Context: an optimization exercise on an open-source flow, tuned for small area. The choices shown serve that exercise and are no tape-out recipe. Where RTL was checked, it was by simulation tests only, not by an equivalence proof against the original. Not every run is shown, and edits may drop behaviour that the tests do not exercise. The RTL of run 2 was laid out without a check of its function. The clock cells of runs 11 and 12 come from the design's own scripts or RTL, not from TritonCTS. The clock port is modelled as an ideal driver, which makes a skipped or thinned clock tree look cheaper than it is; a real chip needs a root buffer or a tree. Power figures rest on the tool's default switching activity, not on a simulated workload.

### A small window of the routed layout, run 1

Window x 14 to 54, y 14 to 54 microns. Cells in gray, sequential cells in the stronger gray; small squares are vias.
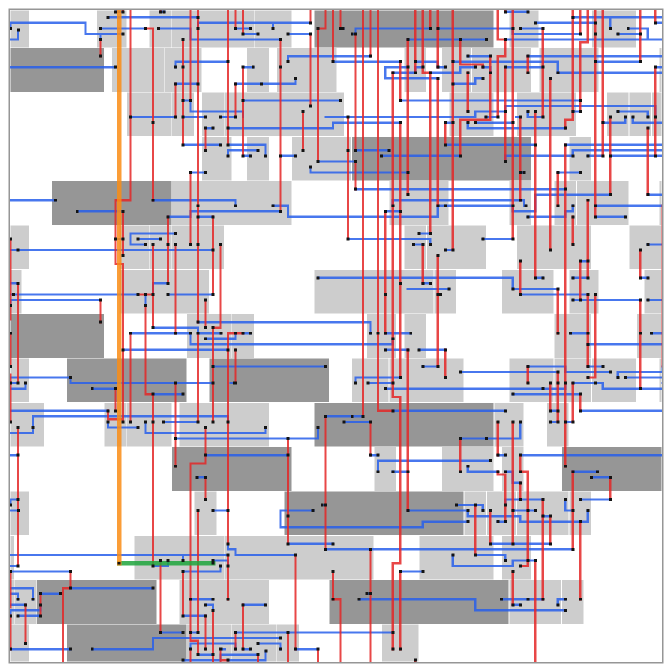
### Gate-type map, run 1

Drawn at 3 px/micron.
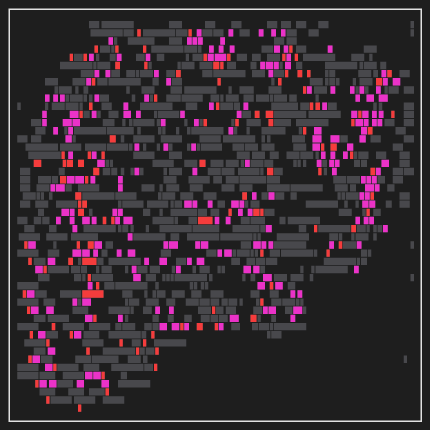
### Congestion heat map, run 1

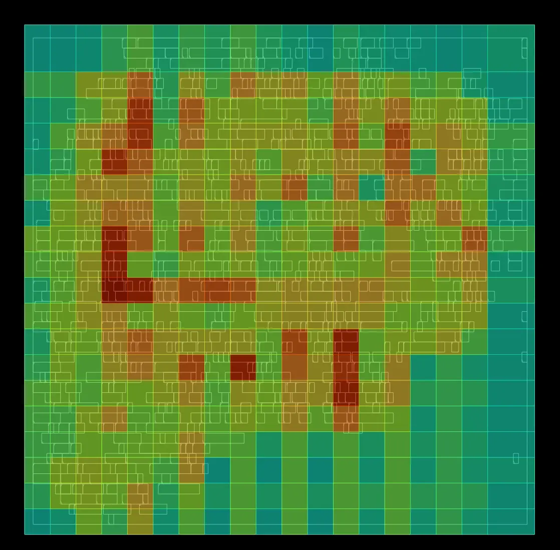
### Drive-strength map, run 1

Drawn at 4 px/micron.
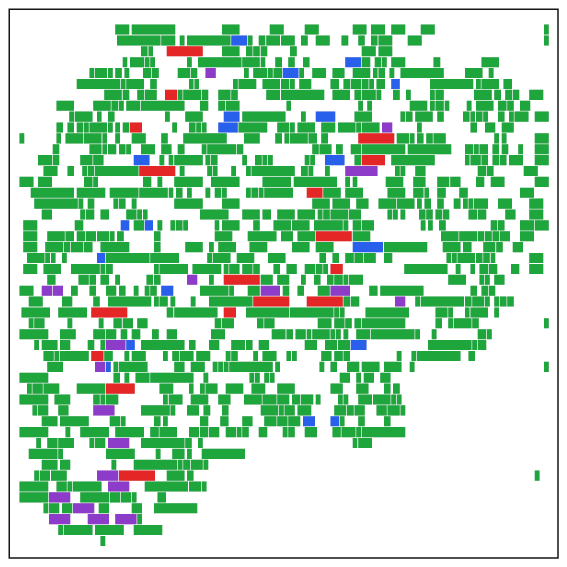
**config.mk**
```make
export PLATFORM = sky130hd
export DESIGN_NAME = calc_core
export DESIGN_NICKNAME = calc_core
export VERILOG_FILES = /design/flow/design.v
export SDC_FILE = /design/flow/constraint.sdc
export NUM_CORES = 4
export LEC_CHECK = 0
export CAP_MARGIN = 20
export CORE_MARGIN = 2
export CORE_UTILIZATION = 40
export PLACE_DENSITY = 0.6
export SLEW_MARGIN = 20
```
**constraint.sdc**
```tcl
create_clock -name core_clock -period 60.0 [get_ports {clk}]
set_input_delay 12.0000 -clock core_clock [delete_from_list [all_inputs] [get_ports {clk}]]
set_output_delay 12.0000 -clock core_clock [all_outputs]
set_load 0.01 [all_outputs]
```
**design.v**
```verilog
module sign_reg(key_value, is_op, is_clr, is_eq, is_dig, digit);
	input      [3:0] key_value;
	output           is_op, is_clr, is_eq, is_dig;
	output reg [3:0] digit;
assign is_op  = (key_value[1:0] == 2'b11);
assign is_clr = (key_value == 4'd12);
assign is_eq  = (key_value == 4'd14);
assign is_dig = ~is_op & ~is_clr & ~is_eq;
always @(*) begin
	case (key_value)
		4'd0:  digit = 4'd7;
		4'd1:  digit = 4'd8;
		4'd2:  digit = 4'd9;
		4'd4:  digit = 4'd4;
		4'd5:  digit = 4'd5;
		4'd6:  digit = 4'd6;
		4'd8:  digit = 4'd1;
		4'd9:  digit = 4'd2;
		4'd10: digit = 4'd3;
		default: digit = 4'd0;
	endcase
end
endmodule
module number_reg(bcd, bin);
	input  [11:0] bcd;
	output [9:0]  bin;
assign bin = bcd[11:8] * 7'd100 + bcd[7:4] * 4'd10 + bcd[3:0];
endmodule
module processor(d, o);
	input  [23:0] d;
	output [23:0] o;
	genvar k;
generate
	for (k = 0; k < 5; k = k + 1) begin : g
		assign o[4*k +: 4] = (d[4*k +: 4] >= 4'd5) ? d[4*k +: 4] + 4'd3 : d[4*k +: 4];
	end
endgenerate
assign o[23:20] = d[23:20];
endmodule
module drive_tube(c, sym, ar, op, dsp, nd, seg);
	input         c, sym, ar;
	input  [1:0]  op;
	input  [23:0] dsp;
	input  [11:0] nd;
	output reg [47:0] seg;
	wire   [23:0] v = c ? dsp : {12'd0, nd};
	reg    [5:0]  lit;
	integer       k;
function [7:0] digit_seg;
	input [3:0] d;
	case (d)
		4'd0: digit_seg = 8'h3f;
		4'd1: digit_seg = 8'h06;
		4'd2: digit_seg = 8'h5b;
		4'd3: digit_seg = 8'h4f;
		4'd4: digit_seg = 8'h66;
		4'd5: digit_seg = 8'h6d;
		4'd6: digit_seg = 8'h7d;
		4'd7: digit_seg = 8'h07;
		4'd8: digit_seg = 8'h7f;
		4'd9: digit_seg = 8'h6f;
		default: digit_seg = 8'h00;
	endcase
endfunction
always @(*) begin
	lit[5] = |v[23:20];
	for (k = 4; k >= 1; k = k - 1)
		lit[k] = lit[k+1] | (|v[4*k +: 4]);
	lit[0] = 1'b1;
	seg = 48'd0;
	if (sym) begin
		if (!ar) seg[7:0] = 8'h3f;
		else case (op)
			2'd0: seg[7:0] = 8'h70;
			2'd1: seg[7:0] = 8'h40;
			2'd2: seg[7:0] = 8'h76;
			default: seg[7:0] = 8'h49;
		endcase
	end
	else
		for (k = 0; k < 6; k = k + 1)
			if (lit[k]) seg[8*k +: 8] = digit_seg(v[4*k +: 4]);
end
endmodule
module calc_core(clk, rst, key_valid, key_value, ready, seg);
	input         clk;
	input         rst;
	input         key_valid;
	input  [3:0]  key_value;
	output        ready;
	output [47:0] seg;
	reg    [11:0] nd;     
	reg    [19:0] r;      
	reg    [23:0] dsp;    
	reg    [9:0]  acc;    
	reg           c;      
	reg           sym;    
	reg           ar;     
	reg    [1:0]  op;     
	reg           busy;
	reg           ph;     
	reg           ld;     
	reg    [4:0]  cnt;
	wire          is_op, is_clr, is_eq, is_dig;
	wire   [3:0]  dv;
	wire   [9:0]  nb;
assign ready = ~busy;
wire take = key_valid & ~busy;
sign_reg   u_key (.key_value(key_value), .is_op(is_op), .is_clr(is_clr),
                  .is_eq(is_eq), .is_dig(is_dig), .digit(dv));
number_reg u_nb  (.bcd(nd), .bin(nb));
wire        div  = ~ld & (op == 2'd3);
wire        mul  = ~ld & (op == 2'd2);
wire        sub  = ~ld & (op == 2'd1);
wire        rbit = (r[0] ^ sub) & ~ld;
wire [10:0] a_in = div ? {acc, r[19]} : {1'b0, acc};
wire [10:0] b_in = div ? ~{1'b0, nb} :
                   mul ? (r[0] ? {1'b0, nb} : 11'd0) : {10'd0, rbit};
wire [11:0] sum  = {1'b0, a_in} + {1'b0, b_in} + {11'd0, div};
wire        q    = sum[11];
wire [23:0] dd;
processor u_dd (.d(dsp), .o(dd));
always @(posedge clk) begin
	if (rst) begin
		nd   <= 12'd0;
		r    <= 20'd0;
		c    <= 1'b0;
		sym  <= 1'b0;
		ar   <= 1'b0;
		busy <= 1'b0;
	end
	else if (busy) begin
		cnt <= cnt + 5'd1;
		if (!ph) begin
			if (div) begin
				acc <= q ? sum[9:0] : a_in[9:0];
				r   <= {r[18:0], q};
			end
			else begin
				acc <= sum[10:1];
				r   <= {sum[0] ^ sub, r[19:1]};
			end
			if (cnt == 5'd19) begin
				cnt <= 5'd0;
				if (ld) busy <= 1'b0;
				else    ph   <= 1'b1;
			end
		end
		else begin
			dsp <= {dd[22:0], r[19]};
			r   <= {r[18:0], r[19]};
			if (cnt == 5'd19) busy <= 1'b0;
		end
	end
	else if (take) begin
		if (is_dig) begin
			nd  <= {nd[7:0], dv};
			sym <= 1'b0;
		end
		if (is_op) begin
			ar  <= 1'b1;
			op  <= key_value[3:2];
			sym <= 1'b1;
			nd  <= 12'd0;
			acc <= nb;
			ld  <= 1'b1;
			cnt <= 5'd0;
			ph  <= 1'b0;
			if (!c) busy <= 1'b1;
		end
		if (is_clr) begin
			ar  <= 1'b0;
			c   <= 1'b0;
			r   <= 20'd0;
			nd  <= 12'd0;
			sym <= 1'b1;
		end
		if (is_eq) begin
			sym  <= 1'b0;
			c    <= 1'b1;
			ld   <= 1'b0;
			cnt  <= 5'd0;
			ph   <= ~ar;
			busy <= 1'b1;
			dsp  <= 24'd0;
			acc  <= op[1] ? 10'd0 : nb;
		end
	end
end
drive_tube u_tube (.c(c), .sym(sym), .ar(ar), .op(op), .dsp(dsp), .nd(nd), .seg(seg));
endmodule
```
**run.sh**
```bash
#!/bin/bash
# synth_recipe.tcl (not shown) runs the flow's synth.tcl, then flattens the netlist and writes it again
# the make line also repeats each setting of config.mk as NAME=value (left out here)
make -C /OpenROAD-flow-scripts/flow DESIGN_CONFIG=/design/flow/config.mk WORK_HOME=/design/flow/orfs CLKGATE_MAP_FILE= SYNTH_SCRIPT=/design/flow/synth_recipe.tcl finish
```
==> results by group, run 1 <==
STA
  • Skew final: 0.01058 ns
  • Setup ws final: 44.53 ns
  • Worst Tran Pin Value: 0.9394 ns
  • Setup repair after global routing missed its margin: false
  • Min cycle time layout: 15.47 ns
  • Final hold slack: 0.5009 ns
  • Slew Limit Fails: 0
  • Tcrit/Tclk final: 25.78%
  • Setup TNS Final: 0 ns
  • Slew margin rel.: 37.37%
  • Peak Freq: 64.66 MHz

Cells and area
  • Commonest non-fill, non-tap cell in the layout: nand2_1
  • Post-route insts no fill: 1092
  • Top class by area: multi-input combinational cells
  • Ant. Diodes: 0
  • Fin util: 46.07%
  • Most frequent cells in the layout: nand2_1, nor2_1, a21oi_1
  • Biggest register: dsp
  • Non-clock buffer share: 6.814%
  • Multi-input gate area: 0.004621 sq mm
  • Cell area after layout: 0.007969 sq mm
  • # nets final: 954
  • Max reg flops: 24
  • Clock buffer count: 9
  • Seq/total area: 25.26%
  • Layout cell share with drive strength beyond 1: 6.459%
  • Non-clock inverter count: 57

Synthesis
  • Post-Synth Simple-Gate Area: 16.60%
  • Count leader, synth: nand2_1
  • Adder-Cell Fraction of Synth Area: 15.82%
  • Top cells by area, synth: edfxtp_1, ha_1, dfxtp_1
  • Synth cell count leaders: nand2_1, nor2_1, a21oi_1, ha_1, inv_1
  • Synthesized area per cell: 8.470 sq um
  • #FFs+latches synth: 79
  • Post-synth top area share: 18.30%
  • Post-Synth XOR/XNOR Area: 3.600%
  • Mapped Area: 0.007056 sq mm
  • Cells after Synth: 833
  • Sequential area share after synthesis: 28.52%
  • Post-synth EDFFs: 43

Critical path
  • Critical Path RT: 48.00 ns
  • Crit Path Category: reg2out
  • CP max stage cell: dfxtp_2
  • CP Max Fanout: 33
  • Crit path capture: seg[11]
  • Worst Reg-to-Reg Cells: 17
  • R2R Path End: acc[8]$_DFFE_PP_
  • Cell chain of the critical path: buf_4 -> mux2i_1 -> ha_1 -> o21ai_1 -> nor3_1 -> a31o_1 -> o21bai_2 -> a21oi_1 -> clkdlybuf4s50_1
  • CP peak stage delay: 0.66 ns
  • Reg-to-Reg Start: nd[7]$_SDFFE_PP0P_
  • Stages on the worst setup path: 9

Detailed routing
  • Met1 wire length: 7768 microns
  • Routed vias: 5801
  • Initial DRC Count: 281
  • Drt total wl: 15580 microns
  • Vias/cell: 5.312
  • Routed wl met2: 7202 microns
  • Highest routed layer: met4
  • DRT Pass-1 Iters: 4
  • Residual DRC count: 0
  • Wirelength per Cell: 14.27 microns
  • Length of routed met3 wiring: 382 microns

GRT
  • First-pass GRT wire length: 25640 microns
  • GRT Residual Overflow: 0
  • Number of global-route vias before repair: 5343
  • Largest net degree at the start of global routing: 35

Power and ir drop
  • Clk pwr: 55.4 uW
  • Biggest consumer: registers
  • Total Power: 142.4 uW
  • Seq group: 59.9 uW
  • Internal: 99.96 uW
  • LEAKAGE: 0.003353 uW
  • Pwr Density: 17.87 mW/mm^2
  • Comb. pwr: 27.0 uW
  • Comb pwr share: 19.0%
  • Sequential Power Share: 42.1%
  • Peak VDD IR: 0.01506 mV
  • Clock share of power: 38.9%

Outcome
  • Status: no timing/DRC/antenna violations

Floorplan
  • Row count: 48
  • Initial Util: 40.79%
  • Total core area: 0.01730 sq mm
  • Total die area: 0.01872 sq mm
  • I/O Pins: 56

Clocking
  • Setup bufs post-CTS: 0
  • TritonCTS clock tree: yes
  • Root Driver: clkbuf_16
  • Clock Sinks: 79
  • Reg clk slew, reported paths: 0.06 ns
  • H-Tree Level Count: 3
  • Clock latency on the worst-skew pair: 0.35 ns

Min path
  • Hold Path Origin: nd[3]$_SDFFE_PP0P_
  • End of the worst hold path: nd[7]$_SDFFE_PP0P_
  • Worst min path class: reg2reg

Place
  • DP Wirelength: 11620 microns
  • DP Cell Count: 1076

Flow run
  • Max_cap viols: 0
About 'A small window of the routed layout':
Key: orange = metal 4; red = metal 2; blue = metal 1; green = metal 3
Sequential cells in the window: 14. Most frequent: nor2_1 (14), dfxtp_1 (8). Netlist names of flops here include `r` (8), `cnt` (4), `acc` (2). 96 logic cells have their middle in the window.

About 'Gate-type map':
Key: magenta = aoi and oai cells [cells 210, most used a21oi_1, where all over the die]; red = nor cells [cells 116, most used nor2_1, where all over the die]

About 'Congestion heat map':
GRT Overall Usage: 17.03%
GRT met1 Usage: 23.56%
met3 global-route usage: 2.407%
busiest grt layer: met2
M2 GR Usage: 27.39%

About 'Drive-strength map':
Key: red = _6 and larger [cells 17, share 2.0%]; purple = _3 and _4 cells [cells 20, share 2.3%]; green = _0 and _1 cells [cells 811, share 94%]; blue = _2 cells [cells 19, share 2.2%]

==> run 2: a larger rewrite; changed files in full <==
removed: run.sh
==> design.v <==
module sign_reg(key_value, is_op, is_clr, is_eq, is_dig, digit);
	input      [3:0] key_value;
	output           is_op, is_clr, is_eq, is_dig;
	output reg [3:0] digit;
assign is_op  = (key_value[1:0] == 2'b11);
assign is_clr = (key_value == 4'd12);
assign is_eq  = (key_value == 4'd14);
assign is_dig = ~is_op & ~is_clr & ~is_eq;
always @(*) begin
	case (key_value)
		4'd0:  digit = 4'd7;
		4'd1:  digit = 4'd8;
		4'd2:  digit = 4'd9;
		4'd4:  digit = 4'd4;
		4'd5:  digit = 4'd5;
		4'd6:  digit = 4'd6;
		4'd8:  digit = 4'd1;
		4'd9:  digit = 4'd2;
		4'd10: digit = 4'd3;
		default: digit = 4'd0;
	endcase
end
endmodule
module number_reg(bcd, bin);
	input  [11:0] bcd;
	output [9:0]  bin;
assign bin = bcd[11:8] * 7'd100 + bcd[7:4] * 4'd10 + bcd[3:0];
endmodule
module processor(d, cin, o);
	input  [23:0] d;
	input         cin;
	output [23:0] o;
	wire   [6:0]  cy;
function [4:0] step;       
	input [3:0] x;
	input       ci;
	case (x)
		4'd0: step = {1'b0, 3'd0, ci};
		4'd1: step = {1'b0, 3'd1, ci};
		4'd2: step = {1'b0, 3'd2, ci};
		4'd3: step = {1'b0, 3'd3, ci};
		4'd4: step = {1'b0, 3'd4, ci};
		4'd5: step = {1'b1, 3'd0, ci};
		4'd6: step = {1'b1, 3'd1, ci};
		4'd7: step = {1'b1, 3'd2, ci};
		4'd8: step = {1'b1, 3'd3, ci};
		4'd9: step = {1'b1, 3'd4, ci};
		default: step = ci ? 5'b00001 : 5'b01010;
	endcase
endfunction
assign cy[0] = cin;
genvar k;
generate
	for (k = 0; k < 5; k = k + 1) begin : g
		assign {cy[k+1], o[4*k +: 4]} = step(d[4*k +: 4], cy[k]);
	end
endgenerate
assign o[23:20] = (d[23:20] == 4'ha) ? (cy[5] ? 4'd1 : 4'ha) : {d[22:20], cy[5]};
endmodule
module drive_tube(dsp, seg);
	input  [23:0] dsp;
	output [47:0] seg;
	wire [111:0] t0 = {16'hf37c, 16'h5371, 16'h5145, 16'h836d, 16'h43fb, 16'h439f, 16'h83ed};
	wire [111:0] t1 = {16'h037c, 16'h0371, 16'h0145, 16'h036d, 16'h03fb, 16'h039f, 16'h03ed};
	genvar k, j;
generate
	for (j = 0; j < 7; j = j + 1) begin : s0
		assign seg[j] = t0[16*j + dsp[3:0]];
	end
	for (k = 1; k < 6; k = k + 1) begin : g
		for (j = 0; j < 7; j = j + 1) begin : s
			assign seg[8*k + j] = t1[16*j + dsp[4*k +: 4]];
		end
	end
	for (k = 0; k < 6; k = k + 1) begin : dp
		assign seg[8*k + 7] = 1'b0;
	end
endgenerate
endmodule
module calc_core(clk, rst, key_valid, key_value, ready, seg);
	input         clk;
	input         rst;
	input         key_valid;
	input  [3:0]  key_value;
	output        ready;
	output [47:0] seg;
	reg    [11:0] nd;     
	reg    [19:0] r;      
	reg    [23:0] dsp;    
	reg    [9:0]  acc;    
	reg           c;      
	reg           ar;     
	reg    [1:0]  op;     
	reg           busy;
	reg           ph;     
	reg           ld;     
	reg    [4:0]  cnt;
	wire          is_op, is_clr, is_eq, is_dig;
	wire   [3:0]  dv;
	wire   [9:0]  nb;
localparam [23:0] ZERO = 24'haaaaa0;    
assign ready = ~busy;
wire take = key_valid & ~busy;
sign_reg   u_key (.key_value(key_value), .is_op(is_op), .is_clr(is_clr),
                  .is_eq(is_eq), .is_dig(is_dig), .digit(dv));
number_reg u_nb  (.bcd(nd), .bin(nb));
wire        div  = ~ld & (op == 2'd3);
wire        mul  = ~ld & (op == 2'd2);
wire        sub  = ~ld & (op == 2'd1);
wire        rbit = (r[0] ^ sub) & ~ld;
wire [10:0] a_in = div ? {acc, r[19]} : {1'b0, acc};
wire [10:0] b_in = div ? ~{1'b0, nb} :
                   mul ? (r[0] ? {1'b0, nb} : 11'd0) : {10'd0, rbit};
wire [11:0] sum  = {1'b0, a_in} + {1'b0, b_in} + {11'd0, div};
wire        q    = sum[11];
wire [23:0] dd;
processor u_dd (.d(dsp), .cin(r[19]), .o(dd));
wire [11:0] nn  = {nd[7:0], dv};
wire        l2  = |nn[11:8];
wire        l1  = l2 | (|nn[7:4]);
wire [11:0] nds = {l2 ? nn[11:8] : 4'ha, l1 ? nn[7:4] : 4'ha, nn[3:0]};
always @(posedge clk) begin
	if (rst) begin
		nd   <= 12'd0;
		r    <= 20'd0;
		dsp  <= ZERO;
		c    <= 1'b0;
		ar   <= 1'b0;
		busy <= 1'b0;
	end
	else if (busy) begin
		cnt <= cnt + 5'd1;
		if (!ph) begin
			if (div) begin
				acc <= q ? sum[9:0] : a_in[9:0];
				r   <= {r[18:0], q};
			end
			else begin
				acc <= sum[10:1];
				r   <= {sum[0] ^ sub, r[19:1]};
			end
			if (cnt == 5'd19) begin
				cnt <= 5'd0;
				if (ld) busy <= 1'b0;
				else    ph   <= 1'b1;
			end
		end
		else begin
			dsp <= dd;
			r   <= {r[18:0], r[19]};
			if (cnt == 5'd19) busy <= 1'b0;
		end
	end
	else if (take) begin
		if (is_dig) begin
			nd <= nn;
			if (!c) dsp <= {12'haaa, nds};
			else if (dsp[3:2] == 2'b11) begin
				dsp  <= ZERO;
				busy <= 1'b1;
				ph   <= 1'b1;
				cnt  <= 5'd0;
			end
		end
		if (is_op) begin
			ar  <= 1'b1;
			op  <= key_value[3:2];
			nd  <= 12'd0;
			dsp <= {20'haaaaa, 2'b11, key_value[3:2]};
			acc <= nb;
			ld  <= 1'b1;
			cnt <= 5'd0;
			ph  <= 1'b0;
			if (!c) busy <= 1'b1;
		end
		if (is_clr) begin
			ar  <= 1'b0;
			c   <= 1'b0;
			r   <= 20'd0;
			nd  <= 12'd0;
			dsp <= ZERO;
		end
		if (is_eq) begin
			c    <= 1'b1;
			ld   <= 1'b0;
			cnt  <= 5'd0;
			ph   <= ~ar;
			busy <= 1'b1;
			dsp  <= ZERO;
			acc  <= op[1] ? 10'd0 : nb;
		end
	end
end
drive_tube u_tube (.dsp(dsp), .seg(seg));
endmodule
==> flow/run.sh <==
#!/bin/bash
# Standard layout, logged.
bash standard.sh > standard.log 2>&1
==> standard.sh <==
#!/bin/bash
# synth_recipe.tcl (not shown) runs the flow's synth.tcl, then flattens the netlist and writes it again
# the make line also repeats each setting of config.mk as NAME=value (left out here)
make -C /OpenROAD-flow-scripts/flow DESIGN_CONFIG=/design/flow/config.mk WORK_HOME=/design/flow/orfs CLKGATE_MAP_FILE= SYNTH_SCRIPT=/design/flow/synth_recipe.tcl "${@:-finish}"
==> results by group, run 2 <==
Cells and area
  • Commonest non-fill, non-tap cell in the layout: a21oi_1
  • Top class by area: multi-input combinational cells
  • Most frequent cells in the layout: a21oi_1, nor2_1, ha_1
  • Ant. Diodes: 0
  • Clk cell area share: 3.726%
  • Non-clock buffer share: 7.008%
  • Fillers: 1738
  • FFs & Latches: 78
  • Post-route insts no fill: 1149
  • Biggest register: dsp
  • Layout cell share with drive strength beyond 1: 3.896%
  • Fin util: 45.78%
  • Seq/total area: 22.20%
  • Non-clock inverter count: 62
  • Register area: 0.001752 sq mm
  • Clock buffer count: 11
  • Area Overhead vs Synth: 12.67%
  • Top flop regs: dsp: 24 flops, r: 20 flops, nd: 12 flops
  • Plain + repair buffers: 58
  • Cell area after layout: 0.007891 sq mm
  • Max reg flops: 24
  • # nets final: 1017
  • Comb_multi_in: 710
  • Fraction of area in multi-input gates: 60.55%
  • Multi-input gate area: 0.004778 sq mm

STA
  • Final hold slack: 0.5055 ns
  • Slew Limit Fails: 0
  • Slew margin rel.: 35.30%
  • Setup repair after global routing missed its margin: false
  • Tcrit/Tclk final: 23.80%
  • Setup ws final: 45.72 ns
  • Min cycle time layout: 14.28 ns
  • Final setup vio count: 0
  • Worst Tran Pin Value: 0.9631 ns
  • Setup TNS Final: 0 ns
  • Peak Freq: 70.02 MHz
  • Final hold viol count: 0
  • Skew final: 0.009011 ns

GRT
  • GRT Residual Overflow: 0
  • M2 GR Usage: 28.28%
  • Number of global-route vias before repair: 5778
  • GRT Overall Usage: 18.16%
  • GRT met1 Usage: 26.20%
  • Initial antenna violation count: 0
  • Largest net degree at the start of global routing: 64
  • Busiest grt layer: met2
  • First-pass GRT wire length: 27790 microns
  • Met3 global-route usage: 1.790%

Synthesis
  • Mapped Area: 0.007004 sq mm
  • Post-Synth Simple-Gate Area: 17.65%
  • Post-synth top area share: 16.86%
  • Count of different cell masters after synthesis: 69
  • Cells after Synth: 903
  • Async S/R FF share, synth: 0%
  • Post-synth EDFFs: 19
  • Multiplexer share of the synthesized area: 2.912%
  • Sequential area share after synthesis: 25.01%
  • Main synth FF type: dfxtp_1
  • Cell taking the most area after synthesis: dfxtp_1
  • Count leader, synth: a21oi_1
  • Synth cell count leaders: a21oi_1, ha_1, nor2_1, nand2_1, o21ai_0
  • Adder-Cell Fraction of Synth Area: 17.01%
  • Synthesized area per cell: 7.757 sq um
  • Synth Area in Compound Gates: 27.33%
  • Post-Synth XOR/XNOR Area: 3.001%
  • #FFs+latches synth: 78
  • Largest family of logic cells by synthesized area: compound AO/OA/AOI/OAI gates
  • Top cells by area, synth: dfxtp_1, ha_1, edfxtp_1
  • Synth Warn #: 3

Clocking
  • Hold Buf Count CTS: 0
  • Reg clk slew, reported paths: 0.06 ns
  • Clock latency on the worst-skew pair: 0.35 ns
  • Setup bufs post-CTS: 0
  • Clock buffer depth: 2
  • Post-cts resize count: 0
  • Root Driver: clkbuf_16
  • Total CTS buffers: 9
  • Clock Sinks: 78
  • TritonCTS clock tree: yes
  • H-Tree Level Count: 3

Flow run
  • Max_cap viols: 0

Critical path
  • CP max stage cell: ha_1
  • Delay-heaviest family, CP: compound AO/OA/AOI/OAI gates
  • CP Max Fanout: 18
  • Cell chain of the critical path: clkdlybuf4s50_1 -> ha_1 -> nor3b_1 -> a21boi_0 -> o21a_1 -> o21ai_0 -> a221o_1
  • Crit path buf inv count: 1
  • CP peak stage delay: 0.53 ns
  • Worst Reg-to-Reg Cells: 18
  • Stages on the worst setup path: 7
  • Worst setup SP type: primary input
  • Crit Path Category: in2reg
  • Critical Path RT: 60.23 ns
  • Reg-to-Reg Start: nd[5]$_SDFFE_PP0P_
  • Crit path capture: dsp[19]$_SDFFE_PP1P_
  • Critical Path Source: key_value[1]
  • CP endpoint kind: flip-flop
  • R2R Path End: acc[5]$_DFFE_PP_
  • Flop-to-flop setup slack: 54.17 ns
  • WP data arrival: 14.51 ns

Detailed routing
  • Length of routed met3 wiring: 540 microns
  • DRT Pass-1 Iters: 7
  • Met1 wire length: 8560 microns
  • Drt total wl: 16550 microns
  • Routed vias: 6258
  • Routed wl met2: 7229 microns
  • Wirelength per Cell: 14.40 microns
  • Highest routed layer: met4
  • Routed Antenna Nets: 0
  • Initial DRC Count: 473
  • Vias/cell: 5.446
  • Residual DRC count: 0

Power and ir drop
  • Clock share of power: 35.1%
  • Switch share: 31.67%
  • Clk pwr: 54.4 uW
  • Total Power: 155.1 uW
  • Biggest consumer: registers
  • Seq group: 60.2 uW
  • Pwr Density: 19.65 mW/mm^2
  • Peak VDD IR: 0.01281 mV
  • Sequential Power Share: 38.8%
  • Comb pwr share: 26.1%
  • Psw: 49.12 uW
  • LEAKAGE: 0.003225 uW
  • Internal: 106.0 uW
  • Comb. pwr: 40.5 uW

Floorplan
  • I/O Pins: 56
  • Total core area: 0.01724 sq mm
  • Row count: 48
  • Initial Util: 40.64%
  • Tapcell count: 225
  • Die Width: 136.3 microns
  • Die H: 136.3 microns
  • Total die area: 0.01858 sq mm

Min path
  • WHS Path Cells: 2
  • End of the worst hold path: r[15]$_SDFFE_PP0P_
  • Worst min path class: reg2reg
  • Hold Path Origin: r[15]$_SDFFE_PP0P_

Place
  • Final GP Congestion: 0.8120
  • Post-Place Setup Slack: 45.37 ns
  • Port Buf Inserts: 49
  • DP Cell Count: 1133
  • Area after DPL: 0.007597 sq mm
  • DP Wirelength: 11550 microns

Outcome
  • Status: no timing/DRC/antenna violations
### I/O pins on the die edge, run 2

Drawn at 3 px/micron. Pins as bars across the die edge, other pins in gray.
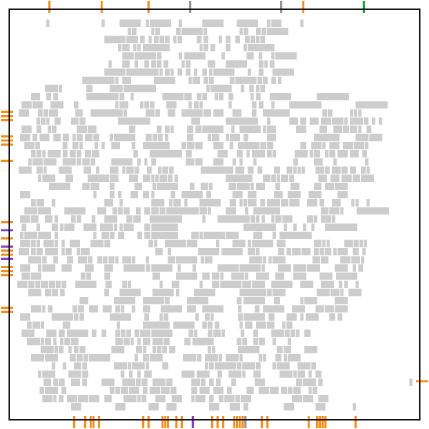
Key: orange = `seg` [pins 48, direction output, edge 27 bottom, 16 left, 4 top, 1 right]; purple = `key_value` [pins 4, direction input, edge 3 left, 1 bottom]; green = `clk` [pins 1, direction input, edge top]

### Drive-strength map, run 2

Drawn at 4 px/micron.
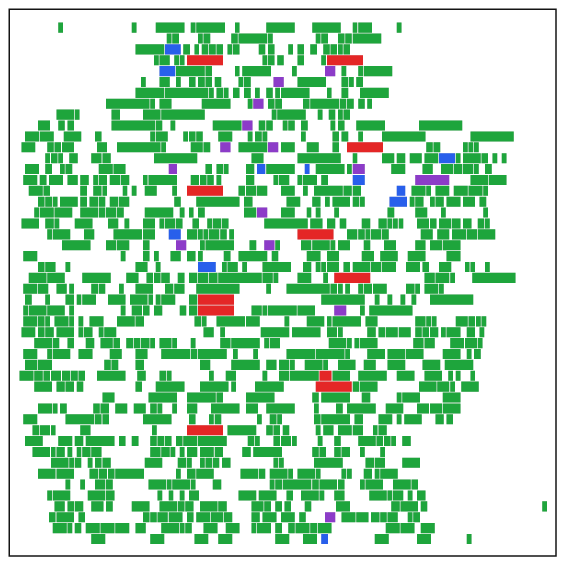
Key: blue = _2 cells [cells 11, share 1.2%]; purple = _3 and _4 cells [cells 14, share 1.5%]; green = _0 and _1 cells [cells 888, share 96%]; red = _6 and larger [cells 11, share 1.2%]

==> run 3: a larger rewrite; changed files in full <==
==> design.v <==
module sign_reg(key_value, is_op, is_clr, is_eq, is_dig, dcode);
	input      [3:0] key_value;
	output           is_op, is_clr, is_eq, is_dig;
	output reg [3:0] dcode;
assign is_op  = (key_value[1:0] == 2'b11);
assign is_clr = (key_value == 4'd12);
assign is_eq  = (key_value == 4'd14);
assign is_dig = ~is_op & ~is_clr & ~is_eq;
always @(*) begin
	case (key_value)
		4'd0:  dcode = 4'd7;
		4'd1:  dcode = 4'd8;
		4'd2:  dcode = 4'd9;
		4'd4:  dcode = 4'd4;
		4'd5:  dcode = 4'd5;
		4'd6:  dcode = 4'd6;
		4'd8:  dcode = 4'd1;
		4'd9:  dcode = 4'd2;
		4'd10: dcode = 4'd3;
		default: dcode = 4'ha;
	endcase
end
endmodule
module number_reg(nd, dcode, nn, nb);
	input  [11:0] nd;
	input  [3:0]  dcode;
	output [11:0] nn;
	output [9:0]  nb;
function [3:0] val;
	input [3:0] x;
	val = (x == 4'ha) ? 4'd0 : x;
endfunction
	wire   [3:0]  o1 = nd[7:4];
	wire   [3:0]  o0 = nd[3:0];
	wire   [3:0]  n2 = (o1 == 4'd0 || o1 == 4'ha) ? 4'd0 : o1;
	wire   [3:0]  n1 = (o0 == 4'ha && n2 == 4'd0) ? 4'd0 : o0;
assign nn = {n2, n1, dcode};
assign nb = val(nd[11:8]) * 7'd100 + val(nd[7:4]) * 4'd10 + val(nd[3:0]);
endmodule
module processor(d, cin, o);
	input  [23:0] d;
	input         cin;
	output [23:0] o;
	wire   [5:0]  cy;
function [3:0] val;
	input [3:0] x;
	val = (x == 4'ha) ? 4'd0 : x;
endfunction
function [4:0] step;       
	input [3:0] x;
	input       ci;
	reg   [3:0] e;
	begin
		e = (val(x) >= 4'd5) ? val(x) + 4'd3 : val(x);
		if (x == 4'd0)
			step = {1'b0, 3'd0, ci};
		else if ({e[2:0], ci} == 4'd0)
			step = {e[3], 4'ha};
		else
			step = {e[3], e[2:0], ci};
	end
endfunction
assign cy[0] = cin;
genvar k;
generate
	for (k = 0; k < 5; k = k + 1) begin : g
		assign {cy[k+1], o[4*k +: 4]} = step(d[4*k +: 4], cy[k]);
	end
endgenerate
assign o[23:20] = (d[23:20] == 4'd5 && !cy[5]) ? 4'hb : {d[22:20], cy[5]};
endmodule
module drive_tube(dsp, seg);
	input  [23:0] dsp;
	output [47:0] seg;
	wire [111:0] t0 = {16'hf37c, 16'h5770, 16'h5544, 16'h876c, 16'h47fa, 16'h479e, 16'h87ec};
	wire [111:0] t1 = {16'h037c, 16'h0770, 16'h0544, 16'h076c, 16'h07fa, 16'h079e, 16'h07ec};
	genvar k, j;
generate
	for (j = 0; j < 7; j = j + 1) begin : s0
		assign seg[j] = t0[16*j + dsp[3:0]];
	end
	for (k = 1; k < 6; k = k + 1) begin : g
		for (j = 0; j < 7; j = j + 1) begin : s
			assign seg[8*k + j] = t1[16*j + dsp[4*k +: 4]];
		end
	end
	for (k = 0; k < 6; k = k + 1) begin : dp
		assign seg[8*k + 7] = 1'b0;
	end
endgenerate
endmodule
module calc_core(clk, rst, key_valid, key_value, ready, seg);
	input         clk;
	input         rst;
	input         key_valid;
	input  [3:0]  key_value;
	output        ready;
	output [47:0] seg;
	reg    [11:0] nd;     
	reg    [19:0] r;      
	reg    [23:0] dsp;    
	reg           c;      
	reg           ar;     
	reg    [1:0]  op;     
	reg           busy;
	reg           ph;     
	reg    [4:0]  cnt;
	wire          is_op, is_clr, is_eq, is_dig;
	wire   [3:0]  dcode;
	wire   [9:0]  nb;
	wire   [11:0] nn;
	wire   [3:0]  symc = {2'b11, op};
	wire   [23:0] dd;
assign ready = ~busy;
wire take = key_valid & ~busy;
sign_reg   u_key (.key_value(key_value), .is_op(is_op), .is_clr(is_clr),
                  .is_eq(is_eq), .is_dig(is_dig), .dcode(dcode));
number_reg u_num (.nd(nd), .dcode(dcode), .nn(nn), .nb(nb));
wire [9:0]  acc  = dsp[23:14];
wire        div  = c & (op == 2'd3);
wire        mul  = c & (op == 2'd2);
wire        sub  = c & (op == 2'd1);
wire        rbit = (r[0] ^ sub) & c;
wire        addn = mul ? r[0] : (cnt == 5'd0);
wire [10:0] a_in = div ? {acc, r[19]} : {1'b0, acc};
wire [10:0] b_in = div ? ~{1'b0, nb} : (addn ? {1'b0, nb} : 11'd0);
wire [11:0] sum  = {1'b0, a_in} + {1'b0, b_in} + {11'd0, div | (~mul & rbit)};
wire        q    = sum[11];
wire        last = (cnt == 5'd19);
processor  u_dd  (.d(dsp), .cin(r[19]), .o(dd));
drive_tube u_seg (.dsp(dsp), .seg(seg));
wire [23:0] ZERO = {20'd0, 4'ha};
always @(posedge clk) begin
	if (rst) begin
		nd   <= {8'd0, 4'ha};
		r    <= 20'd0;
		dsp  <= ZERO;
		c    <= 1'b0;
		ar   <= 1'b0;
		busy <= 1'b0;
	end
	else if (busy) begin
		cnt <= cnt + 5'd1;
		if (!ph) begin
			if (div) begin
				dsp[23:14] <= q ? sum[9:0] : a_in[9:0];
				r          <= {r[18:0], q};
			end
			else begin
				dsp[23:14] <= sum[10:1];
				r          <= {sum[0] ^ sub, r[19:1]};
			end
			if (last) begin
				cnt <= 5'd0;
				if (c) begin
					ph  <= 1'b1;
					dsp <= ZERO;
				end
				else begin
					busy <= 1'b0;
					dsp  <= {20'd0, symc};
					nd   <= {8'd0, 4'ha};
				end
			end
		end
		else begin
			dsp <= dd;
			r   <= {r[18:0], r[19]};
			if (last) busy <= 1'b0;
		end
	end
	else if (take) begin
		cnt <= 5'd0;
		if (is_dig) begin
			nd <= nn;
			if (!c) dsp <= {12'd0, nn};
			else if (dsp[3:2] == 2'b11) begin
				dsp  <= ZERO;
				busy <= 1'b1;
				ph   <= 1'b1;
			end
		end
		if (is_op) begin
			ar  <= 1'b1;
			op  <= key_value[3:2];
			dsp <= {20'd0, 2'b11, key_value[3:2]};
			ph  <= 1'b0;
			if (c) nd <= {8'd0, 4'ha};
			else begin
				busy <= 1'b1;
				dsp  <= 24'd0;
			end
		end
		if (is_clr) begin
			ar  <= 1'b0;
			c   <= 1'b0;
			r   <= 20'd0;
			nd  <= {8'd0, 4'ha};
			dsp <= ZERO;
		end
		if (is_eq) begin
			c    <= 1'b1;
			ph   <= ~ar;
			busy <= 1'b1;
			dsp  <= ZERO;
		end
	end
end
endmodule
==> flow/run.sh <==
#!/bin/bash
# The standard layout (standard.sh), with area-oriented synthesis and
# buffering: no adder-cell extraction, an area-oriented ABC script (run
# through flow/synth.tcl, which is synth_recipe.tcl with the ABC script
# swapped), one-site port buffers and mid-size clock buffers.
F=$(pwd)/flow
export MY_ABC_SCRIPT=$F/area.abc
bash standard.sh ADDER_MAP_FILE= SYNTH_SCRIPT=$F/synth.tcl \
	"BUFFER_PORTS_ARGS=-buffer_cell sky130_fd_sc_hd__buf_1" \
	"CTS_BUF_LIST=sky130_fd_sc_hd__clkbuf_8" CTS_CLUSTER_SIZE=30 CTS_CLUSTER_DIAMETER=200 \
	finish > standard.log 2>&1
==> flow/area.abc <==
strash
&get -n
&fraig -x
&put
scorr
dc2
dretime
strash
&get -n
&dch -f
&nf -R 1000
&put
strash
&get -n
&dch -f
&nf -R 1000
&put
==> flow/synth.tcl <==
proc synth {args} { yosys synth -nofsm -noshare {*}$args }
proc abc {args} {
  set i [lsearch -exact $args -script]
  if { $i >= 0 && [info exists ::env(MY_ABC_SCRIPT)] } { lset args [expr {$i + 1}] $::env(MY_ABC_SCRIPT) }
  yosys abc {*}$args
}
source $::env(SCRIPTS_DIR)/synth.tcl
# left out here: clear keep_hierarchy, flatten, clean up, hide names made inside functions, write 1_2_yosys.v
==> results by group, run 3 <==
Outcome
  • Status: no timing/DRC/antenna violations

Critical path
  • Worst Reg-to-Reg Cells: 21
  • Critical Path Source: key_value[2]
  • Reg-to-Reg Start: c$_SDFFE_PP0P_
  • WP data arrival: 14.59 ns
  • CP Max Fanout: 15
  • Crit path buf inv count: 1
  • Cell chain of the critical path: buf_1 -> nand2_1 -> nor3_1 -> nor2_1 -> o21ai_0 -> o22ai_2 -> or2_0 -> a2111oi_0 -> a211oi_1
  • Stages on the worst setup path: 9
  • Delay-heaviest family, CP: simple AND/OR/NAND/NOR gates
  • Crit path capture: dsp[2]$_SDFFE_PP0P_
  • Crit Path Category: in2reg
  • R2R Path End: dsp[23]$_SDFFE_PP0P_
  • CP max stage cell: or2_0

Detailed routing
  • DRT Pass-1 Iters: 5
  • Vias/cell: 5.495
  • Routed vias: 5517
  • Routed wl met2: 6431 microns
  • Length of routed met3 wiring: 467 microns
  • Initial DRC Count: 361
  • Met1 wire length: 6357 microns
  • Residual DRC count: 0

Min path
  • Hold Path Origin: ar$_SDFFE_PP0P_
  • WHS Path Cells: 1
  • Worst min path class: reg2reg

Synthesis
  • Count of different cell masters after synthesis: 38
  • Synthesized area per cell: 6.692 sq um
  • Post-synth top area share: 23.13%
  • Post-Synth XOR/XNOR Area: 7.890%
  • Post-synth EDFFs: 8
  • Synth Area in Compound Gates: 30.48%
  • Count leader, synth: nor2_1
  • Post-Synth Simple-Gate Area: 29.80%
  • Adder-Cell Fraction of Synth Area: 1.176%
  • Sequential area share after synthesis: 27.84%
  • Top cells by area, synth: dfxtp_1, nor2_1, a21oi_1
  • Largest family of logic cells by synthesized area: compound AO/OA/AOI/OAI gates
  • Synth Warn #: 4
  • Main synth FF type: dfxtp_1
  • Async S/R FF share, synth: 0%
  • #FFs+latches synth: 67

Cells and area
  • FFs & Latches: 67
  • Fraction of area in multi-input gates: 63.22%
  • Commonest non-fill, non-tap cell in the layout: nor2_1
  • Non-clock inverter count: 12
  • Comb_multi_in: 683
  • Cell area after layout: 0.005729 sq mm
  • Plain + repair buffers: 54
  • Top flop regs: dsp: 24 flops, r: 20 flops, nd: 12 flops
  • Most frequent cells in the layout: nor2_1, a21oi_1, nand2_1
  • # nets final: 834
  • Register area: 0.001421 sq mm
  • Clock buffer count: 10
  • Area Overhead vs Synth: 12.20%
  • Max reg flops: 24
  • Clk cell area share: 3.538%
  • Fillers: 1312
  • Fin util: 45.77%
  • Seq/total area: 24.81%
  • Biggest register: dsp
  • Layout cell share with drive strength beyond 1: 2.764%

Power and ir drop
  • Switch share: 36.36%
  • Clock share of power: 30.0%
  • Total Power: 130.4 uW
  • Seq group: 52.6 uW
  • Biggest consumer: registers
  • Psw: 47.43 uW
  • Internal: 83.00 uW
  • Peak VDD IR: 0.01240 mV
  • Clk pwr: 39.1 uW
  • Comb pwr share: 29.7%
  • Sequential Power Share: 40.4%
  • Pwr Density: 22.77 mW/mm^2

Clocking
  • Post-cts resize count: 0
  • Clock Sinks: 67
  • Setup bufs post-CTS: 0
  • H-Tree Level Count: 3
  • Total CTS buffers: 9
  • Clock buffer depth: 2
  • Clock latency on the worst-skew pair: 0.34 ns
  • Hold Buf Count CTS: 0
  • Reg clk slew, reported paths: 0.08 ns
  • TritonCTS clock tree: yes

Place
  • Area after DPL: 0.005518 sq mm
  • Final GP Congestion: 0.8727
  • Port Buf Inserts: 49
  • DP Cell Count: 988
  • DP Wirelength: 9580 microns

GRT
  • GRT met1 Usage: 26.06%
  • GRT Overall Usage: 19.78%
  • M2 GR Usage: 34.57%
  • First-pass GRT wire length: 22260 microns
  • Busiest grt layer: met2
  • GRT Residual Overflow: 0
  • Largest net degree at the start of global routing: 51
  • Initial antenna violation count: 0

Floorplan
  • Row count: 41
  • Total core area: 0.01252 sq mm
  • Initial Util: 40.79%
  • Tapcell count: 172
  • Die Width: 117.0 microns
  • Die H: 117.0 microns
  • I/O Pins: 56

STA
  • Peak Freq: 69.46 MHz
  • Final setup vio count: 0
  • Final hold slack: 0.4815 ns
  • Worst Tran Pin Value: 0.9119 ns
  • Slew margin rel.: 38.74%
  • Tcrit/Tclk final: 24.00%
  • Setup ws final: 45.60 ns
  • Slew Limit Fails: 0
  • Min cycle time layout: 14.40 ns
  • Setup repair after global routing missed its margin: false

Flow run
  • Max_cap viols: 0
### Drive-strength map, run 3

Drawn at 6 px/micron.
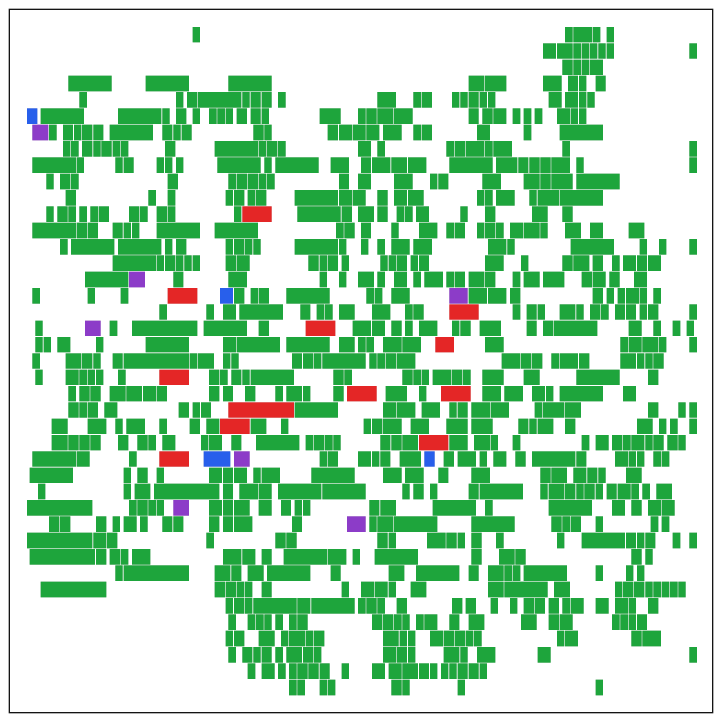
Key: red = _6 and larger [cells 12, share 1.4%]; purple = _3 and _4 cells [cells 7, share 0.84%]; green = _0 and _1 cells [cells 809, share 97%]; blue = _2 cells [cells 4, share 0.48%]

### A small window of the routed layout, run 3

Window x 9 to 49, y 9 to 49 microns. Cells in gray, sequential cells in the stronger gray; small squares are vias.
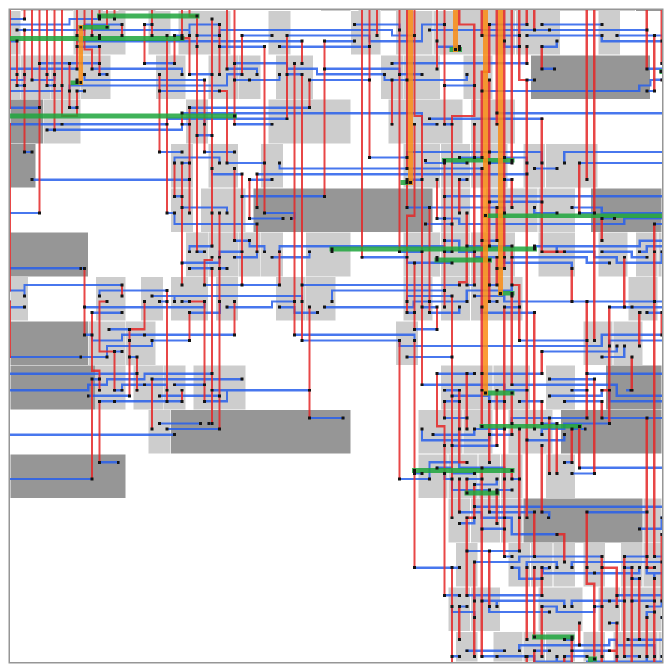
Key: blue = metal 1; red = metal 2; green = metal 3; orange = metal 4
Sequential cells in the window: 7. Most frequent: nor2_1 (25), o21ai_0 (12), a21oi_1 (11). 109 logic cells have their middle in the window. Netlist names of flops here include `dsp` (3), `cnt` (2).

==> run 4: changes to the inputs <==
--- a/flow/run.sh
+++ b/flow/run.sh
@@ -7,5 +7,5 @@
 export MY_ABC_SCRIPT=$F/area.abc
 bash standard.sh ADDER_MAP_FILE= SYNTH_SCRIPT=$F/synth.tcl \
 	"BUFFER_PORTS_ARGS=-buffer_cell sky130_fd_sc_hd__buf_1" \
-	"CTS_BUF_LIST=sky130_fd_sc_hd__clkbuf_8" CTS_CLUSTER_SIZE=30 CTS_CLUSTER_DIAMETER=200 \
+	"CTS_BUF_LIST=sky130_fd_sc_hd__clkbuf_8" \
 	finish > standard.log 2>&1
==> results by group, run 4 <==
Outcome
  • Status: no timing/DRC/antenna violations

Clocking
  • Root Driver: clkbuf_8
  • Setup bufs post-CTS: 0
  • Post-cts resize count: 0
  • Clock buffer depth: 2
  • Clock latency on the worst-skew pair: 0.34 ns

Power and ir drop
  • LEAKAGE: 0.002075 uW
  • Comb. pwr: 38.7 uW
  • Sequential Power Share: 40.4%
  • Clk pwr: 39.1 uW
  • Total Power: 130.4 uW
  • Seq group: 52.6 uW
  • Internal: 83.00 uW
  • Psw: 47.43 uW
  • Clock share of power: 30.0%

Cells and area
  • Multi-input gate area: 0.003622 sq mm
  • Layout cell share with drive strength beyond 1: 2.764%
  • Seq/total area: 24.81%
  • Clk cell area share: 3.538%
  • Top class by area: multi-input combinational cells
  • Most frequent cells in the layout: nor2_1, a21oi_1, nand2_1
  • Fin util: 45.77%
  • Clock buffer count: 10
  • Non-clock inverter count: 12
  • Fraction of area in multi-input gates: 63.22%
  • Fillers: 1312
  • Comb_multi_in: 683
  • Top flop regs: dsp: 24 flops, r: 20 flops, nd: 12 flops
  • # nets final: 834
  • Area Overhead vs Synth: 12.20%
  • Post-route insts no fill: 1004
  • Commonest non-fill, non-tap cell in the layout: nor2_1

Critical path
  • Flop-to-flop setup slack: 53.16 ns
  • Cell chain of the critical path: buf_1 -> nand2_1 -> nor3_1 -> nor2_1 -> o21ai_0 -> o22ai_2 -> or2_0 -> a2111oi_0 -> a211oi_1
  • Stages on the worst setup path: 9
  • R2R Path End: dsp[23]$_SDFFE_PP0P_
  • Crit Path Category: in2reg
  • Crit path buf inv count: 1
  • Worst Reg-to-Reg Cells: 21
  • Critical Path Source: key_value[2]
  • CP max stage cell: or2_0
  • Delay-heaviest family, CP: simple AND/OR/NAND/NOR gates
  • CP peak stage delay: 0.58 ns

Synthesis
  • Cell taking the most area after synthesis: dfxtp_1
  • Synth Warn #: 4
  • Main synth FF type: dfxtp_1
  • Post-synth top area share: 23.13%
  • Adder-Cell Fraction of Synth Area: 1.176%
  • Count of different cell masters after synthesis: 38
  • Async S/R FF share, synth: 0%
  • Mapped Area: 0.005106 sq mm
  • Post-Synth XOR/XNOR Area: 7.890%
  • Sequential area share after synthesis: 27.84%
  • #FFs+latches synth: 67
  • Synth Area in Compound Gates: 30.48%
  • Multiplexer share of the synthesized area: 0.9802%
  • Count leader, synth: nor2_1

Detailed routing
  • Vias/cell: 5.495
  • Drt total wl: 13390 microns
  • Residual DRC count: 0
  • Highest routed layer: met4
  • Routed wl met2: 6431 microns
  • Met1 wire length: 6357 microns
  • Length of routed met3 wiring: 467 microns

GRT
  • Initial antenna violation count: 0
  • Number of global-route vias before repair: 4817
  • First-pass GRT wire length: 22260 microns
  • Met3 global-route usage: 2.575%

STA
  • Setup ws final: 45.60 ns
  • Final setup vio count: 0
  • Peak Freq: 69.46 MHz
  • Setup repair after global routing missed its margin: false

Min path
  • Hold Path Origin: ar$_SDFFE_PP0P_
  • End of the worst hold path: ar$_SDFFE_PP0P_

Floorplan
  • Total die area: 0.01369 sq mm
  • Die Width: 117.0 microns
  • Tapcell count: 172
  • Initial Util: 40.79%
  • Row count: 41
  • Total core area: 0.01252 sq mm

Place
  • Post-Place Setup Slack: 45.04 ns
  • Port Buf Inserts: 49

Flow run
  • Max_cap viols: 0
### Congestion heat map, run 4

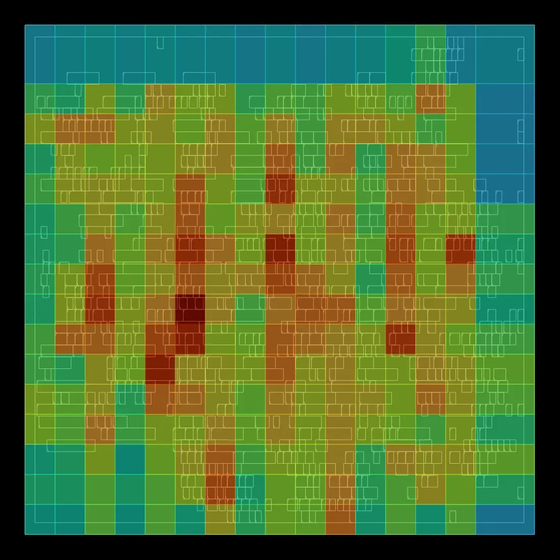
GRT met1 Usage: 26.06%
Wirelength per Cell: 13.34 microns

### I/O pins on the die edge, run 4

Drawn at 3 px/micron. Pins as bars across the die edge, other pins in gray.
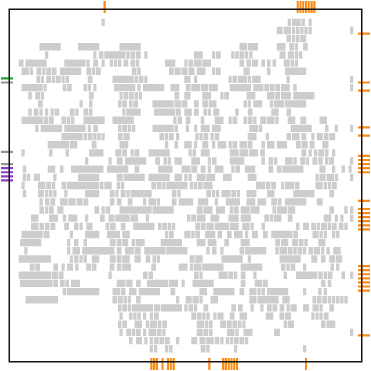
Key: green = `clk` [pins 1, direction input, edge left]; orange = `seg` [pins 48, direction output, edge 25 right, 15 bottom, 8 top]; purple = `key_value` [pins 4, direction input, edge left]
All pins by edge: 25 right, 15 bottom, 8 left, 8 top.

==> run 5: a larger rewrite; changed files in full <==
==> design.v <==
module sign_reg(key_value, is_op, is_clr, is_eq, is_dig, dcode);
	input  [3:0] key_value;
	output       is_op, is_clr, is_eq, is_dig;
	output [3:0] dcode;
	wire   [63:0] dt = {4'd10, 4'd10, 4'd10, 4'd10, 4'd10, 4'd3, 4'd2, 4'd1, 4'd10, 4'd6, 4'd5, 4'd4, 4'd10, 4'd9, 4'd8, 4'd7};
assign is_op  = (key_value[1:0] == 2'b11);
assign is_clr = (key_value == 4'd12);
assign is_eq  = (key_value == 4'd14);
assign is_dig = ~is_op & ~is_clr & ~is_eq;
assign dcode  = dt[4*key_value +: 4];
endmodule
module number_reg(nd, dcode, nn, nb);
	input  [11:0] nd;
	input  [3:0]  dcode;
	output [11:0] nn;
	output [9:0]  nb;
	wire   [63:0] vt = {4'bx, 4'bx, 4'bx, 4'bx, 4'bx, 4'd0, 4'd9, 4'd8, 4'd7, 4'd6, 4'd5, 4'd4, 4'd3, 4'd2, 4'd1, 4'd0};
	wire   [3:0]  a = vt[4*nd[11:8] +: 4];
	wire   [3:0]  b = vt[4*nd[7:4] +: 4];
	wire   [3:0]  c = vt[4*nd[3:0] +: 4];
	wire   [3:0]  n2 = (b == 4'd0) ? 4'd0 : nd[7:4];
	wire   [3:0]  n1 = (c == 4'd0 && n2 == 4'd0) ? 4'd0 : nd[3:0];
assign nn = {n2, n1, dcode};
assign nb = a * 7'd100 + b * 4'd10 + c;
endmodule
module processor(d, cin, o);
	input  [23:0] d;
	input         cin;
	output [23:0] o;
	wire   [5:0]  cy;
function [4:0] step;
	input [4:0] i;
	case (i)
		5'd0: step = 5'd0;
		5'd1: step = 5'd1;
		5'd2: step = 5'd2;
		5'd3: step = 5'd3;
		5'd4: step = 5'd4;
		5'd5: step = 5'd5;
		5'd6: step = 5'd6;
		5'd7: step = 5'd7;
		5'd8: step = 5'd8;
		5'd9: step = 5'd9;
		5'd10: step = 5'd26;
		5'd11: step = 5'd17;
		5'd12: step = 5'd18;
		5'd13: step = 5'd19;
		5'd14: step = 5'd20;
		5'd15: step = 5'd21;
		5'd16: step = 5'd22;
		5'd17: step = 5'd23;
		5'd18: step = 5'd24;
		5'd19: step = 5'd25;
		5'd20: step = 5'd10;
		5'd21: step = 5'd1;
		default: step = 5'bx;
	endcase
endfunction
function [3:0] step5;
	input [4:0] i;
	case (i)
		5'd0: step5 = 4'd0;
		5'd1: step5 = 4'd1;
		5'd2: step5 = 4'd2;
		5'd3: step5 = 4'd3;
		5'd4: step5 = 4'd4;
		5'd5: step5 = 4'd5;
		5'd6: step5 = 4'd6;
		5'd7: step5 = 4'd7;
		5'd8: step5 = 4'd8;
		5'd9: step5 = 4'd9;
		5'd10: step5 = 4'd11;
		5'd20: step5 = 4'd10;
		5'd21: step5 = 4'd1;
		default: step5 = 4'bx;
	endcase
endfunction
assign cy[0] = cin;
genvar k;
generate
	for (k = 0; k < 5; k = k + 1) begin : g
		assign {cy[k+1], o[4*k +: 4]} = step({d[4*k +: 4], cy[k]});
	end
endgenerate
assign o[23:20] = step5({d[23:20], cy[5]});
endmodule
module drive_tube(dsp, seg);
	input  [23:0] dsp;
	output [47:0] seg;
	wire [111:0] d0_t = {16'b1111x01101111100, 16'b0101x11101110000, 16'b0101x10101000100, 16'b1000x11101101100, 16'b0100x11111111010, 16'b0100x11110011110, 16'b1000x11111101100};
	wire [111:0] d1_t = {16'bxxxx001101111100, 16'bxxxx011101110000, 16'bxxxx010101000100, 16'bxxxx011101101100, 16'bxxxx011111111010, 16'bxxxx011110011110, 16'bxxxx011111101100};
	genvar k, j;
generate
	for (j = 0; j < 7; j = j + 1) begin : s0
		assign seg[j] = d0_t[16*j + dsp[3:0]];
	end
	for (k = 1; k < 6; k = k + 1) begin : g
		for (j = 0; j < 7; j = j + 1) begin : s
			assign seg[8*k + j] = d1_t[16*j + dsp[4*k +: 4]];
		end
	end
	for (k = 0; k < 6; k = k + 1) begin : dp
		assign seg[8*k + 7] = 1'b0;
	end
endgenerate
endmodule
module calc_core(clk, rst, key_valid, key_value, ready, seg);
	input         clk;
	input         rst;
	input         key_valid;
	input  [3:0]  key_value;
	output        ready;
	output [47:0] seg;
	reg    [11:0] nd;     
	reg    [19:0] r;      
	reg    [23:0] dsp;    
	reg           c;      
	reg           ar;     
	reg    [1:0]  op;     
	reg           busy;
	reg           ph;     
	reg    [4:0]  cnt;
	wire          is_op, is_clr, is_eq, is_dig;
	wire   [3:0]  dcode;
	wire   [9:0]  nb;
	wire   [11:0] nn;
	wire   [15:0] opc   = {4'd15, 4'd14, 4'd13, 4'd12};
	wire   [15:0] issym = 16'b1111x0000000000x;
	wire   [23:0] dd;
assign ready = ~busy;
wire take = key_valid & ~busy;
sign_reg   u_key (.key_value(key_value), .is_op(is_op), .is_clr(is_clr),
                  .is_eq(is_eq), .is_dig(is_dig), .dcode(dcode));
number_reg u_num (.nd(nd), .dcode(dcode), .nn(nn), .nb(nb));
wire [10:0] acc  = dsp[23:13];
wire        div  = c & (op == 2'd3);
wire        mul  = c & (op == 2'd2);
wire        sub  = c & (op == 2'd1);
wire        rbit = (r[0] ^ sub) & c;
wire        addn = mul ? r[0] : (cnt == 5'd0);
wire [10:0] b_in = div ? ~{1'b0, nb} : (addn ? {1'b0, nb} : 11'd0);
wire [11:0] sum  = {1'b0, acc} + {1'b0, b_in} + {11'd0, div | (~mul & rbit)};
wire        q    = sum[11];
wire        last = (ph | ~div) ? (cnt == 5'd19) : (cnt == 5'd20);
processor  u_dd  (.d(dsp), .cin(r[19]), .o(dd));
drive_tube u_seg (.dsp(dsp), .seg(seg));
wire [23:0] ZERO = {20'd0, 4'd10};
always @(posedge clk) begin
	if (rst) begin
		nd   <= {8'd0, 4'd10};
		r    <= 20'd0;
		dsp  <= ZERO;
		c    <= 1'b0;
		ar   <= 1'b0;
		op   <= 2'd0;
		ph   <= 1'b0;
		busy <= 1'b0;
		cnt  <= 5'd0;
	end
	else if (busy) begin
		cnt <= last ? 5'd0 : cnt + 5'd1;
		if (!ph) begin
			if (div) begin
				dsp[23:13] <= {q ? sum[9:0] : acc[9:0], r[19]};
				r          <= {r[18:0], q};
			end
			else begin
				dsp[23:13] <= {1'b0, sum[10:1]};
				r          <= {sum[0] ^ sub, r[19:1]};
			end
			if (last) begin
				if (c) begin
					ph  <= 1'b1;
					dsp <= ZERO;
				end
				else begin
					busy       <= 1'b0;
					dsp[23:13] <= 11'd0;
					nd         <= {8'd0, 4'd10};
				end
			end
		end
		else begin
			dsp <= dd;
			r   <= {r[18:0], r[19]};
			if (last) busy <= 1'b0;
		end
	end
	else if (take) begin
		if (is_dig) begin
			nd <= nn;
			if (!c) dsp <= {12'd0, nn};
			else if (issym[dsp[3:0]]) begin
				dsp  <= ZERO;
				busy <= 1'b1;
				ph   <= 1'b1;
			end
		end
		if (is_op) begin
			ar  <= 1'b1;
			op  <= key_value[3:2];
			dsp <= {20'd0, opc[4*key_value[3:2] +: 4]};
			ph  <= 1'b0;
			if (c) nd <= {8'd0, 4'd10};
			else   busy <= 1'b1;
		end
		if (is_clr) begin
			ar  <= 1'b0;
			c   <= 1'b0;
			r   <= 20'd0;
			nd  <= {8'd0, 4'd10};
			dsp <= ZERO;
		end
		if (is_eq) begin
			c    <= 1'b1;
			ph   <= ~ar;
			busy <= 1'b1;
			dsp  <= ZERO;
		end
	end
end
endmodule
==> flow/run.sh <==
#!/bin/bash
# The standard layout (standard.sh), with area-oriented synthesis and
# buffering: no adder-cell extraction, an area-oriented ABC script (run
# through flow/synth.tcl, which is synth_recipe.tcl with the ABC script
# swapped), one-site port buffers and mid-size clock buffers.
F=$(pwd)/flow
export MY_ABC_SCRIPT=$F/area.abc
bash standard.sh ADDER_MAP_FILE= SYNTH_SCRIPT=$F/synth.tcl \
	"BUFFER_PORTS_ARGS=-buffer_cell sky130_fd_sc_hd__buf_1" \
	"CTS_ARGS=-sink_clustering_enable -repair_clock_nets -buf_list sky130_fd_sc_hd__clkbuf_8 -dont_use_dummy_load" SLEW_MARGIN=0 CAP_MARGIN=0 \
	finish > standard.log 2>&1
==> results by group, run 5 <==
Clocking
  • Root Driver: clkbuf_8
  • Reg clk slew, reported paths: 0.07 ns
  • Post-cts resize count: 0
  • H-Tree Level Count: 3
  • Clock latency on the worst-skew pair: 0.35 ns
  • Hold Buf Count CTS: 0
  • Setup bufs post-CTS: 0
  • Clock buffer depth: 2

Detailed routing
  • Wirelength per Cell: 13.92 microns
  • Routed wl met2: 6062 microns
  • Vias/cell: 5.629
  • Length of routed met3 wiring: 628 microns
  • Routed Antenna Nets: 0
  • Highest routed layer: met4
  • DRT Pass-1 Iters: 7
  • Routed vias: 5539

Cells and area
  • Cell area after layout: 0.005515 sq mm
  • Multi-input gate area: 0.003568 sq mm
  • Ant. Diodes: 0
  • Top class by area: multi-input combinational cells
  • Comb_multi_in: 673
  • Clock buffer count: 9
  • # nets final: 825
  • Fraction of area in multi-input gates: 64.70%
  • Non-clock inverter count: 13
  • Biggest register: dsp
  • Non-clock buffer share: 4.038%
  • Fin util: 45.54%
  • Most frequent cells in the layout: nor2_1, nand2_1, o21ai_0
  • Fillers: 1292

Synthesis
  • Top cells by area, synth: dfxtp_1, nor2_1, o21ai_0
  • Main synth FF type: dfxtp_1
  • Mapped Area: 0.004985 sq mm
  • Synth cell count leaders: nor2_1, nand2_1, o21ai_0, a21oi_1, dfxtp_1
  • Post-Synth Simple-Gate Area: 28.66%
  • Synth Area in Compound Gates: 32.88%
  • Post-Synth XOR/XNOR Area: 7.380%
  • Synthesized area per cell: 6.611 sq um
  • Sequential area share after synthesis: 26.91%

Critical path
  • Delay-heaviest family, CP: simple AND/OR/NAND/NOR gates
  • CP endpoint kind: flip-flop
  • Stages on the worst setup path: 9
  • CP Max Fanout: 15
  • Cell chain of the critical path: buf_1 -> nand2_1 -> nor2_1 -> a21oi_1 -> a31o_1 -> nor2_1 -> o21ai_0 -> a21oi_1 -> a211oi_1
  • CP max stage cell: nor2_1

GRT
  • Busiest grt layer: met2
  • GRT Overall Usage: 20.74%
  • Initial antenna violation count: 0
  • M2 GR Usage: 31.93%
  • GRT met1 Usage: 30.47%

Floorplan
  • Row count: 40
  • Initial Util: 41.16%
  • Tapcell count: 168
  • Total die area: 0.01337 sq mm
  • I/O Pins: 56

Place
  • Port Buf Inserts: 49
  • DP Wirelength: 9837 microns

STA
  • Worst Tran Pin Value: 1.141 ns
  • Final setup vio count: 0
  • Final hold viol count: 0
  • Skew final: 0.02626 ns
  • Setup ws final: 45.83 ns

Flow run
  • Max_cap viols: 0

Power and ir drop
  • Seq group: 57.9 uW
  • LEAKAGE: 0.001835 uW
  • Clock share of power: 18.5%
  • Peak VDD IR: 0.01292 mV
  • Clk pwr: 29.0 uW
  • Switch share: 43.44%

Outcome
  • Status: no timing/DRC/antenna violations
### Drive-strength map, run 5

Drawn at 6 px/micron.
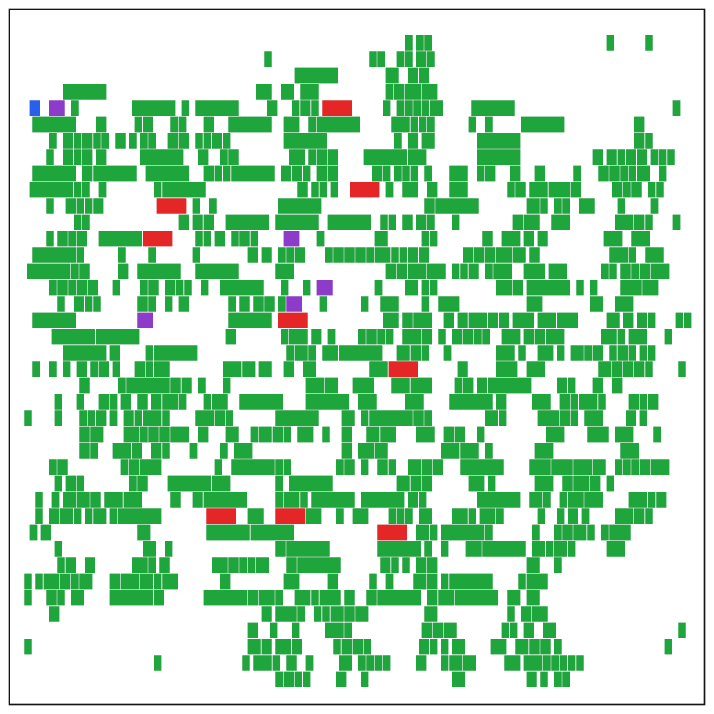
Key: purple = _3 and _4 cells [cells 5, share 0.61%]; blue = _2 cells [cells 1, share 0.12%]; green = _0 and _1 cells [cells 801, share 98%]; red = _6 and larger [cells 9, share 1.1%]

### I/O pins on the die edge, run 5

Drawn at 3 px/micron. Pins as bars across the die edge, other pins in gray.
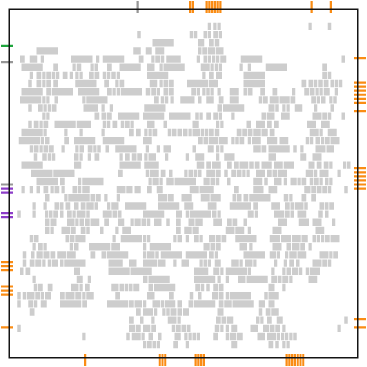
Key: green = `clk` [pins 1, direction input, edge left]; purple = `key_value` [pins 4, direction input, edge left]; orange = `seg` [pins 48, direction output, edge 16 right, 15 bottom, 10 top, 7 left]

==> run 6: changes to the inputs <==
--- a/flow/run.sh
+++ b/flow/run.sh
@@ -7,5 +7,5 @@
 export MY_ABC_SCRIPT=$F/area.abc
 bash standard.sh ADDER_MAP_FILE= SYNTH_SCRIPT=$F/synth.tcl \
 	"BUFFER_PORTS_ARGS=-buffer_cell sky130_fd_sc_hd__buf_1" \
-	"CTS_ARGS=-sink_clustering_enable -repair_clock_nets -buf_list sky130_fd_sc_hd__clkbuf_8 -dont_use_dummy_load" SLEW_MARGIN=0 CAP_MARGIN=0 \
+	"CTS_ARGS=-sink_clustering_enable -repair_clock_nets -buf_list sky130_fd_sc_hd__clkbuf_8 -dont_use_dummy_load" \
 	finish > standard.log 2>&1
==> results by group, run 6 <==
Cells and area
  • Top class by area: multi-input combinational cells
  • Fillers: 1292
  • Area Overhead vs Synth: 10.69%
  • Most frequent cells in the layout: nor2_1, nand2_1, o21ai_0
  • Fraction of area in multi-input gates: 64.72%
  • Seq/total area: 24.31%
  • Max reg flops: 24
  • Top flop regs: dsp: 24 flops, r: 20 flops, nd: 12 flops
  • Cell area after layout: 0.005518 sq mm
  • Non-clock buffer share: 4.036%
  • Plain + repair buffers: 54
  • FFs & Latches: 67
  • Comb_multi_in: 673
  • Non-clock inverter count: 13
  • Clk cell area share: 2.245%
  • Register area: 0.001341 sq mm
  • Post-route insts no fill: 984
  • Layout cell share with drive strength beyond 1: 1.961%
  • Biggest register: dsp
  • Fin util: 45.56%
  • Clock buffer count: 9
  • # nets final: 825
  • Commonest non-fill, non-tap cell in the layout: nor2_1
  • Multi-input gate area: 0.003571 sq mm
  • Ant. Diodes: 0

Detailed routing
  • Routed vias: 5551
  • Vias/cell: 5.641
  • Highest routed layer: met4
  • DRT Pass-1 Iters: 5
  • Routed Antenna Nets: 0
  • Length of routed met3 wiring: 711 microns
  • Residual DRC count: 0
  • Initial DRC Count: 388
  • Drt total wl: 13660 microns
  • Met1 wire length: 6749 microns
  • Routed wl met2: 6053 microns
  • Wirelength per Cell: 13.89 microns

Clocking
  • Post-cts resize count: 0
  • Root Driver: clkbuf_8
  • Clock buffer depth: 2
  • Total CTS buffers: 9
  • Clock latency on the worst-skew pair: 0.35 ns
  • H-Tree Level Count: 3
  • Reg clk slew, reported paths: 0.07 ns
  • TritonCTS clock tree: yes
  • Clock Sinks: 67
  • Hold Buf Count CTS: 0
  • Setup bufs post-CTS: 0

Min path
  • WHS Path Cells: 2
  • End of the worst hold path: ar$_SDFFE_PP0P_
  • Hold Path Origin: ar$_SDFFE_PP0P_
  • Worst min path class: reg2reg

Synthesis
  • Mapped Area: 0.004985 sq mm
  • Async S/R FF share, synth: 0%
  • Multiplexer share of the synthesized area: 0.4016%
  • Synth cell count leaders: nor2_1, nand2_1, o21ai_0, a21oi_1, dfxtp_1
  • Cells after Synth: 754
  • Post-Synth XOR/XNOR Area: 7.380%
  • Largest family of logic cells by synthesized area: compound AO/OA/AOI/OAI gates
  • Synth Warn #: 2
  • Count of different cell masters after synthesis: 49
  • Sequential area share after synthesis: 26.91%
  • Adder-Cell Fraction of Synth Area: 1.807%
  • Synth Area in Compound Gates: 32.88%
  • #FFs+latches synth: 67
  • Post-Synth Simple-Gate Area: 28.66%
  • Top cells by area, synth: dfxtp_1, nor2_1, o21ai_0
  • Post-synth top area share: 26.91%
  • Count leader, synth: nor2_1
  • Cell taking the most area after synthesis: dfxtp_1
  • Main synth FF type: dfxtp_1
  • Synthesized area per cell: 6.611 sq um
  • Post-synth EDFFs: 0

STA
  • Tcrit/Tclk final: 23.56%
  • Min cycle time layout: 14.14 ns
  • Slew Limit Fails: 0
  • Final hold viol count: 0
  • Setup TNS Final: 0 ns
  • Setup ws final: 45.86 ns
  • Worst Tran Pin Value: 0.9348 ns
  • Final hold slack: 0.4625 ns
  • Skew final: 0.02665 ns
  • Setup repair after global routing missed its margin: false
  • Slew margin rel.: 37.55%
  • Peak Freq: 70.73 MHz
  • Final setup vio count: 0

Outcome
  • Status: no timing/DRC/antenna violations

Critical path
  • Flop-to-flop setup slack: 52.97 ns
  • Crit path capture: dsp[4]$_SDFFE_PP0P_
  • CP peak stage delay: 0.78 ns
  • Crit Path Category: in2reg
  • CP Max Fanout: 15
  • CP endpoint kind: flip-flop
  • CP max stage cell: nor2_1
  • Crit path buf inv count: 1
  • Reg-to-Reg Start: c$_SDFFE_PP0P_
  • Delay-heaviest family, CP: simple AND/OR/NAND/NOR gates
  • Worst setup SP type: primary input
  • Critical Path Source: key_value[3]
  • Critical Path RT: 60.20 ns
  • R2R Path End: dsp[18]$_SDFFE_PP0P_
  • WP data arrival: 14.34 ns
  • Cell chain of the critical path: buf_1 -> nand2_1 -> nor2_1 -> a21oi_1 -> a31o_1 -> nor2_1 -> o21ai_0 -> a21oi_1 -> a211oi_1
  • Stages on the worst setup path: 9
  • Worst Reg-to-Reg Cells: 25

Power and ir drop
  • Total Power: 156.3 uW
  • Comb. pwr: 69.5 uW
  • LEAKAGE: 0.001837 uW
  • Pwr Density: 28.33 mW/mm^2
  • Switch share: 43.45%
  • Sequential Power Share: 37.0%
  • Clk pwr: 28.9 uW
  • Seq group: 57.9 uW
  • Biggest consumer: combinational cells
  • Internal: 88.41 uW
  • Comb pwr share: 44.5%
  • Clock share of power: 18.5%
  • Psw: 67.93 uW
  • Peak VDD IR: 0.01291 mV

GRT
  • Met3 global-route usage: 3.033%
  • Number of global-route vias before repair: 4794
  • GRT Residual Overflow: 0
  • Busiest grt layer: met2
  • First-pass GRT wire length: 22910 microns
  • GRT met1 Usage: 30.47%
  • Largest net degree at the start of global routing: 56
  • GRT Overall Usage: 20.74%
  • Initial antenna violation count: 0
  • M2 GR Usage: 31.93%

Floorplan
  • Total die area: 0.01337 sq mm
  • Die Width: 115.6 microns
  • Tapcell count: 168
  • Die H: 115.6 microns
  • Row count: 40
  • Total core area: 0.01211 sq mm
  • I/O Pins: 56
  • Initial Util: 41.16%

Place
  • DP Cell Count: 975
  • DP Wirelength: 9837 microns
  • Final GP Congestion: 0.8592
  • Area after DPL: 0.005391 sq mm
  • Post-Place Setup Slack: 45.51 ns
  • Port Buf Inserts: 49

Flow run
  • Max_cap viols: 0
### Drive-strength map, run 6

Drawn at 6 px/micron.
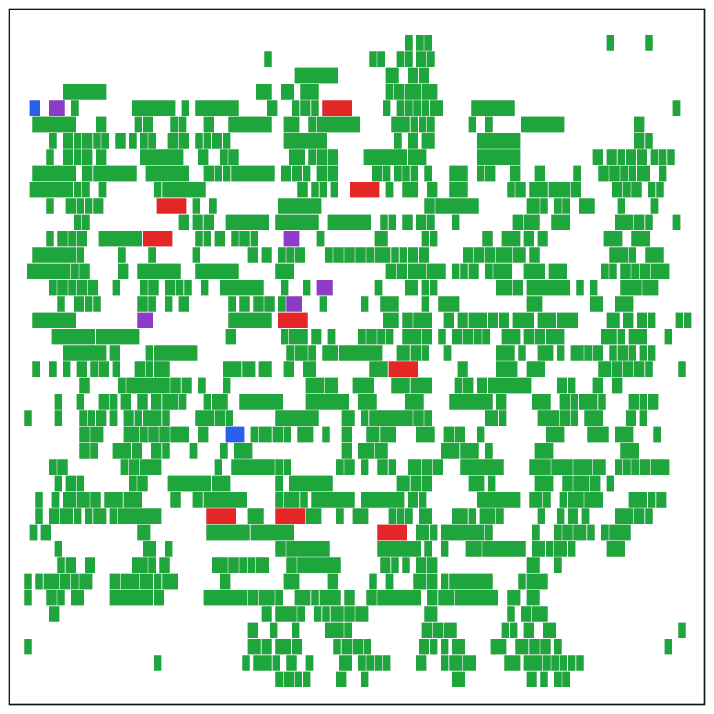
Key: purple = _3 and _4 cells [cells 5, share 0.61%]; blue = _2 cells [cells 2, share 0.25%]; green = _0 and _1 cells [cells 800, share 98%]; red = _6 and larger [cells 9, share 1.1%]

### A small window of the routed layout, run 6

Window x 9 to 49, y 9 to 49 microns. Cells in gray, sequential cells in the stronger gray; small squares are vias.
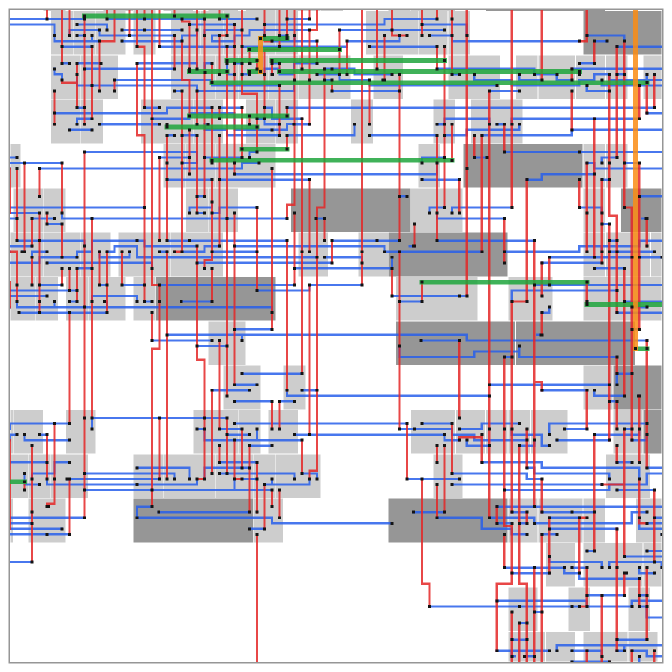
Key: blue = metal 1; red = metal 2; orange = metal 4; green = metal 3
Netlist names of flops here include `dsp` (5), `nd` (4). 113 logic cells have their middle in the window. Most frequent: nor2_1 (22), a21oi_1 (13), o21ai_0 (12). Sequential cells in the window: 9.

==> run 7: changes to the inputs <==
--- a/flow/run.sh
+++ b/flow/run.sh
@@ -7,5 +7,5 @@
 export MY_ABC_SCRIPT=$F/area.abc
 bash standard.sh ADDER_MAP_FILE= SYNTH_SCRIPT=$F/synth.tcl \
 	"BUFFER_PORTS_ARGS=-buffer_cell sky130_fd_sc_hd__buf_1" \
-	"CTS_ARGS=-sink_clustering_enable -repair_clock_nets -buf_list sky130_fd_sc_hd__clkbuf_8 -dont_use_dummy_load" \
+	"CTS_ARGS=-sink_clustering_enable -repair_clock_nets -buf_list sky130_fd_sc_hd__clkbuf_16 -dont_use_dummy_load -sink_clustering_size 40 -sink_clustering_max_diameter 400" \
 	finish > standard.log 2>&1
==> results by group, run 7 <==
Clocking
  • Clock Sinks: 67
  • Clock latency on the worst-skew pair: 0.33 ns
  • Clock buffer depth: 2
  • Setup bufs post-CTS: 0
  • Hold Buf Count CTS: 0
  • Reg clk slew, reported paths: 0.05 ns
  • Total CTS buffers: 9
  • Post-cts resize count: 0

Min path
  • Hold Path Origin: ar$_SDFFE_PP0P_
  • End of the worst hold path: ar$_SDFFE_PP0P_

Cells and area
  • Multi-input gate area: 0.003571 sq mm
  • Most frequent cells in the layout: nor2_1, nand2_1, o21ai_0
  • FFs & Latches: 67
  • Non-clock buffer share: 3.963%
  • Clock buffer count: 9
  • Layout cell share with drive strength beyond 1: 1.961%
  • Commonest non-fill, non-tap cell in the layout: nor2_1
  • Register area: 0.001341 sq mm
  • Fillers: 1286
  • Fin util: 46.39%
  • Clk cell area share: 4.008%
  • Plain + repair buffers: 54
  • Non-clock inverter count: 13
  • Cell area after layout: 0.005619 sq mm
  • Top flop regs: dsp: 24 flops, r: 20 flops, nd: 12 flops
  • Biggest register: dsp
  • Fraction of area in multi-input gates: 63.55%
  • Ant. Diodes: 0
  • # nets final: 825
  • Top class by area: multi-input combinational cells

Detailed routing
  • Drt total wl: 13780 microns
  • Wirelength per Cell: 14.00 microns
  • Highest routed layer: met4
  • Initial DRC Count: 367
  • Routed wl met2: 6114 microns
  • Vias/cell: 5.632
  • Routed vias: 5542
  • Length of routed met3 wiring: 624 microns
  • DRT Pass-1 Iters: 5
  • Met1 wire length: 6914 microns

Synthesis
  • Post-Synth XOR/XNOR Area: 7.380%
  • Main synth FF type: dfxtp_1
  • Post-synth EDFFs: 0
  • Count of different cell masters after synthesis: 49
  • Synthesized area per cell: 6.611 sq um
  • Multiplexer share of the synthesized area: 0.4016%
  • #FFs+latches synth: 67
  • Post-synth top area share: 26.91%
  • Sequential area share after synthesis: 26.91%
  • Top cells by area, synth: dfxtp_1, nor2_1, o21ai_0
  • Largest family of logic cells by synthesized area: compound AO/OA/AOI/OAI gates
  • Synth cell count leaders: nor2_1, nand2_1, o21ai_0, a21oi_1, dfxtp_1
  • Post-Synth Simple-Gate Area: 28.66%
  • Async S/R FF share, synth: 0%
  • Cells after Synth: 754
  • Count leader, synth: nor2_1
  • Adder-Cell Fraction of Synth Area: 1.807%
  • Cell taking the most area after synthesis: dfxtp_1
  • Mapped Area: 0.004985 sq mm

Critical path
  • Delay-heaviest family, CP: simple AND/OR/NAND/NOR gates
  • R2R Path End: dsp[18]$_SDFFE_PP0P_
  • Stages on the worst setup path: 9
  • Crit path buf inv count: 1
  • CP Max Fanout: 15
  • WP data arrival: 14.38 ns
  • CP peak stage delay: 0.81 ns
  • Critical Path RT: 60.18 ns
  • Crit path capture: dsp[4]$_SDFFE_PP0P_
  • Flop-to-flop setup slack: 52.98 ns
  • CP max stage cell: nor2_1
  • Worst setup SP type: primary input

Floorplan
  • I/O Pins: 56
  • Row count: 40
  • Tapcell count: 168
  • Total die area: 0.01337 sq mm
  • Total core area: 0.01211 sq mm
  • Initial Util: 41.16%
  • Die Width: 115.6 microns
  • Die H: 115.6 microns

GRT
  • GRT Overall Usage: 20.76%
  • Busiest grt layer: met2
  • GRT met1 Usage: 30.37%
  • Initial antenna violation count: 0
  • GRT Residual Overflow: 0
  • First-pass GRT wire length: 22950 microns
  • Largest net degree at the start of global routing: 56
  • Number of global-route vias before repair: 4787

STA
  • Peak Freq: 70.42 MHz
  • Slew Limit Fails: 0
  • Min cycle time layout: 14.20 ns
  • Slew margin rel.: 36.30%
  • Setup TNS Final: 0 ns
  • Skew final: 0.01880 ns
  • Final hold slack: 0.4607 ns

Power and ir drop
  • Clk pwr: 43.6 uW
  • Switch share: 40.78%
  • Comb. pwr: 69.5 uW
  • Biggest consumer: combinational cells
  • Total Power: 171.1 uW

Place
  • Post-Place Setup Slack: 45.51 ns
  • Area after DPL: 0.005391 sq mm
  • Final GP Congestion: 0.8592
  • DP Cell Count: 975

Flow run
  • Max_cap viols: 0

Outcome
  • Status: no timing/DRC/antenna violations
### A small window of the routed layout, run 7

Window x 9 to 49, y 9 to 49 microns. Cells in gray, sequential cells in the stronger gray; small squares are vias.
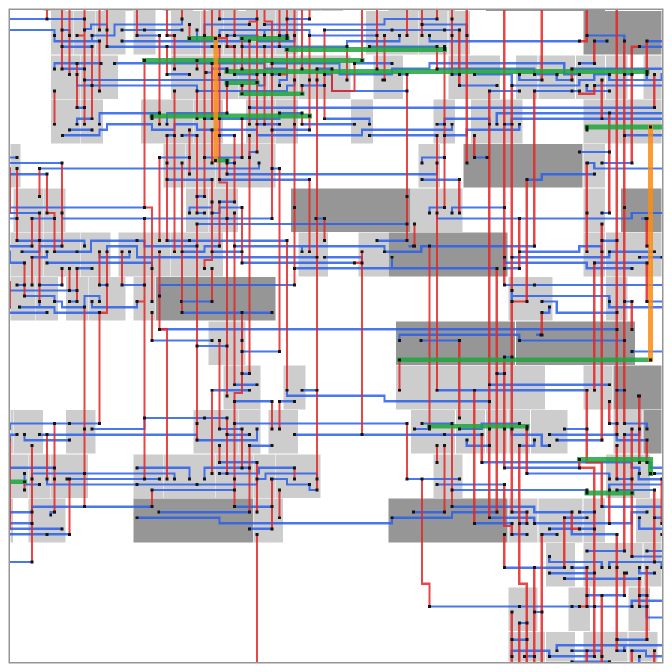
Key: blue = metal 1; red = metal 2; green = metal 3; orange = metal 4
Sequential cells in the window: 9. 113 logic cells have their middle in the window. Netlist names of flops here include `dsp` (5), `nd` (4). Most frequent: nor2_1 (22), a21oi_1 (13), o21ai_0 (12).

### Drive-strength map, run 7

Drawn at 6 px/micron.
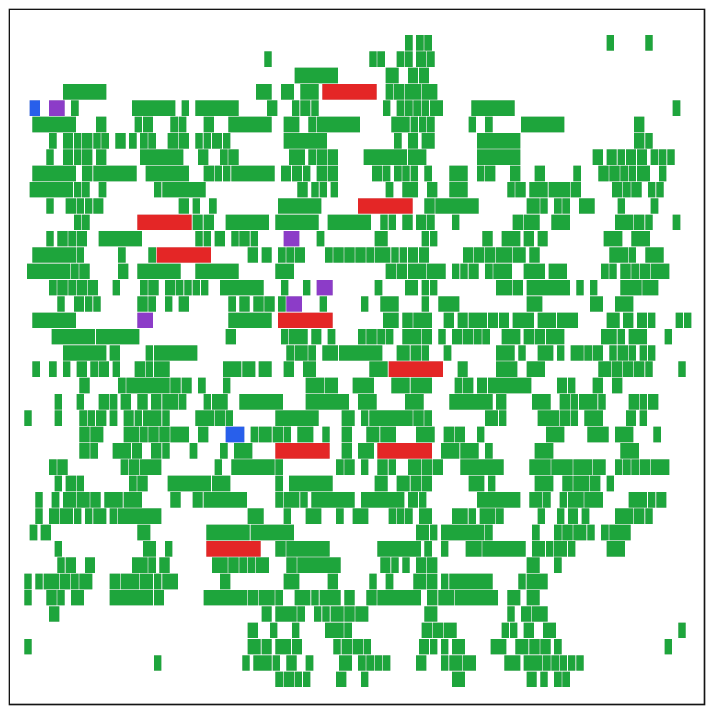
Key: blue = _2 cells [cells 2, share 0.25%]; purple = _3 and _4 cells [cells 5, share 0.61%]; green = _0 and _1 cells [cells 800, share 98%]; red = _6 and larger [cells 9, share 1.1%]

==> run 8: changes to the inputs <==
--- a/design.v
+++ b/design.v
@@ -152,13 +152,10 @@
 		dsp  <= ZERO;
 		c    <= 1'b0;
 		ar   <= 1'b0;
-		op   <= 2'd0;
-		ph   <= 1'b0;
 		busy <= 1'b0;
-		cnt  <= 5'd0;
 	end
 	else if (busy) begin
-		cnt <= last ? 5'd0 : cnt + 5'd1;
+		cnt <= cnt + 5'd1;
 		if (!ph) begin
 			if (div) begin
 				dsp[23:13] <= {q ? sum[9:0] : acc[9:0], r[19]};
@@ -169,6 +166,7 @@
 				r          <= {sum[0] ^ sub, r[19:1]};
 			end
 			if (last) begin
+				cnt <= 5'd0;
 				if (c) begin
 					ph  <= 1'b1;
 					dsp <= ZERO;
@@ -187,6 +185,7 @@
 		end
 	end
 	else if (take) begin
+		cnt <= 5'd0;
 		if (is_dig) begin
 			nd <= nn;
 			if (!c) dsp <= {12'd0, nn};
--- a/flow/run.sh
+++ b/flow/run.sh
@@ -7,5 +7,5 @@
 export MY_ABC_SCRIPT=$F/area.abc
 bash standard.sh ADDER_MAP_FILE= SYNTH_SCRIPT=$F/synth.tcl \
 	"BUFFER_PORTS_ARGS=-buffer_cell sky130_fd_sc_hd__buf_1" \
-	"CTS_ARGS=-sink_clustering_enable -repair_clock_nets -buf_list sky130_fd_sc_hd__clkbuf_16 -dont_use_dummy_load -sink_clustering_size 40 -sink_clustering_max_diameter 400" \
+	"CTS_BUF_LIST=sky130_fd_sc_hd__clkbuf_8" \
 	finish > standard.log 2>&1
==> results by group, run 8 <==
Cells and area
  • Top class by area: multi-input combinational cells
  • Fillers: 1328
  • Register area: 0.001421 sq mm
  • Cell area after layout: 0.005645 sq mm
  • Clock buffer count: 9
  • Fraction of area in multi-input gates: 62.21%
  • # nets final: 829
  • Layout cell share with drive strength beyond 1: 2.781%
  • Commonest non-fill, non-tap cell in the layout: nor2_1
  • Plain + repair buffers: 54
  • Comb_multi_in: 675
  • Area Overhead vs Synth: 12.60%
  • FFs & Latches: 67
  • Non-clock buffer share: 3.945%
  • Non-clock inverter count: 15

Detailed routing
  • Routed Antenna Nets: 0
  • Highest routed layer: met4
  • Length of routed met3 wiring: 688 microns
  • DRT Pass-1 Iters: 5
  • Vias/cell: 5.605
  • Initial DRC Count: 405
  • Wirelength per Cell: 14.16 microns
  • Met1 wire length: 6646 microns
  • Routed vias: 5577
  • Residual DRC count: 0

Clocking
  • Clock latency on the worst-skew pair: 0.36 ns
  • Total CTS buffers: 9
  • Clock buffer depth: 2
  • Root Driver: clkbuf_8
  • Post-cts resize count: 0
  • TritonCTS clock tree: yes
  • Reg clk slew, reported paths: 0.08 ns

Power and ir drop
  • Comb. pwr: 36.1 uW
  • Biggest consumer: registers
  • Psw: 47.60 uW
  • LEAKAGE: 0.002021 uW
  • Pwr Density: 23.46 mW/mm^2
  • Switch share: 35.94%
  • Seq group: 52.6 uW
  • Comb pwr share: 27.3%
  • Sequential Power Share: 39.7%
  • Peak VDD IR: 0.01387 mV
  • Internal: 84.85 uW

Critical path
  • Cell chain of the critical path: nor2b_1 -> o21ai_0 -> nand2b_1 -> o211ai_1 -> buf_1
  • Crit Path Category: reg2out
  • Crit path capture: seg[27]
  • WP data arrival: 1.94 ns
  • CP peak stage delay: 0.59 ns
  • Flop-to-flop setup slack: 53.17 ns
  • Critical Path RT: 48.00 ns
  • Stages on the worst setup path: 5
  • Worst setup SP type: flip-flop
  • Reg-to-Reg Start: c$_SDFFE_PP0P_
  • CP Max Fanout: 13
  • Critical Path Source: dsp[14]$_SDFFE_PP0P_
  • Crit path buf inv count: 1
  • Worst Reg-to-Reg Cells: 26
  • CP max stage cell: dfxtp_1

Place
  • DP Wirelength: 9968 microns
  • Port Buf Inserts: 49
  • Post-Place Setup Slack: 45.93 ns
  • Area after DPL: 0.005420 sq mm

GRT
  • GRT Residual Overflow: 0
  • Met3 global-route usage: 3.295%
  • Initial antenna violation count: 0
  • Number of global-route vias before repair: 4799
  • First-pass GRT wire length: 23280 microns
  • Largest net degree at the start of global routing: 50
  • Busiest grt layer: met2
  • M2 GR Usage: 34.42%

Floorplan
  • Initial Util: 41.39%
  • Total core area: 0.01211 sq mm
  • Die H: 116.0 microns

Synthesis
  • Main synth FF type: dfxtp_1
  • Multiplexer share of the synthesized area: 0.3993%
  • Post-Synth Simple-Gate Area: 29.77%
  • Post-synth top area share: 23.56%
  • Post-synth EDFFs: 8
  • Synth cell count leaders: nor2_1, nand2_1, a21oi_1, o21ai_0, dfxtp_1
  • Largest family of logic cells by synthesized area: compound AO/OA/AOI/OAI gates
  • Synth Area in Compound Gates: 30.02%
  • Async S/R FF share, synth: 0%
  • Adder-Cell Fraction of Synth Area: 2.196%
  • Synthesized area per cell: 6.614 sq um
  • Top cells by area, synth: dfxtp_1, nor2_1, a21oi_1
  • Synth Warn #: 2
  • Count leader, synth: nor2_1

STA
  • Slew margin rel.: 36.17%
  • Final hold slack: 0.4655 ns
  • Min cycle time layout: 13.94 ns
  • Setup TNS Final: 0 ns
  • Slew Limit Fails: 0
  • Setup ws final: 46.06 ns
  • Worst Tran Pin Value: 0.9540 ns
  • Peak Freq: 71.75 MHz
  • Tcrit/Tclk final: 23.23%
  • Final setup vio count: 0
  • Final hold viol count: 0
  • Setup repair after global routing missed its margin: false
  • Skew final: 0.009392 ns

Min path
  • Worst min path class: reg2reg
  • WHS Path Cells: 1
  • Hold Path Origin: ar$_SDFFE_PP0P_
  • End of the worst hold path: ar$_SDFFE_PP0P_

Outcome
  • Status: no timing/DRC/antenna violations

Flow run
  • Max_cap viols: 0
### Drive-strength map, run 8

Drawn at 6 px/micron.
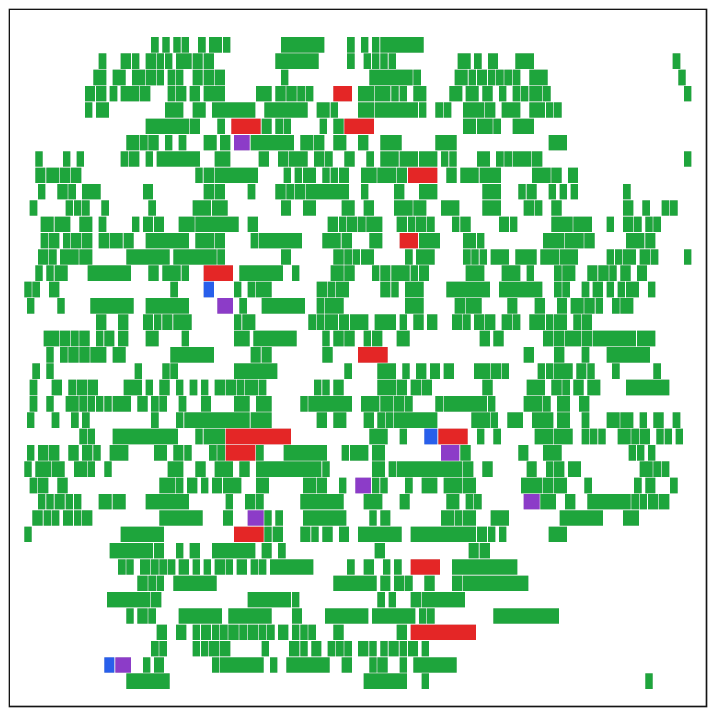
Key: purple = _3 and _4 cells [cells 7, share 0.85%]; green = _0 and _1 cells [cells 804, share 97%]; red = _6 and larger [cells 13, share 1.6%]; blue = _2 cells [cells 3, share 0.36%]

### I/O pins on the die edge, run 8

Drawn at 3 px/micron. Pins as bars across the die edge, other pins in gray.
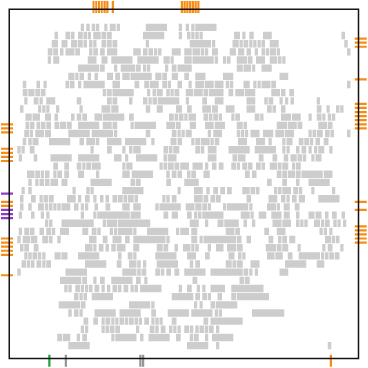
Key: purple = `key_value` [pins 4, direction input, edge left]; green = `clk` [pins 1, direction input, edge bottom]; orange = `seg` [pins 48, direction output, edge 18 right, 15 left, 14 top, 1 bottom]

==> run 9: changes to the inputs <==
--- a/design.v
+++ b/design.v
@@ -152,10 +152,13 @@
 		dsp  <= ZERO;
 		c    <= 1'b0;
 		ar   <= 1'b0;
+		op   <= 2'd0;
+		ph   <= 1'b0;
 		busy <= 1'b0;
+		cnt  <= 5'd0;
 	end
 	else if (busy) begin
-		cnt <= cnt + 5'd1;
+		cnt <= last ? 5'd0 : cnt + 5'd1;
 		if (!ph) begin
 			if (div) begin
 				dsp[23:13] <= {q ? sum[9:0] : acc[9:0], r[19]};
@@ -166,7 +169,6 @@
 				r          <= {sum[0] ^ sub, r[19:1]};
 			end
 			if (last) begin
-				cnt <= 5'd0;
 				if (c) begin
 					ph  <= 1'b1;
 					dsp <= ZERO;
@@ -185,7 +187,6 @@
 		end
 	end
 	else if (take) begin
-		cnt <= 5'd0;
 		if (is_dig) begin
 			nd <= nn;
 			if (!c) dsp <= {12'd0, nn};
==> flow/run.sh (replaced) <==
#!/bin/bash
# The standard layout (standard.sh) with area-oriented settings:
# - synthesis through flow/synth.tcl (synth_recipe.tcl with the ABC script
#   swapped for flow/area.abc, an area-oriented script), and no adder-cell
#   extraction (ADDER_MAP_FILE empty); registers are mapped as in the
#   standard synthesis;
# - one-site port buffers;
# - clock tree from clkbuf_8 only, without dummy loads.
F=$(pwd)/flow
export MY_ABC_SCRIPT=$F/area.abc
bash standard.sh ADDER_MAP_FILE= SYNTH_SCRIPT=$F/synth.tcl \
	"BUFFER_PORTS_ARGS=-buffer_cell sky130_fd_sc_hd__buf_1" \
	"CTS_ARGS=-sink_clustering_enable -repair_clock_nets -buf_list sky130_fd_sc_hd__clkbuf_8 -dont_use_dummy_load" \
	finish > standard.log 2>&1
==> flow/area.abc (replaced) <==
strash
&get -n
&fraig -x
&put
scorr
dc2
dretime
strash
&get -n
&deepsyn -T 240
&dch -f
&nf -R 1000
&put
==> results by group, run 9 <==
Critical path
  • Cell chain of the critical path: buf_1 -> nor2_1 -> nand2_1 -> a21oi_1 -> o21ai_1 -> o22ai_2 -> nor2b_1 -> o21ai_0 -> a21o_1 -> a222oi_1 -> o21ai_0
  • CP endpoint kind: flip-flop
  • Flop-to-flop setup slack: 53.43 ns
  • Critical Path RT: 60.26 ns
  • CP Max Fanout: 13
  • Crit path buf inv count: 1
  • Worst setup SP type: primary input
  • Reg-to-Reg Start: c$_SDFFE_PP0P_
  • Crit Path Category: in2reg
  • CP peak stage delay: 0.60 ns
  • Delay-heaviest family, CP: compound AO/OA/AOI/OAI gates
  • Stages on the worst setup path: 11
  • CP max stage cell: o22ai_2

STA
  • Peak Freq: 68.19 MHz
  • Final hold viol count: 0
  • Setup repair after global routing missed its margin: false
  • Skew final: 0.02180 ns
  • Slew margin rel.: 42.94%
  • Min cycle time layout: 14.66 ns
  • Worst Tran Pin Value: 0.8559 ns
  • Setup ws final: 45.34 ns
  • Setup TNS Final: 0 ns
  • Final hold slack: 0.4494 ns

Power and ir drop
  • Psw: 37.38 uW
  • Biggest consumer: registers
  • Seq group: 50.3 uW
  • Total Power: 108.0 uW
  • Pwr Density: 22.00 mW/mm^2
  • Sequential Power Share: 46.6%
  • Clock share of power: 26.3%
  • Comb pwr share: 27.1%
  • Peak VDD IR: 0.01073 mV
  • Switch share: 34.62%
  • Clk pwr: 28.4 uW

GRT
  • GRT Residual Overflow: 0
  • Number of global-route vias before repair: 4094
  • Initial antenna violation count: 0
  • Largest net degree at the start of global routing: 21
  • GRT Overall Usage: 20.02%
  • Busiest grt layer: met2
  • First-pass GRT wire length: 19170 microns
  • GRT met1 Usage: 27.30%

Synthesis
  • Adder-Cell Fraction of Synth Area: 1.814%
  • Synthesized area per cell: 7.189 sq um
  • Synth Area in Compound Gates: 30.41%
  • Post-synth EDFFs: 0
  • Largest family of logic cells by synthesized area: compound AO/OA/AOI/OAI gates
  • Sequential area share after synthesis: 30.39%
  • Cells after Synth: 614
  • Synth cell count leaders: nand2_1, nor2_1, dfxtp_1, a21oi_1, o21ai_0
  • Cell taking the most area after synthesis: dfxtp_1
  • Count of different cell masters after synthesis: 49
  • Post-Synth XOR/XNOR Area: 6.944%
  • Mapped Area: 0.004414 sq mm
  • Top cells by area, synth: dfxtp_1, nand2_1, nor2_1

Cells and area
  • Clock buffer count: 9
  • Non-clock inverter count: 42
  • Top flop regs: dsp: 24 flops, r: 20 flops, nd: 12 flops
  • Multi-input gate area: 0.002895 sq mm
  • # nets final: 684
  • Max reg flops: 24
  • Biggest register: dsp
  • Comb_multi_in: 504
  • FFs & Latches: 67
  • Fin util: 45.47%
  • Top class by area: multi-input combinational cells
  • Register area: 0.001341 sq mm
  • Fillers: 1122
  • Ant. Diodes: 0
  • Clk cell area share: 2.524%
  • Most frequent cells in the layout: nand2_1, nor2_1, dfxtp_1
  • Area Overhead vs Synth: 11.17%

Min path
  • Hold Path Origin: ar$_SDFFE_PP0P_
  • End of the worst hold path: ar$_SDFFE_PP0P_
  • WHS Path Cells: 1

Detailed routing
  • Initial DRC Count: 396
  • Vias/cell: 5.739
  • Met1 wire length: 5439 microns
  • Routed Antenna Nets: 0
  • Routed wl met2: 5313 microns
  • Highest routed layer: met4
  • Length of routed met3 wiring: 654 microns
  • DRT Pass-1 Iters: 8

Floorplan
  • Row count: 38
  • Die Width: 109.1 microns
  • Total die area: 0.01189 sq mm
  • Total core area: 0.01079 sq mm
  • Initial Util: 40.90%
  • Tapcell count: 140

Clocking
  • Clock latency on the worst-skew pair: 0.35 ns
  • H-Tree Level Count: 3
  • Post-cts resize count: 0
  • TritonCTS clock tree: yes
  • Setup bufs post-CTS: 0
  • Total CTS buffers: 9
  • Clock Sinks: 67
  • Root Driver: clkbuf_8

Place
  • Port Buf Inserts: 49
  • DP Cell Count: 806
  • Area after DPL: 0.004777 sq mm
  • Final GP Congestion: 0.8758

Flow run
  • Max_cap viols: 0

Outcome
  • Status: no timing/DRC/antenna violations
### I/O pins on the die edge, run 9

Drawn at 3 px/micron. Pins as bars across the die edge, other pins in gray.
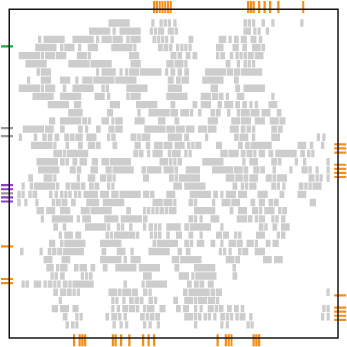
Key: purple = `key_value` [pins 4, direction input, edge left]; orange = `seg` [pins 48, direction output, edge 18 bottom, 15 top, 12 right, 3 left]; green = `clk` [pins 1, direction input, edge left]
All pins by edge: 18 bottom, 15 top, 12 right, 11 left.

### Gate-type map, run 9

Drawn at 4 px/micron.
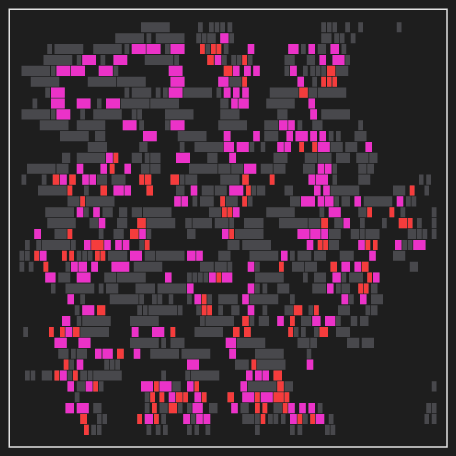
Key: magenta = aoi and oai cells [cells 175, most used a21oi_1]; red = nor cells [cells 108, most used nor2_1, where all over the die]

==> run 10: changes to the inputs <==
==> flow/area.abc (replaced) <==
strash
&get -n
&fraig -x
&put
scorr
dc2
dretime
strash
&get -n
&deepsyn -T 240
&put
amap
==> results by group, run 10 <==
Cells and area
  • FFs & Latches: 67
  • # nets final: 713
  • Clock buffer count: 9
  • Max reg flops: 24
  • Layout cell share with drive strength beyond 1: 1.989%
  • Plain + repair buffers: 50
  • Clk cell area share: 2.568%
  • Comb_multi_in: 463
  • Seq/total area: 27.81%
  • Multi-input gate area: 0.002560 sq mm
  • Top flop regs: dsp: 24 flops, r: 20 flops, nd: 12 flops
  • Register area: 0.001341 sq mm
  • Commonest non-fill, non-tap cell in the layout: clkinv_1
  • Fillers: 1146
  • Non-clock inverter count: 115
  • Fraction of area in multi-input gates: 53.07%
  • Top class by area: multi-input combinational cells

Min path
  • Worst min path class: reg2reg
  • Hold Path Origin: ar$_SDFFE_PP0P_
  • WHS Path Cells: 2

Power and ir drop
  • Pwr Density: 22.95 mW/mm^2
  • Biggest consumer: registers
  • Sequential Power Share: 44.0%
  • Peak VDD IR: 0.01218 mV
  • Clk pwr: 29.0 uW
  • Comb pwr share: 29.8%
  • Comb. pwr: 33.0 uW
  • Total Power: 110.7 uW

Floorplan
  • Tapcell count: 140
  • Initial Util: 40.48%
  • Total core area: 0.01075 sq mm
  • Die H: 108.3 microns

Synthesis
  • Top cells by area, synth: dfxtp_1, nor2_1, clkinv_1
  • Synthesized area per cell: 6.732 sq um
  • Synth Area in Compound Gates: 38.64%
  • Adder-Cell Fraction of Synth Area: 0%
  • Sequential area share after synthesis: 30.84%
  • Post-synth top area share: 30.84%
  • Mapped Area: 0.004349 sq mm

Detailed routing
  • Initial DRC Count: 454
  • Vias/cell: 5.861
  • Length of routed met3 wiring: 612 microns
  • Residual DRC count: 0
  • Routed Antenna Nets: 0

Clocking
  • Clock latency on the worst-skew pair: 0.35 ns
  • Root Driver: clkbuf_8
  • H-Tree Level Count: 3
  • Clock buffer depth: 2
  • Setup bufs post-CTS: 0
  • Hold Buf Count CTS: 0
  • Total CTS buffers: 9

STA
  • Min cycle time layout: 15.08 ns
  • Final hold viol count: 0
  • Peak Freq: 66.33 MHz
  • Setup TNS Final: 0 ns
  • Final hold slack: 0.4793 ns

Critical path
  • Critical Path Source: rst
  • Crit Path Category: in2reg
  • Worst setup SP type: primary input
  • CP endpoint kind: flip-flop
  • WP data arrival: 15.31 ns
  • Critical Path RT: 60.23 ns
  • CP Max Fanout: 12
  • Stages on the worst setup path: 12
  • Worst Reg-to-Reg Cells: 29
  • Cell chain of the critical path: buf_1 -> nor2_1 -> nand2_1 -> a21oi_1 -> nand2b_1 -> o32ai_1 -> clkinv_1 -> nand2_1 -> o21ai_0 -> o21ai_0 -> clkinv_1 -> o21a_1
  • Crit path buf inv count: 3

Place
  • Area after DPL: 0.004692 sq mm
  • DP Wirelength: 9319 microns
  • DP Cell Count: 835
  • Port Buf Inserts: 49

Flow run
  • Max_cap viols: 0

GRT
  • Busiest grt layer: met2
  • Largest net degree at the start of global routing: 21
  • Initial antenna violation count: 0
  • Number of global-route vias before repair: 4298

Outcome
  • Status: no timing/DRC/antenna violations
### Congestion heat map, run 10

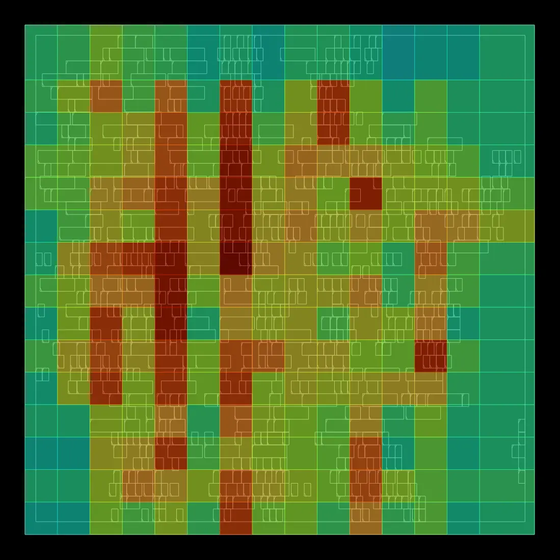
fin util: 44.89%
Wirelength per Cell: 14.33 microns
GRT Overall Usage: 20.90%

### Drive-strength map, run 10

Drawn at 6 px/micron.
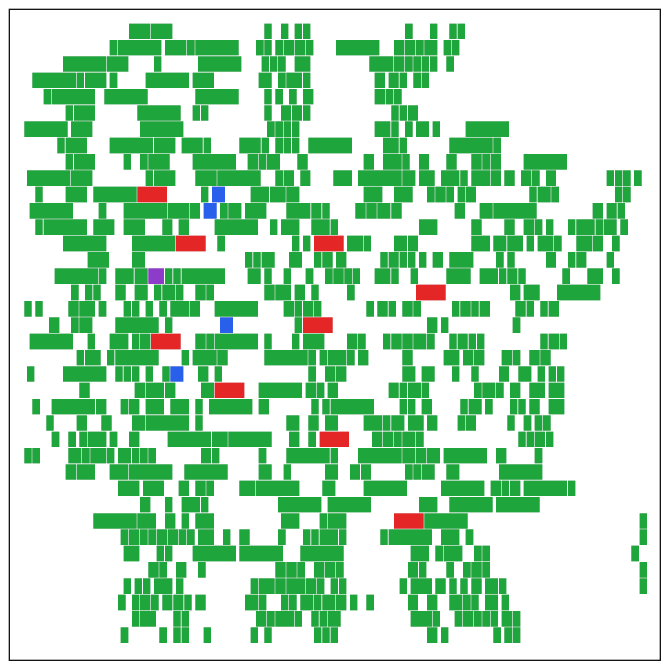
Key: green = _0 and _1 cells [cells 690, share 98%]; red = _6 and larger [cells 9, share 1.3%]; purple = _3 and _4 cells [cells 1, share 0.14%]; blue = _2 cells [cells 4, share 0.57%]

==> run 11: changes to the inputs <==
--- a/flow/run.sh
+++ b/flow/run.sh
@@ -10,5 +10,5 @@
 export MY_ABC_SCRIPT=$F/area.abc
 bash standard.sh ADDER_MAP_FILE= SYNTH_SCRIPT=$F/synth.tcl \
 	"BUFFER_PORTS_ARGS=-buffer_cell sky130_fd_sc_hd__buf_1" \
-	"CTS_ARGS=-sink_clustering_enable -repair_clock_nets -buf_list sky130_fd_sc_hd__clkbuf_8 -dont_use_dummy_load" \
+	PRE_CTS_TCL=$F/cts.tcl \
 	finish > standard.log 2>&1
==> flow/area.abc (replaced) <==
strash
&get -n
&fraig -x
&put
scorr
dc2
dretime
strash
&get -n
&deepsyn -T 20
&dch -f
&nf -R 1000
&put
==> flow/cts.tcl (new file) <==
# Sourced before ORFS's CTS step (PRE_CTS_TCL): a two-level clock tree.
# The registers are split into four groups by the median of their x and y
# positions; each group's clock pins are driven by one leaf clock buffer at
# the group's centre, and one root buffer drives the leaf buffers.
rename clock_tree_synthesis __orfs_clock_tree_synthesis
proc clock_tree_synthesis { args } {
  set block [ord::get_db_block]
  set dbu [$block getDbUnitsPerMicron]
  set regs {}
  foreach inst [$block getInsts] {
    if { [[$inst getMaster] isSequential] } {
      set box [$inst getBBox]
      lappend regs [list $inst [expr { ([$box xMin] + [$box xMax]) / 2.0 }] \
        [expr { ([$box yMin] + [$box yMax]) / 2.0 }]]
    }
  }
  set xs [lsort -real [lmap r $regs { lindex $r 1 }]]
  set xm [lindex $xs [expr { [llength $xs] / 2 }]]
  set groups [dict create]
  foreach r $regs {
    set g [expr { [lindex $r 1] < $xm ? 0 : 2 }]
    dict lappend groups $g $r
  }
  set final [dict create]
  foreach g [dict keys $groups] {
    set rs [dict get $groups $g]
    set ys [lsort -real [lmap r $rs { lindex $r 2 }]]
    set ym [lindex $ys [expr { [llength $ys] / 2 }]]
    foreach r $rs {
      dict lappend final [expr { $g + ([lindex $r 2] < $ym ? 0 : 1) }] $r
    }
  }
  set k 0
  foreach g [lsort [dict keys $final]] {
    set rs [dict get $final $g]
    set sx 0.0
    set sy 0.0
    set pins {}
    foreach r $rs {
      set sx [expr { $sx + [lindex $r 1] }]
      set sy [expr { $sy + [lindex $r 2] }]
      set inst [lindex $r 0]
      foreach it [$inst getITerms] {
        if { [[$it getMTerm] getSigType] eq "CLOCK" || [[$it getMTerm] getName] eq "CLK" } {
          lappend pins [get_pins [$inst getName]/[[$it getMTerm] getName]]
        }
      }
    }
    set n [llength $rs]
    set x [expr { $sx / $n / $dbu }]
    set y [expr { $sy / $n / $dbu }]
    puts "leaf clock buffer $k at ($x, $y) for $n registers"
    insert_buffer -buffer_cell sky130_fd_sc_hd__clkbuf_8 -net clk -load_pins $pins \
      -location [list $x $y] -buffer_name clkbuf_leaf_$k -net_name clknet_leaf_$k
    incr k
  }
  set die [$block getCoreArea]
  set x [expr { ([$die xMin] + [$die xMax]) / 2.0 / $dbu }]
  set y [expr { ([$die yMin] + [$die yMax]) / 2.0 / $dbu }]
  insert_buffer -buffer_cell sky130_fd_sc_hd__clkbuf_8 -net clk \
    -location [list $x $y] -buffer_name clkbuf_root -net_name clknet_root
  set_propagated_clock [all_clocks]
}
==> results by group, run 11 <==
Outcome
  • Status: no timing/DRC/antenna violations

Detailed routing
  • Routed wl met2: 5259 microns
  • DRT Pass-1 Iters: 7
  • Initial DRC Count: 296
  • Routed vias: 4682
  • Met1 wire length: 5597 microns
  • Wirelength per Cell: 13.95 microns
  • Drt total wl: 11460 microns
  • Vias/cell: 5.703
  • Highest routed layer: met4

GRT
  • Met3 global-route usage: 0.7643%
  • GRT met1 Usage: 26.75%
  • GRT Overall Usage: 18.55%
  • Number of global-route vias before repair: 4047
  • First-pass GRT wire length: 18980 microns
  • M2 GR Usage: 31.68%
  • Busiest grt layer: met2
  • Largest net degree at the start of global routing: 24
  • Initial antenna violation count: 0
  • GRT Residual Overflow: 0

Synthesis
  • Post-synth top area share: 29.79%
  • #FFs+latches synth: 67
  • Async S/R FF share, synth: 0%
  • Post-Synth Simple-Gate Area: 28.32%
  • Post-Synth XOR/XNOR Area: 6.921%
  • Count of different cell masters after synthesis: 51
  • Count leader, synth: nand2_1
  • Main synth FF type: dfxtp_1
  • Cell taking the most area after synthesis: dfxtp_1
  • Sequential area share after synthesis: 29.79%
  • Largest family of logic cells by synthesized area: simple AND/OR/NAND/NOR gates
  • Synth cell count leaders: nand2_1, nor2_1, dfxtp_1, o21ai_0, a21oi_1
  • Post-synth EDFFs: 0
  • Mapped Area: 0.004502 sq mm
  • Synth Warn #: 2
  • Adder-Cell Fraction of Synth Area: 2.668%
  • Top cells by area, synth: dfxtp_1, nand2_1, nor2_1

Clocking
  • Post-cts resize count: 0
  • Setup bufs post-CTS: 0
  • Reg clk slew, reported paths: 0.12 ns
  • Clock latency on the worst-skew pair: 0.34 ns

Cells and area
  • Fraction of area in multi-input gates: 61.28%
  • Seq/total area: 27.33%
  • Fin util: 45.08%
  • Multi-input gate area: 0.003008 sq mm
  • Register area: 0.001341 sq mm
  • Top flop regs: dsp: 24 flops, r: 20 flops, nd: 12 flops
  • # nets final: 690
  • Post-route insts no fill: 821
  • Max reg flops: 24
  • FFs & Latches: 67
  • Non-clock inverter count: 35
  • Biggest register: dsp
  • Most frequent cells in the layout: nand2_1, nor2_1, dfxtp_1
  • Area Overhead vs Synth: 9.033%
  • Commonest non-fill, non-tap cell in the layout: nand2_1
  • Layout cell share with drive strength beyond 1: 1.028%
  • Comb_multi_in: 525
  • Ant. Diodes: 0
  • Cell area after layout: 0.004908 sq mm

Critical path
  • Critical Path Source: key_value[3]
  • Stages on the worst setup path: 7
  • Worst setup SP type: primary input
  • Reg-to-Reg Start: c$_SDFFE_PP0P_
  • Crit path buf inv count: 1
  • CP Max Fanout: 13
  • CP peak stage delay: 0.94 ns
  • Worst Reg-to-Reg Cells: 20
  • CP max stage cell: a21oi_1
  • Cell chain of the critical path: buf_1 -> nand3b_1 -> nand4_1 -> a21oi_1 -> or3_1 -> o21ai_0 -> o311ai_0
  • Flop-to-flop setup slack: 53.00 ns
  • Critical Path RT: 60.24 ns
  • R2R Path End: dsp[15]$_SDFFE_PP0P_
  • CP endpoint kind: flip-flop
  • WP data arrival: 14.31 ns
  • Crit Path Category: in2reg

STA
  • Slew margin rel.: 24.69%
  • Peak Freq: 71.07 MHz
  • Setup TNS Final: 0 ns
  • Setup ws final: 45.93 ns
  • Tcrit/Tclk final: 23.45%
  • Final hold slack: 0.4871 ns
  • Skew final: 0.02401 ns
  • Setup repair after global routing missed its margin: false
  • Worst Tran Pin Value: 1.130 ns

Place
  • Area after DPL: 0.004835 sq mm
  • DP Wirelength: 8568 microns
  • Port Buf Inserts: 49
  • DP Cell Count: 816

Power and ir drop
  • LEAKAGE: 0.001746 uW
  • Comb. pwr: 24.5 uW
  • Sequential Power Share: 51.8%
  • Psw: 33.29 uW
  • Clk pwr: 21.8 uW
  • Comb pwr share: 25.5%
  • Seq group: 49.7 uW
  • Total Power: 96.00 uW
  • Pwr Density: 19.56 mW/mm^2
  • Clock share of power: 22.7%

Floorplan
  • Die H: 110.1 microns
  • Total core area: 0.01089 sq mm
  • Die Width: 110.1 microns
  • I/O Pins: 56
  • Initial Util: 41.35%
  • Total die area: 0.01212 sq mm

Min path
  • Worst min path class: reg2reg
  • End of the worst hold path: r[4]$_SDFFE_PP0P_
  • WHS Path Cells: 2
  • Hold Path Origin: r[3]$_SDFFE_PP0P_
### A small window of the routed layout, run 11

Window x 8 to 48, y 8 to 48 microns. Cells in gray, sequential cells in the stronger gray; small squares are vias.
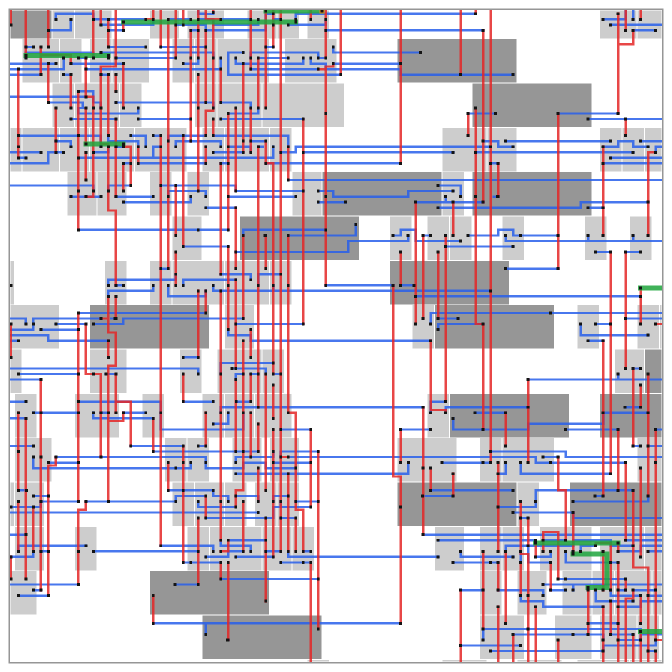
Key: red = metal 2; blue = metal 1; orange = metal 4; green = metal 3
Sequential cells in the window: 14. Netlist names of flops here include `dsp` (7), `nd` (6). 123 logic cells have their middle in the window. Most frequent: nand2_1 (27), nor2_1 (20), dfxtp_1 (14).

### Gate-type map, run 11

Drawn at 4 px/micron.
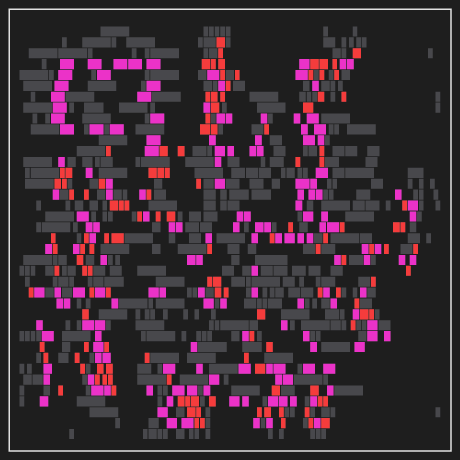
Key: red = nor cells [cells 129, most used nor2_1, where all over the die]; magenta = aoi and oai cells [cells 163, most used o21ai_0, where all over the die]

==> run 12: changes to the inputs <==
--- a/flow/run.sh
+++ b/flow/run.sh
@@ -10,5 +10,5 @@
 export MY_ABC_SCRIPT=$F/area.abc
 bash standard.sh ADDER_MAP_FILE= SYNTH_SCRIPT=$F/synth.tcl \
 	"BUFFER_PORTS_ARGS=-buffer_cell sky130_fd_sc_hd__buf_1" \
-	PRE_CTS_TCL=$F/cts.tcl \
+	PRE_CTS_TCL=$F/cts.tcl SKIP_REPAIR_TIE_FANOUT=1 \
 	finish > standard.log 2>&1
==> flow/area.abc (replaced) <==
strash
&get -n
&fraig -x
&put
scorr
dc2
dretime
strash
&get -n
&deepsyn -T 40
&put
amap
--- a/flow/cts.tcl
+++ b/flow/cts.tcl
@@ -1,6 +1,6 @@
 # Sourced before ORFS's CTS step (PRE_CTS_TCL): a two-level clock tree.
-# The registers are split into four groups by the median of their x and y
-# positions; each group's clock pins are driven by one leaf clock buffer at
+# The registers are split into six groups: three columns by x position,
+# each halved by y position; each group's clock pins are driven by one leaf clock buffer at
 # the group's centre, and one root buffer drives the leaf buffers.
 rename clock_tree_synthesis __orfs_clock_tree_synthesis
 proc clock_tree_synthesis { args } {
@@ -15,10 +15,13 @@
     }
   }
   set xs [lsort -real [lmap r $regs { lindex $r 1 }]]
-  set xm [lindex $xs [expr { [llength $xs] / 2 }]]
+  set n3 [expr { [llength $xs] / 3 }]
+  set x1 [lindex $xs $n3]
+  set x2 [lindex $xs [expr { 2 * $n3 }]]
   set groups [dict create]
   foreach r $regs {
-    set g [expr { [lindex $r 1] < $xm ? 0 : 2 }]
+    set x [lindex $r 1]
+    set g [expr { $x < $x1 ? 0 : ($x < $x2 ? 2 : 4) }]
     dict lappend groups $g $r
   }
   set final [dict create]
==> results by group, run 12 <==
Outcome
  • Status: no timing/DRC/antenna violations

Cells and area
  • Seq/total area: 27.57%
  • Layout cell share with drive strength beyond 1: 1.964%
  • # nets final: 722
  • Most frequent cells in the layout: nor2_1, clkinv_1, o21ai_0
  • Register area: 0.001341 sq mm
  • Biggest register: dsp
  • Fraction of area in multi-input gates: 54.04%
  • Non-clock inverter count: 107
  • Max reg flops: 24
  • Fin util: 45.07%
  • Comb_multi_in: 478
  • Multi-input gate area: 0.002629 sq mm
  • FFs & Latches: 67
  • Ant. Diodes: 0

Power and ir drop
  • Pwr Density: 22.66 mW/mm^2
  • Switch share: 37.81%
  • Sequential Power Share: 44.6%
  • Comb. pwr: 35.9 uW
  • Seq group: 49.2 uW
  • Clock share of power: 22.9%
  • Total Power: 110.2 uW
  • Comb pwr share: 32.5%
  • Peak VDD IR: 0.01388 mV
  • Biggest consumer: registers

Floorplan
  • I/O Pins: 56
  • Row count: 38
  • Die Width: 109.0 microns

STA
  • Setup TNS Final: 0 ns
  • Min cycle time layout: 14.61 ns
  • Final setup vio count: 0
  • Skew final: 0.01635 ns
  • Slew margin rel.: 47.06%
  • Worst Tran Pin Value: 0.7841 ns
  • Peak Freq: 68.43 MHz
  • Final hold viol count: 0
  • Final hold slack: 0.4788 ns

Synthesis
  • Top cells by area, synth: dfxtp_1, nor2_1, clkinv_1
  • Count of different cell masters after synthesis: 43
  • Count leader, synth: nor2_1
  • Synth Warn #: 2
  • Post-Synth XOR/XNOR Area: 0%
  • Cells after Synth: 658
  • Largest family of logic cells by synthesized area: compound AO/OA/AOI/OAI gates
  • Post-Synth Simple-Gate Area: 21.24%
  • #FFs+latches synth: 67
  • Sequential area share after synthesis: 30.40%
  • Mapped Area: 0.004412 sq mm
  • Cell taking the most area after synthesis: dfxtp_1

Detailed routing
  • Routed Antenna Nets: 0
  • Highest routed layer: met4
  • Residual DRC count: 0
  • Drt total wl: 12610 microns
  • Wirelength per Cell: 14.79 microns
  • Vias/cell: 5.784
  • Met1 wire length: 5987 microns
  • Routed vias: 4934

GRT
  • Met3 global-route usage: 1.435%
  • GRT Residual Overflow: 0
  • Largest net degree at the start of global routing: 21
  • GRT Overall Usage: 21.16%
  • Number of global-route vias before repair: 4292
  • M2 GR Usage: 34.96%
  • GRT met1 Usage: 30.59%

Flow run
  • Max_cap viols: 0

Critical path
  • Cell chain of the critical path: buf_1 -> nor2_1 -> clkinv_1 -> nor2_1 -> clkinv_1 -> nor3_1 -> clkinv_1 -> nand4_1 -> o21ai_0 -> a21o_1 -> o21ai_0 -> clkinv_1 -> nor2_1 -> a311oi_1
  • Stages on the worst setup path: 14
  • CP endpoint kind: flip-flop
  • Worst setup SP type: primary input
  • Worst Reg-to-Reg Cells: 31
  • Crit path capture: dsp[1]$_SDFFE_PP1P_
  • Crit Path Category: in2reg
  • Reg-to-Reg Start: c$_SDFFE_PP0P_
  • Crit path buf inv count: 5
  • Critical Path Source: rst
  • R2R Path End: dsp[17]$_SDFFE_PP0P_

Clocking
  • Clock latency on the worst-skew pair: 0.34 ns
  • Setup bufs post-CTS: 0
  • Hold Buf Count CTS: 0

Place
  • Final GP Congestion: 0.9005
  • DP Wirelength: 9804 microns
  • DP Cell Count: 846
### Gate-type map, run 12

Drawn at 4 px/micron.
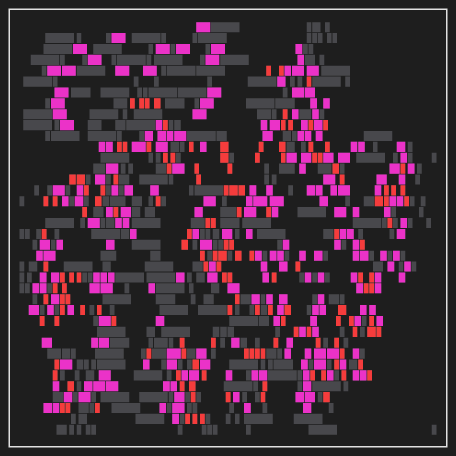
Key: red = nor cells [cells 150, most used nor2_1]; magenta = aoi and oai cells [cells 220, most used o21ai_0, where all over the die]

### I/O pins on the die edge, run 12

Drawn at 3 px/micron. Pins as bars across the die edge, other pins in gray.
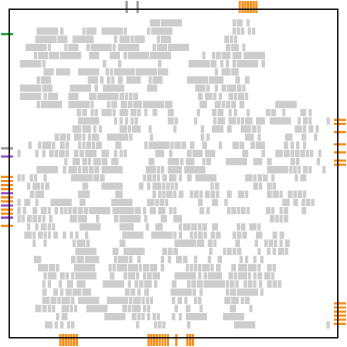
Key: orange = `seg` [pins 48, direction output, edge 19 bottom, 13 right, 9 left, 7 top]; purple = `key_value` [pins 4, direction input, edge left]; green = `clk` [pins 1, direction input, edge left]


==> gallery <==
I/O pins on the die edge.
Drawn at 3 px/micron. Pins as bars across the die edge, other pins in gray.
picture 1
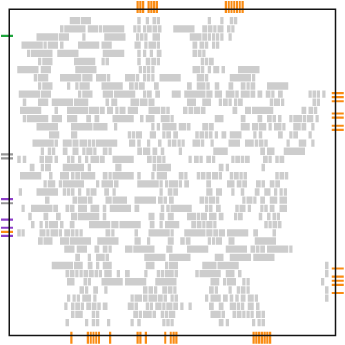
picture 2
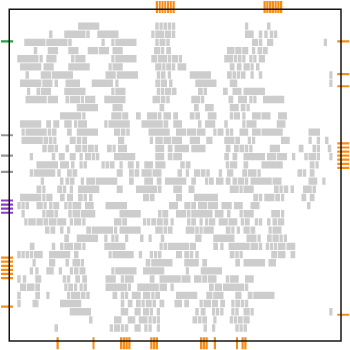
picture 3
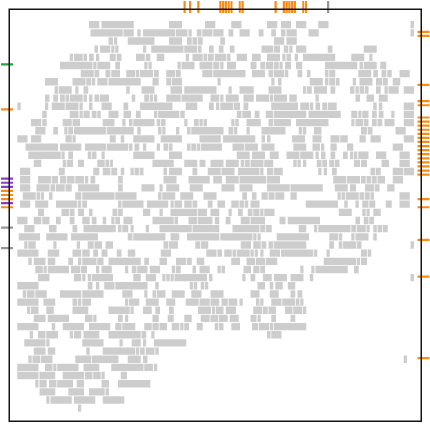
For run 11, see picture 2.
For run 1, see picture 3.
For run 10, see picture 1.
The one with the largest die is picture 3.

separate check: timing with driven ports:
How much do the figures lean on ideal ports? The routed layouts below were timed once more, with nothing changed but the port constraints.
Step 1 sets driving cells, clkbuf_16 on the clock port and buf_2 on the other inputs (assumed; they add their load-dependent delay and slew).
Step 2 moves the port delays by t, midway between the first and last clock arrival at a register: inputs arrive t later, outputs are due t later. That takes back most of the time a late clock gives input paths.
Slacks: no drivers / after step 1 / after step 2; pairs: no drivers / after step 1.
run	shift t [ns]	slack for setup (ns)	clock arrival spread, ns	worst register clock-pin slew, ns	worst data-port slew with drivers (ns)
run 1	0.390	44.533 / 44.492 / 44.882	0.011 / 0.012	0.07 / 0.07	0.03
run 2	0.383	45.718 / 45.715 / 45.345	0.009 / 0.010	0.07 / 0.07	0.06
run 3	0.365	45.603 / 45.611 / 45.245	0.009 / 0.009	0.08 / 0.08	0.03
run 4	0.365	45.603 / 45.611 / 45.245	0.009 / 0.009	0.08 / 0.08	0.03
run 5	0.370	45.832 / 45.838 / 45.468	0.026 / 0.026	0.08 / 0.08	0.03
run 6	0.369	45.861 / 45.871 / 45.502	0.027 / 0.026	0.08 / 0.08	0.03
run 7	0.356	45.800 / 45.815 / 45.458	0.019 / 0.019	0.06 / 0.06	0.03
run 8	0.393	46.062 / 46.030 / 45.873	0.010 / 0.010	0.08 / 0.08	0.04
run 9	0.367	45.336 / 45.346 / 44.979	0.023 / 0.022	0.07 / 0.07	0.03
run 10	0.369	44.924 / 44.939 / 44.569	0.031 / 0.031	0.09 / 0.09	0.03
run 11	0.365	45.929 / 45.898 / 45.575	0.025 / 0.025	0.12 / 0.12	0.03
run 12	0.367	45.387 / 45.390 / 45.023	0.016 / 0.017	0.09 / 0.09	0.04
After both steps setup and hold are still met in every run listed. The setup slack of run 2, which loses most, moves by -0.003 ns with the drivers and by -0.373 ns with both steps.
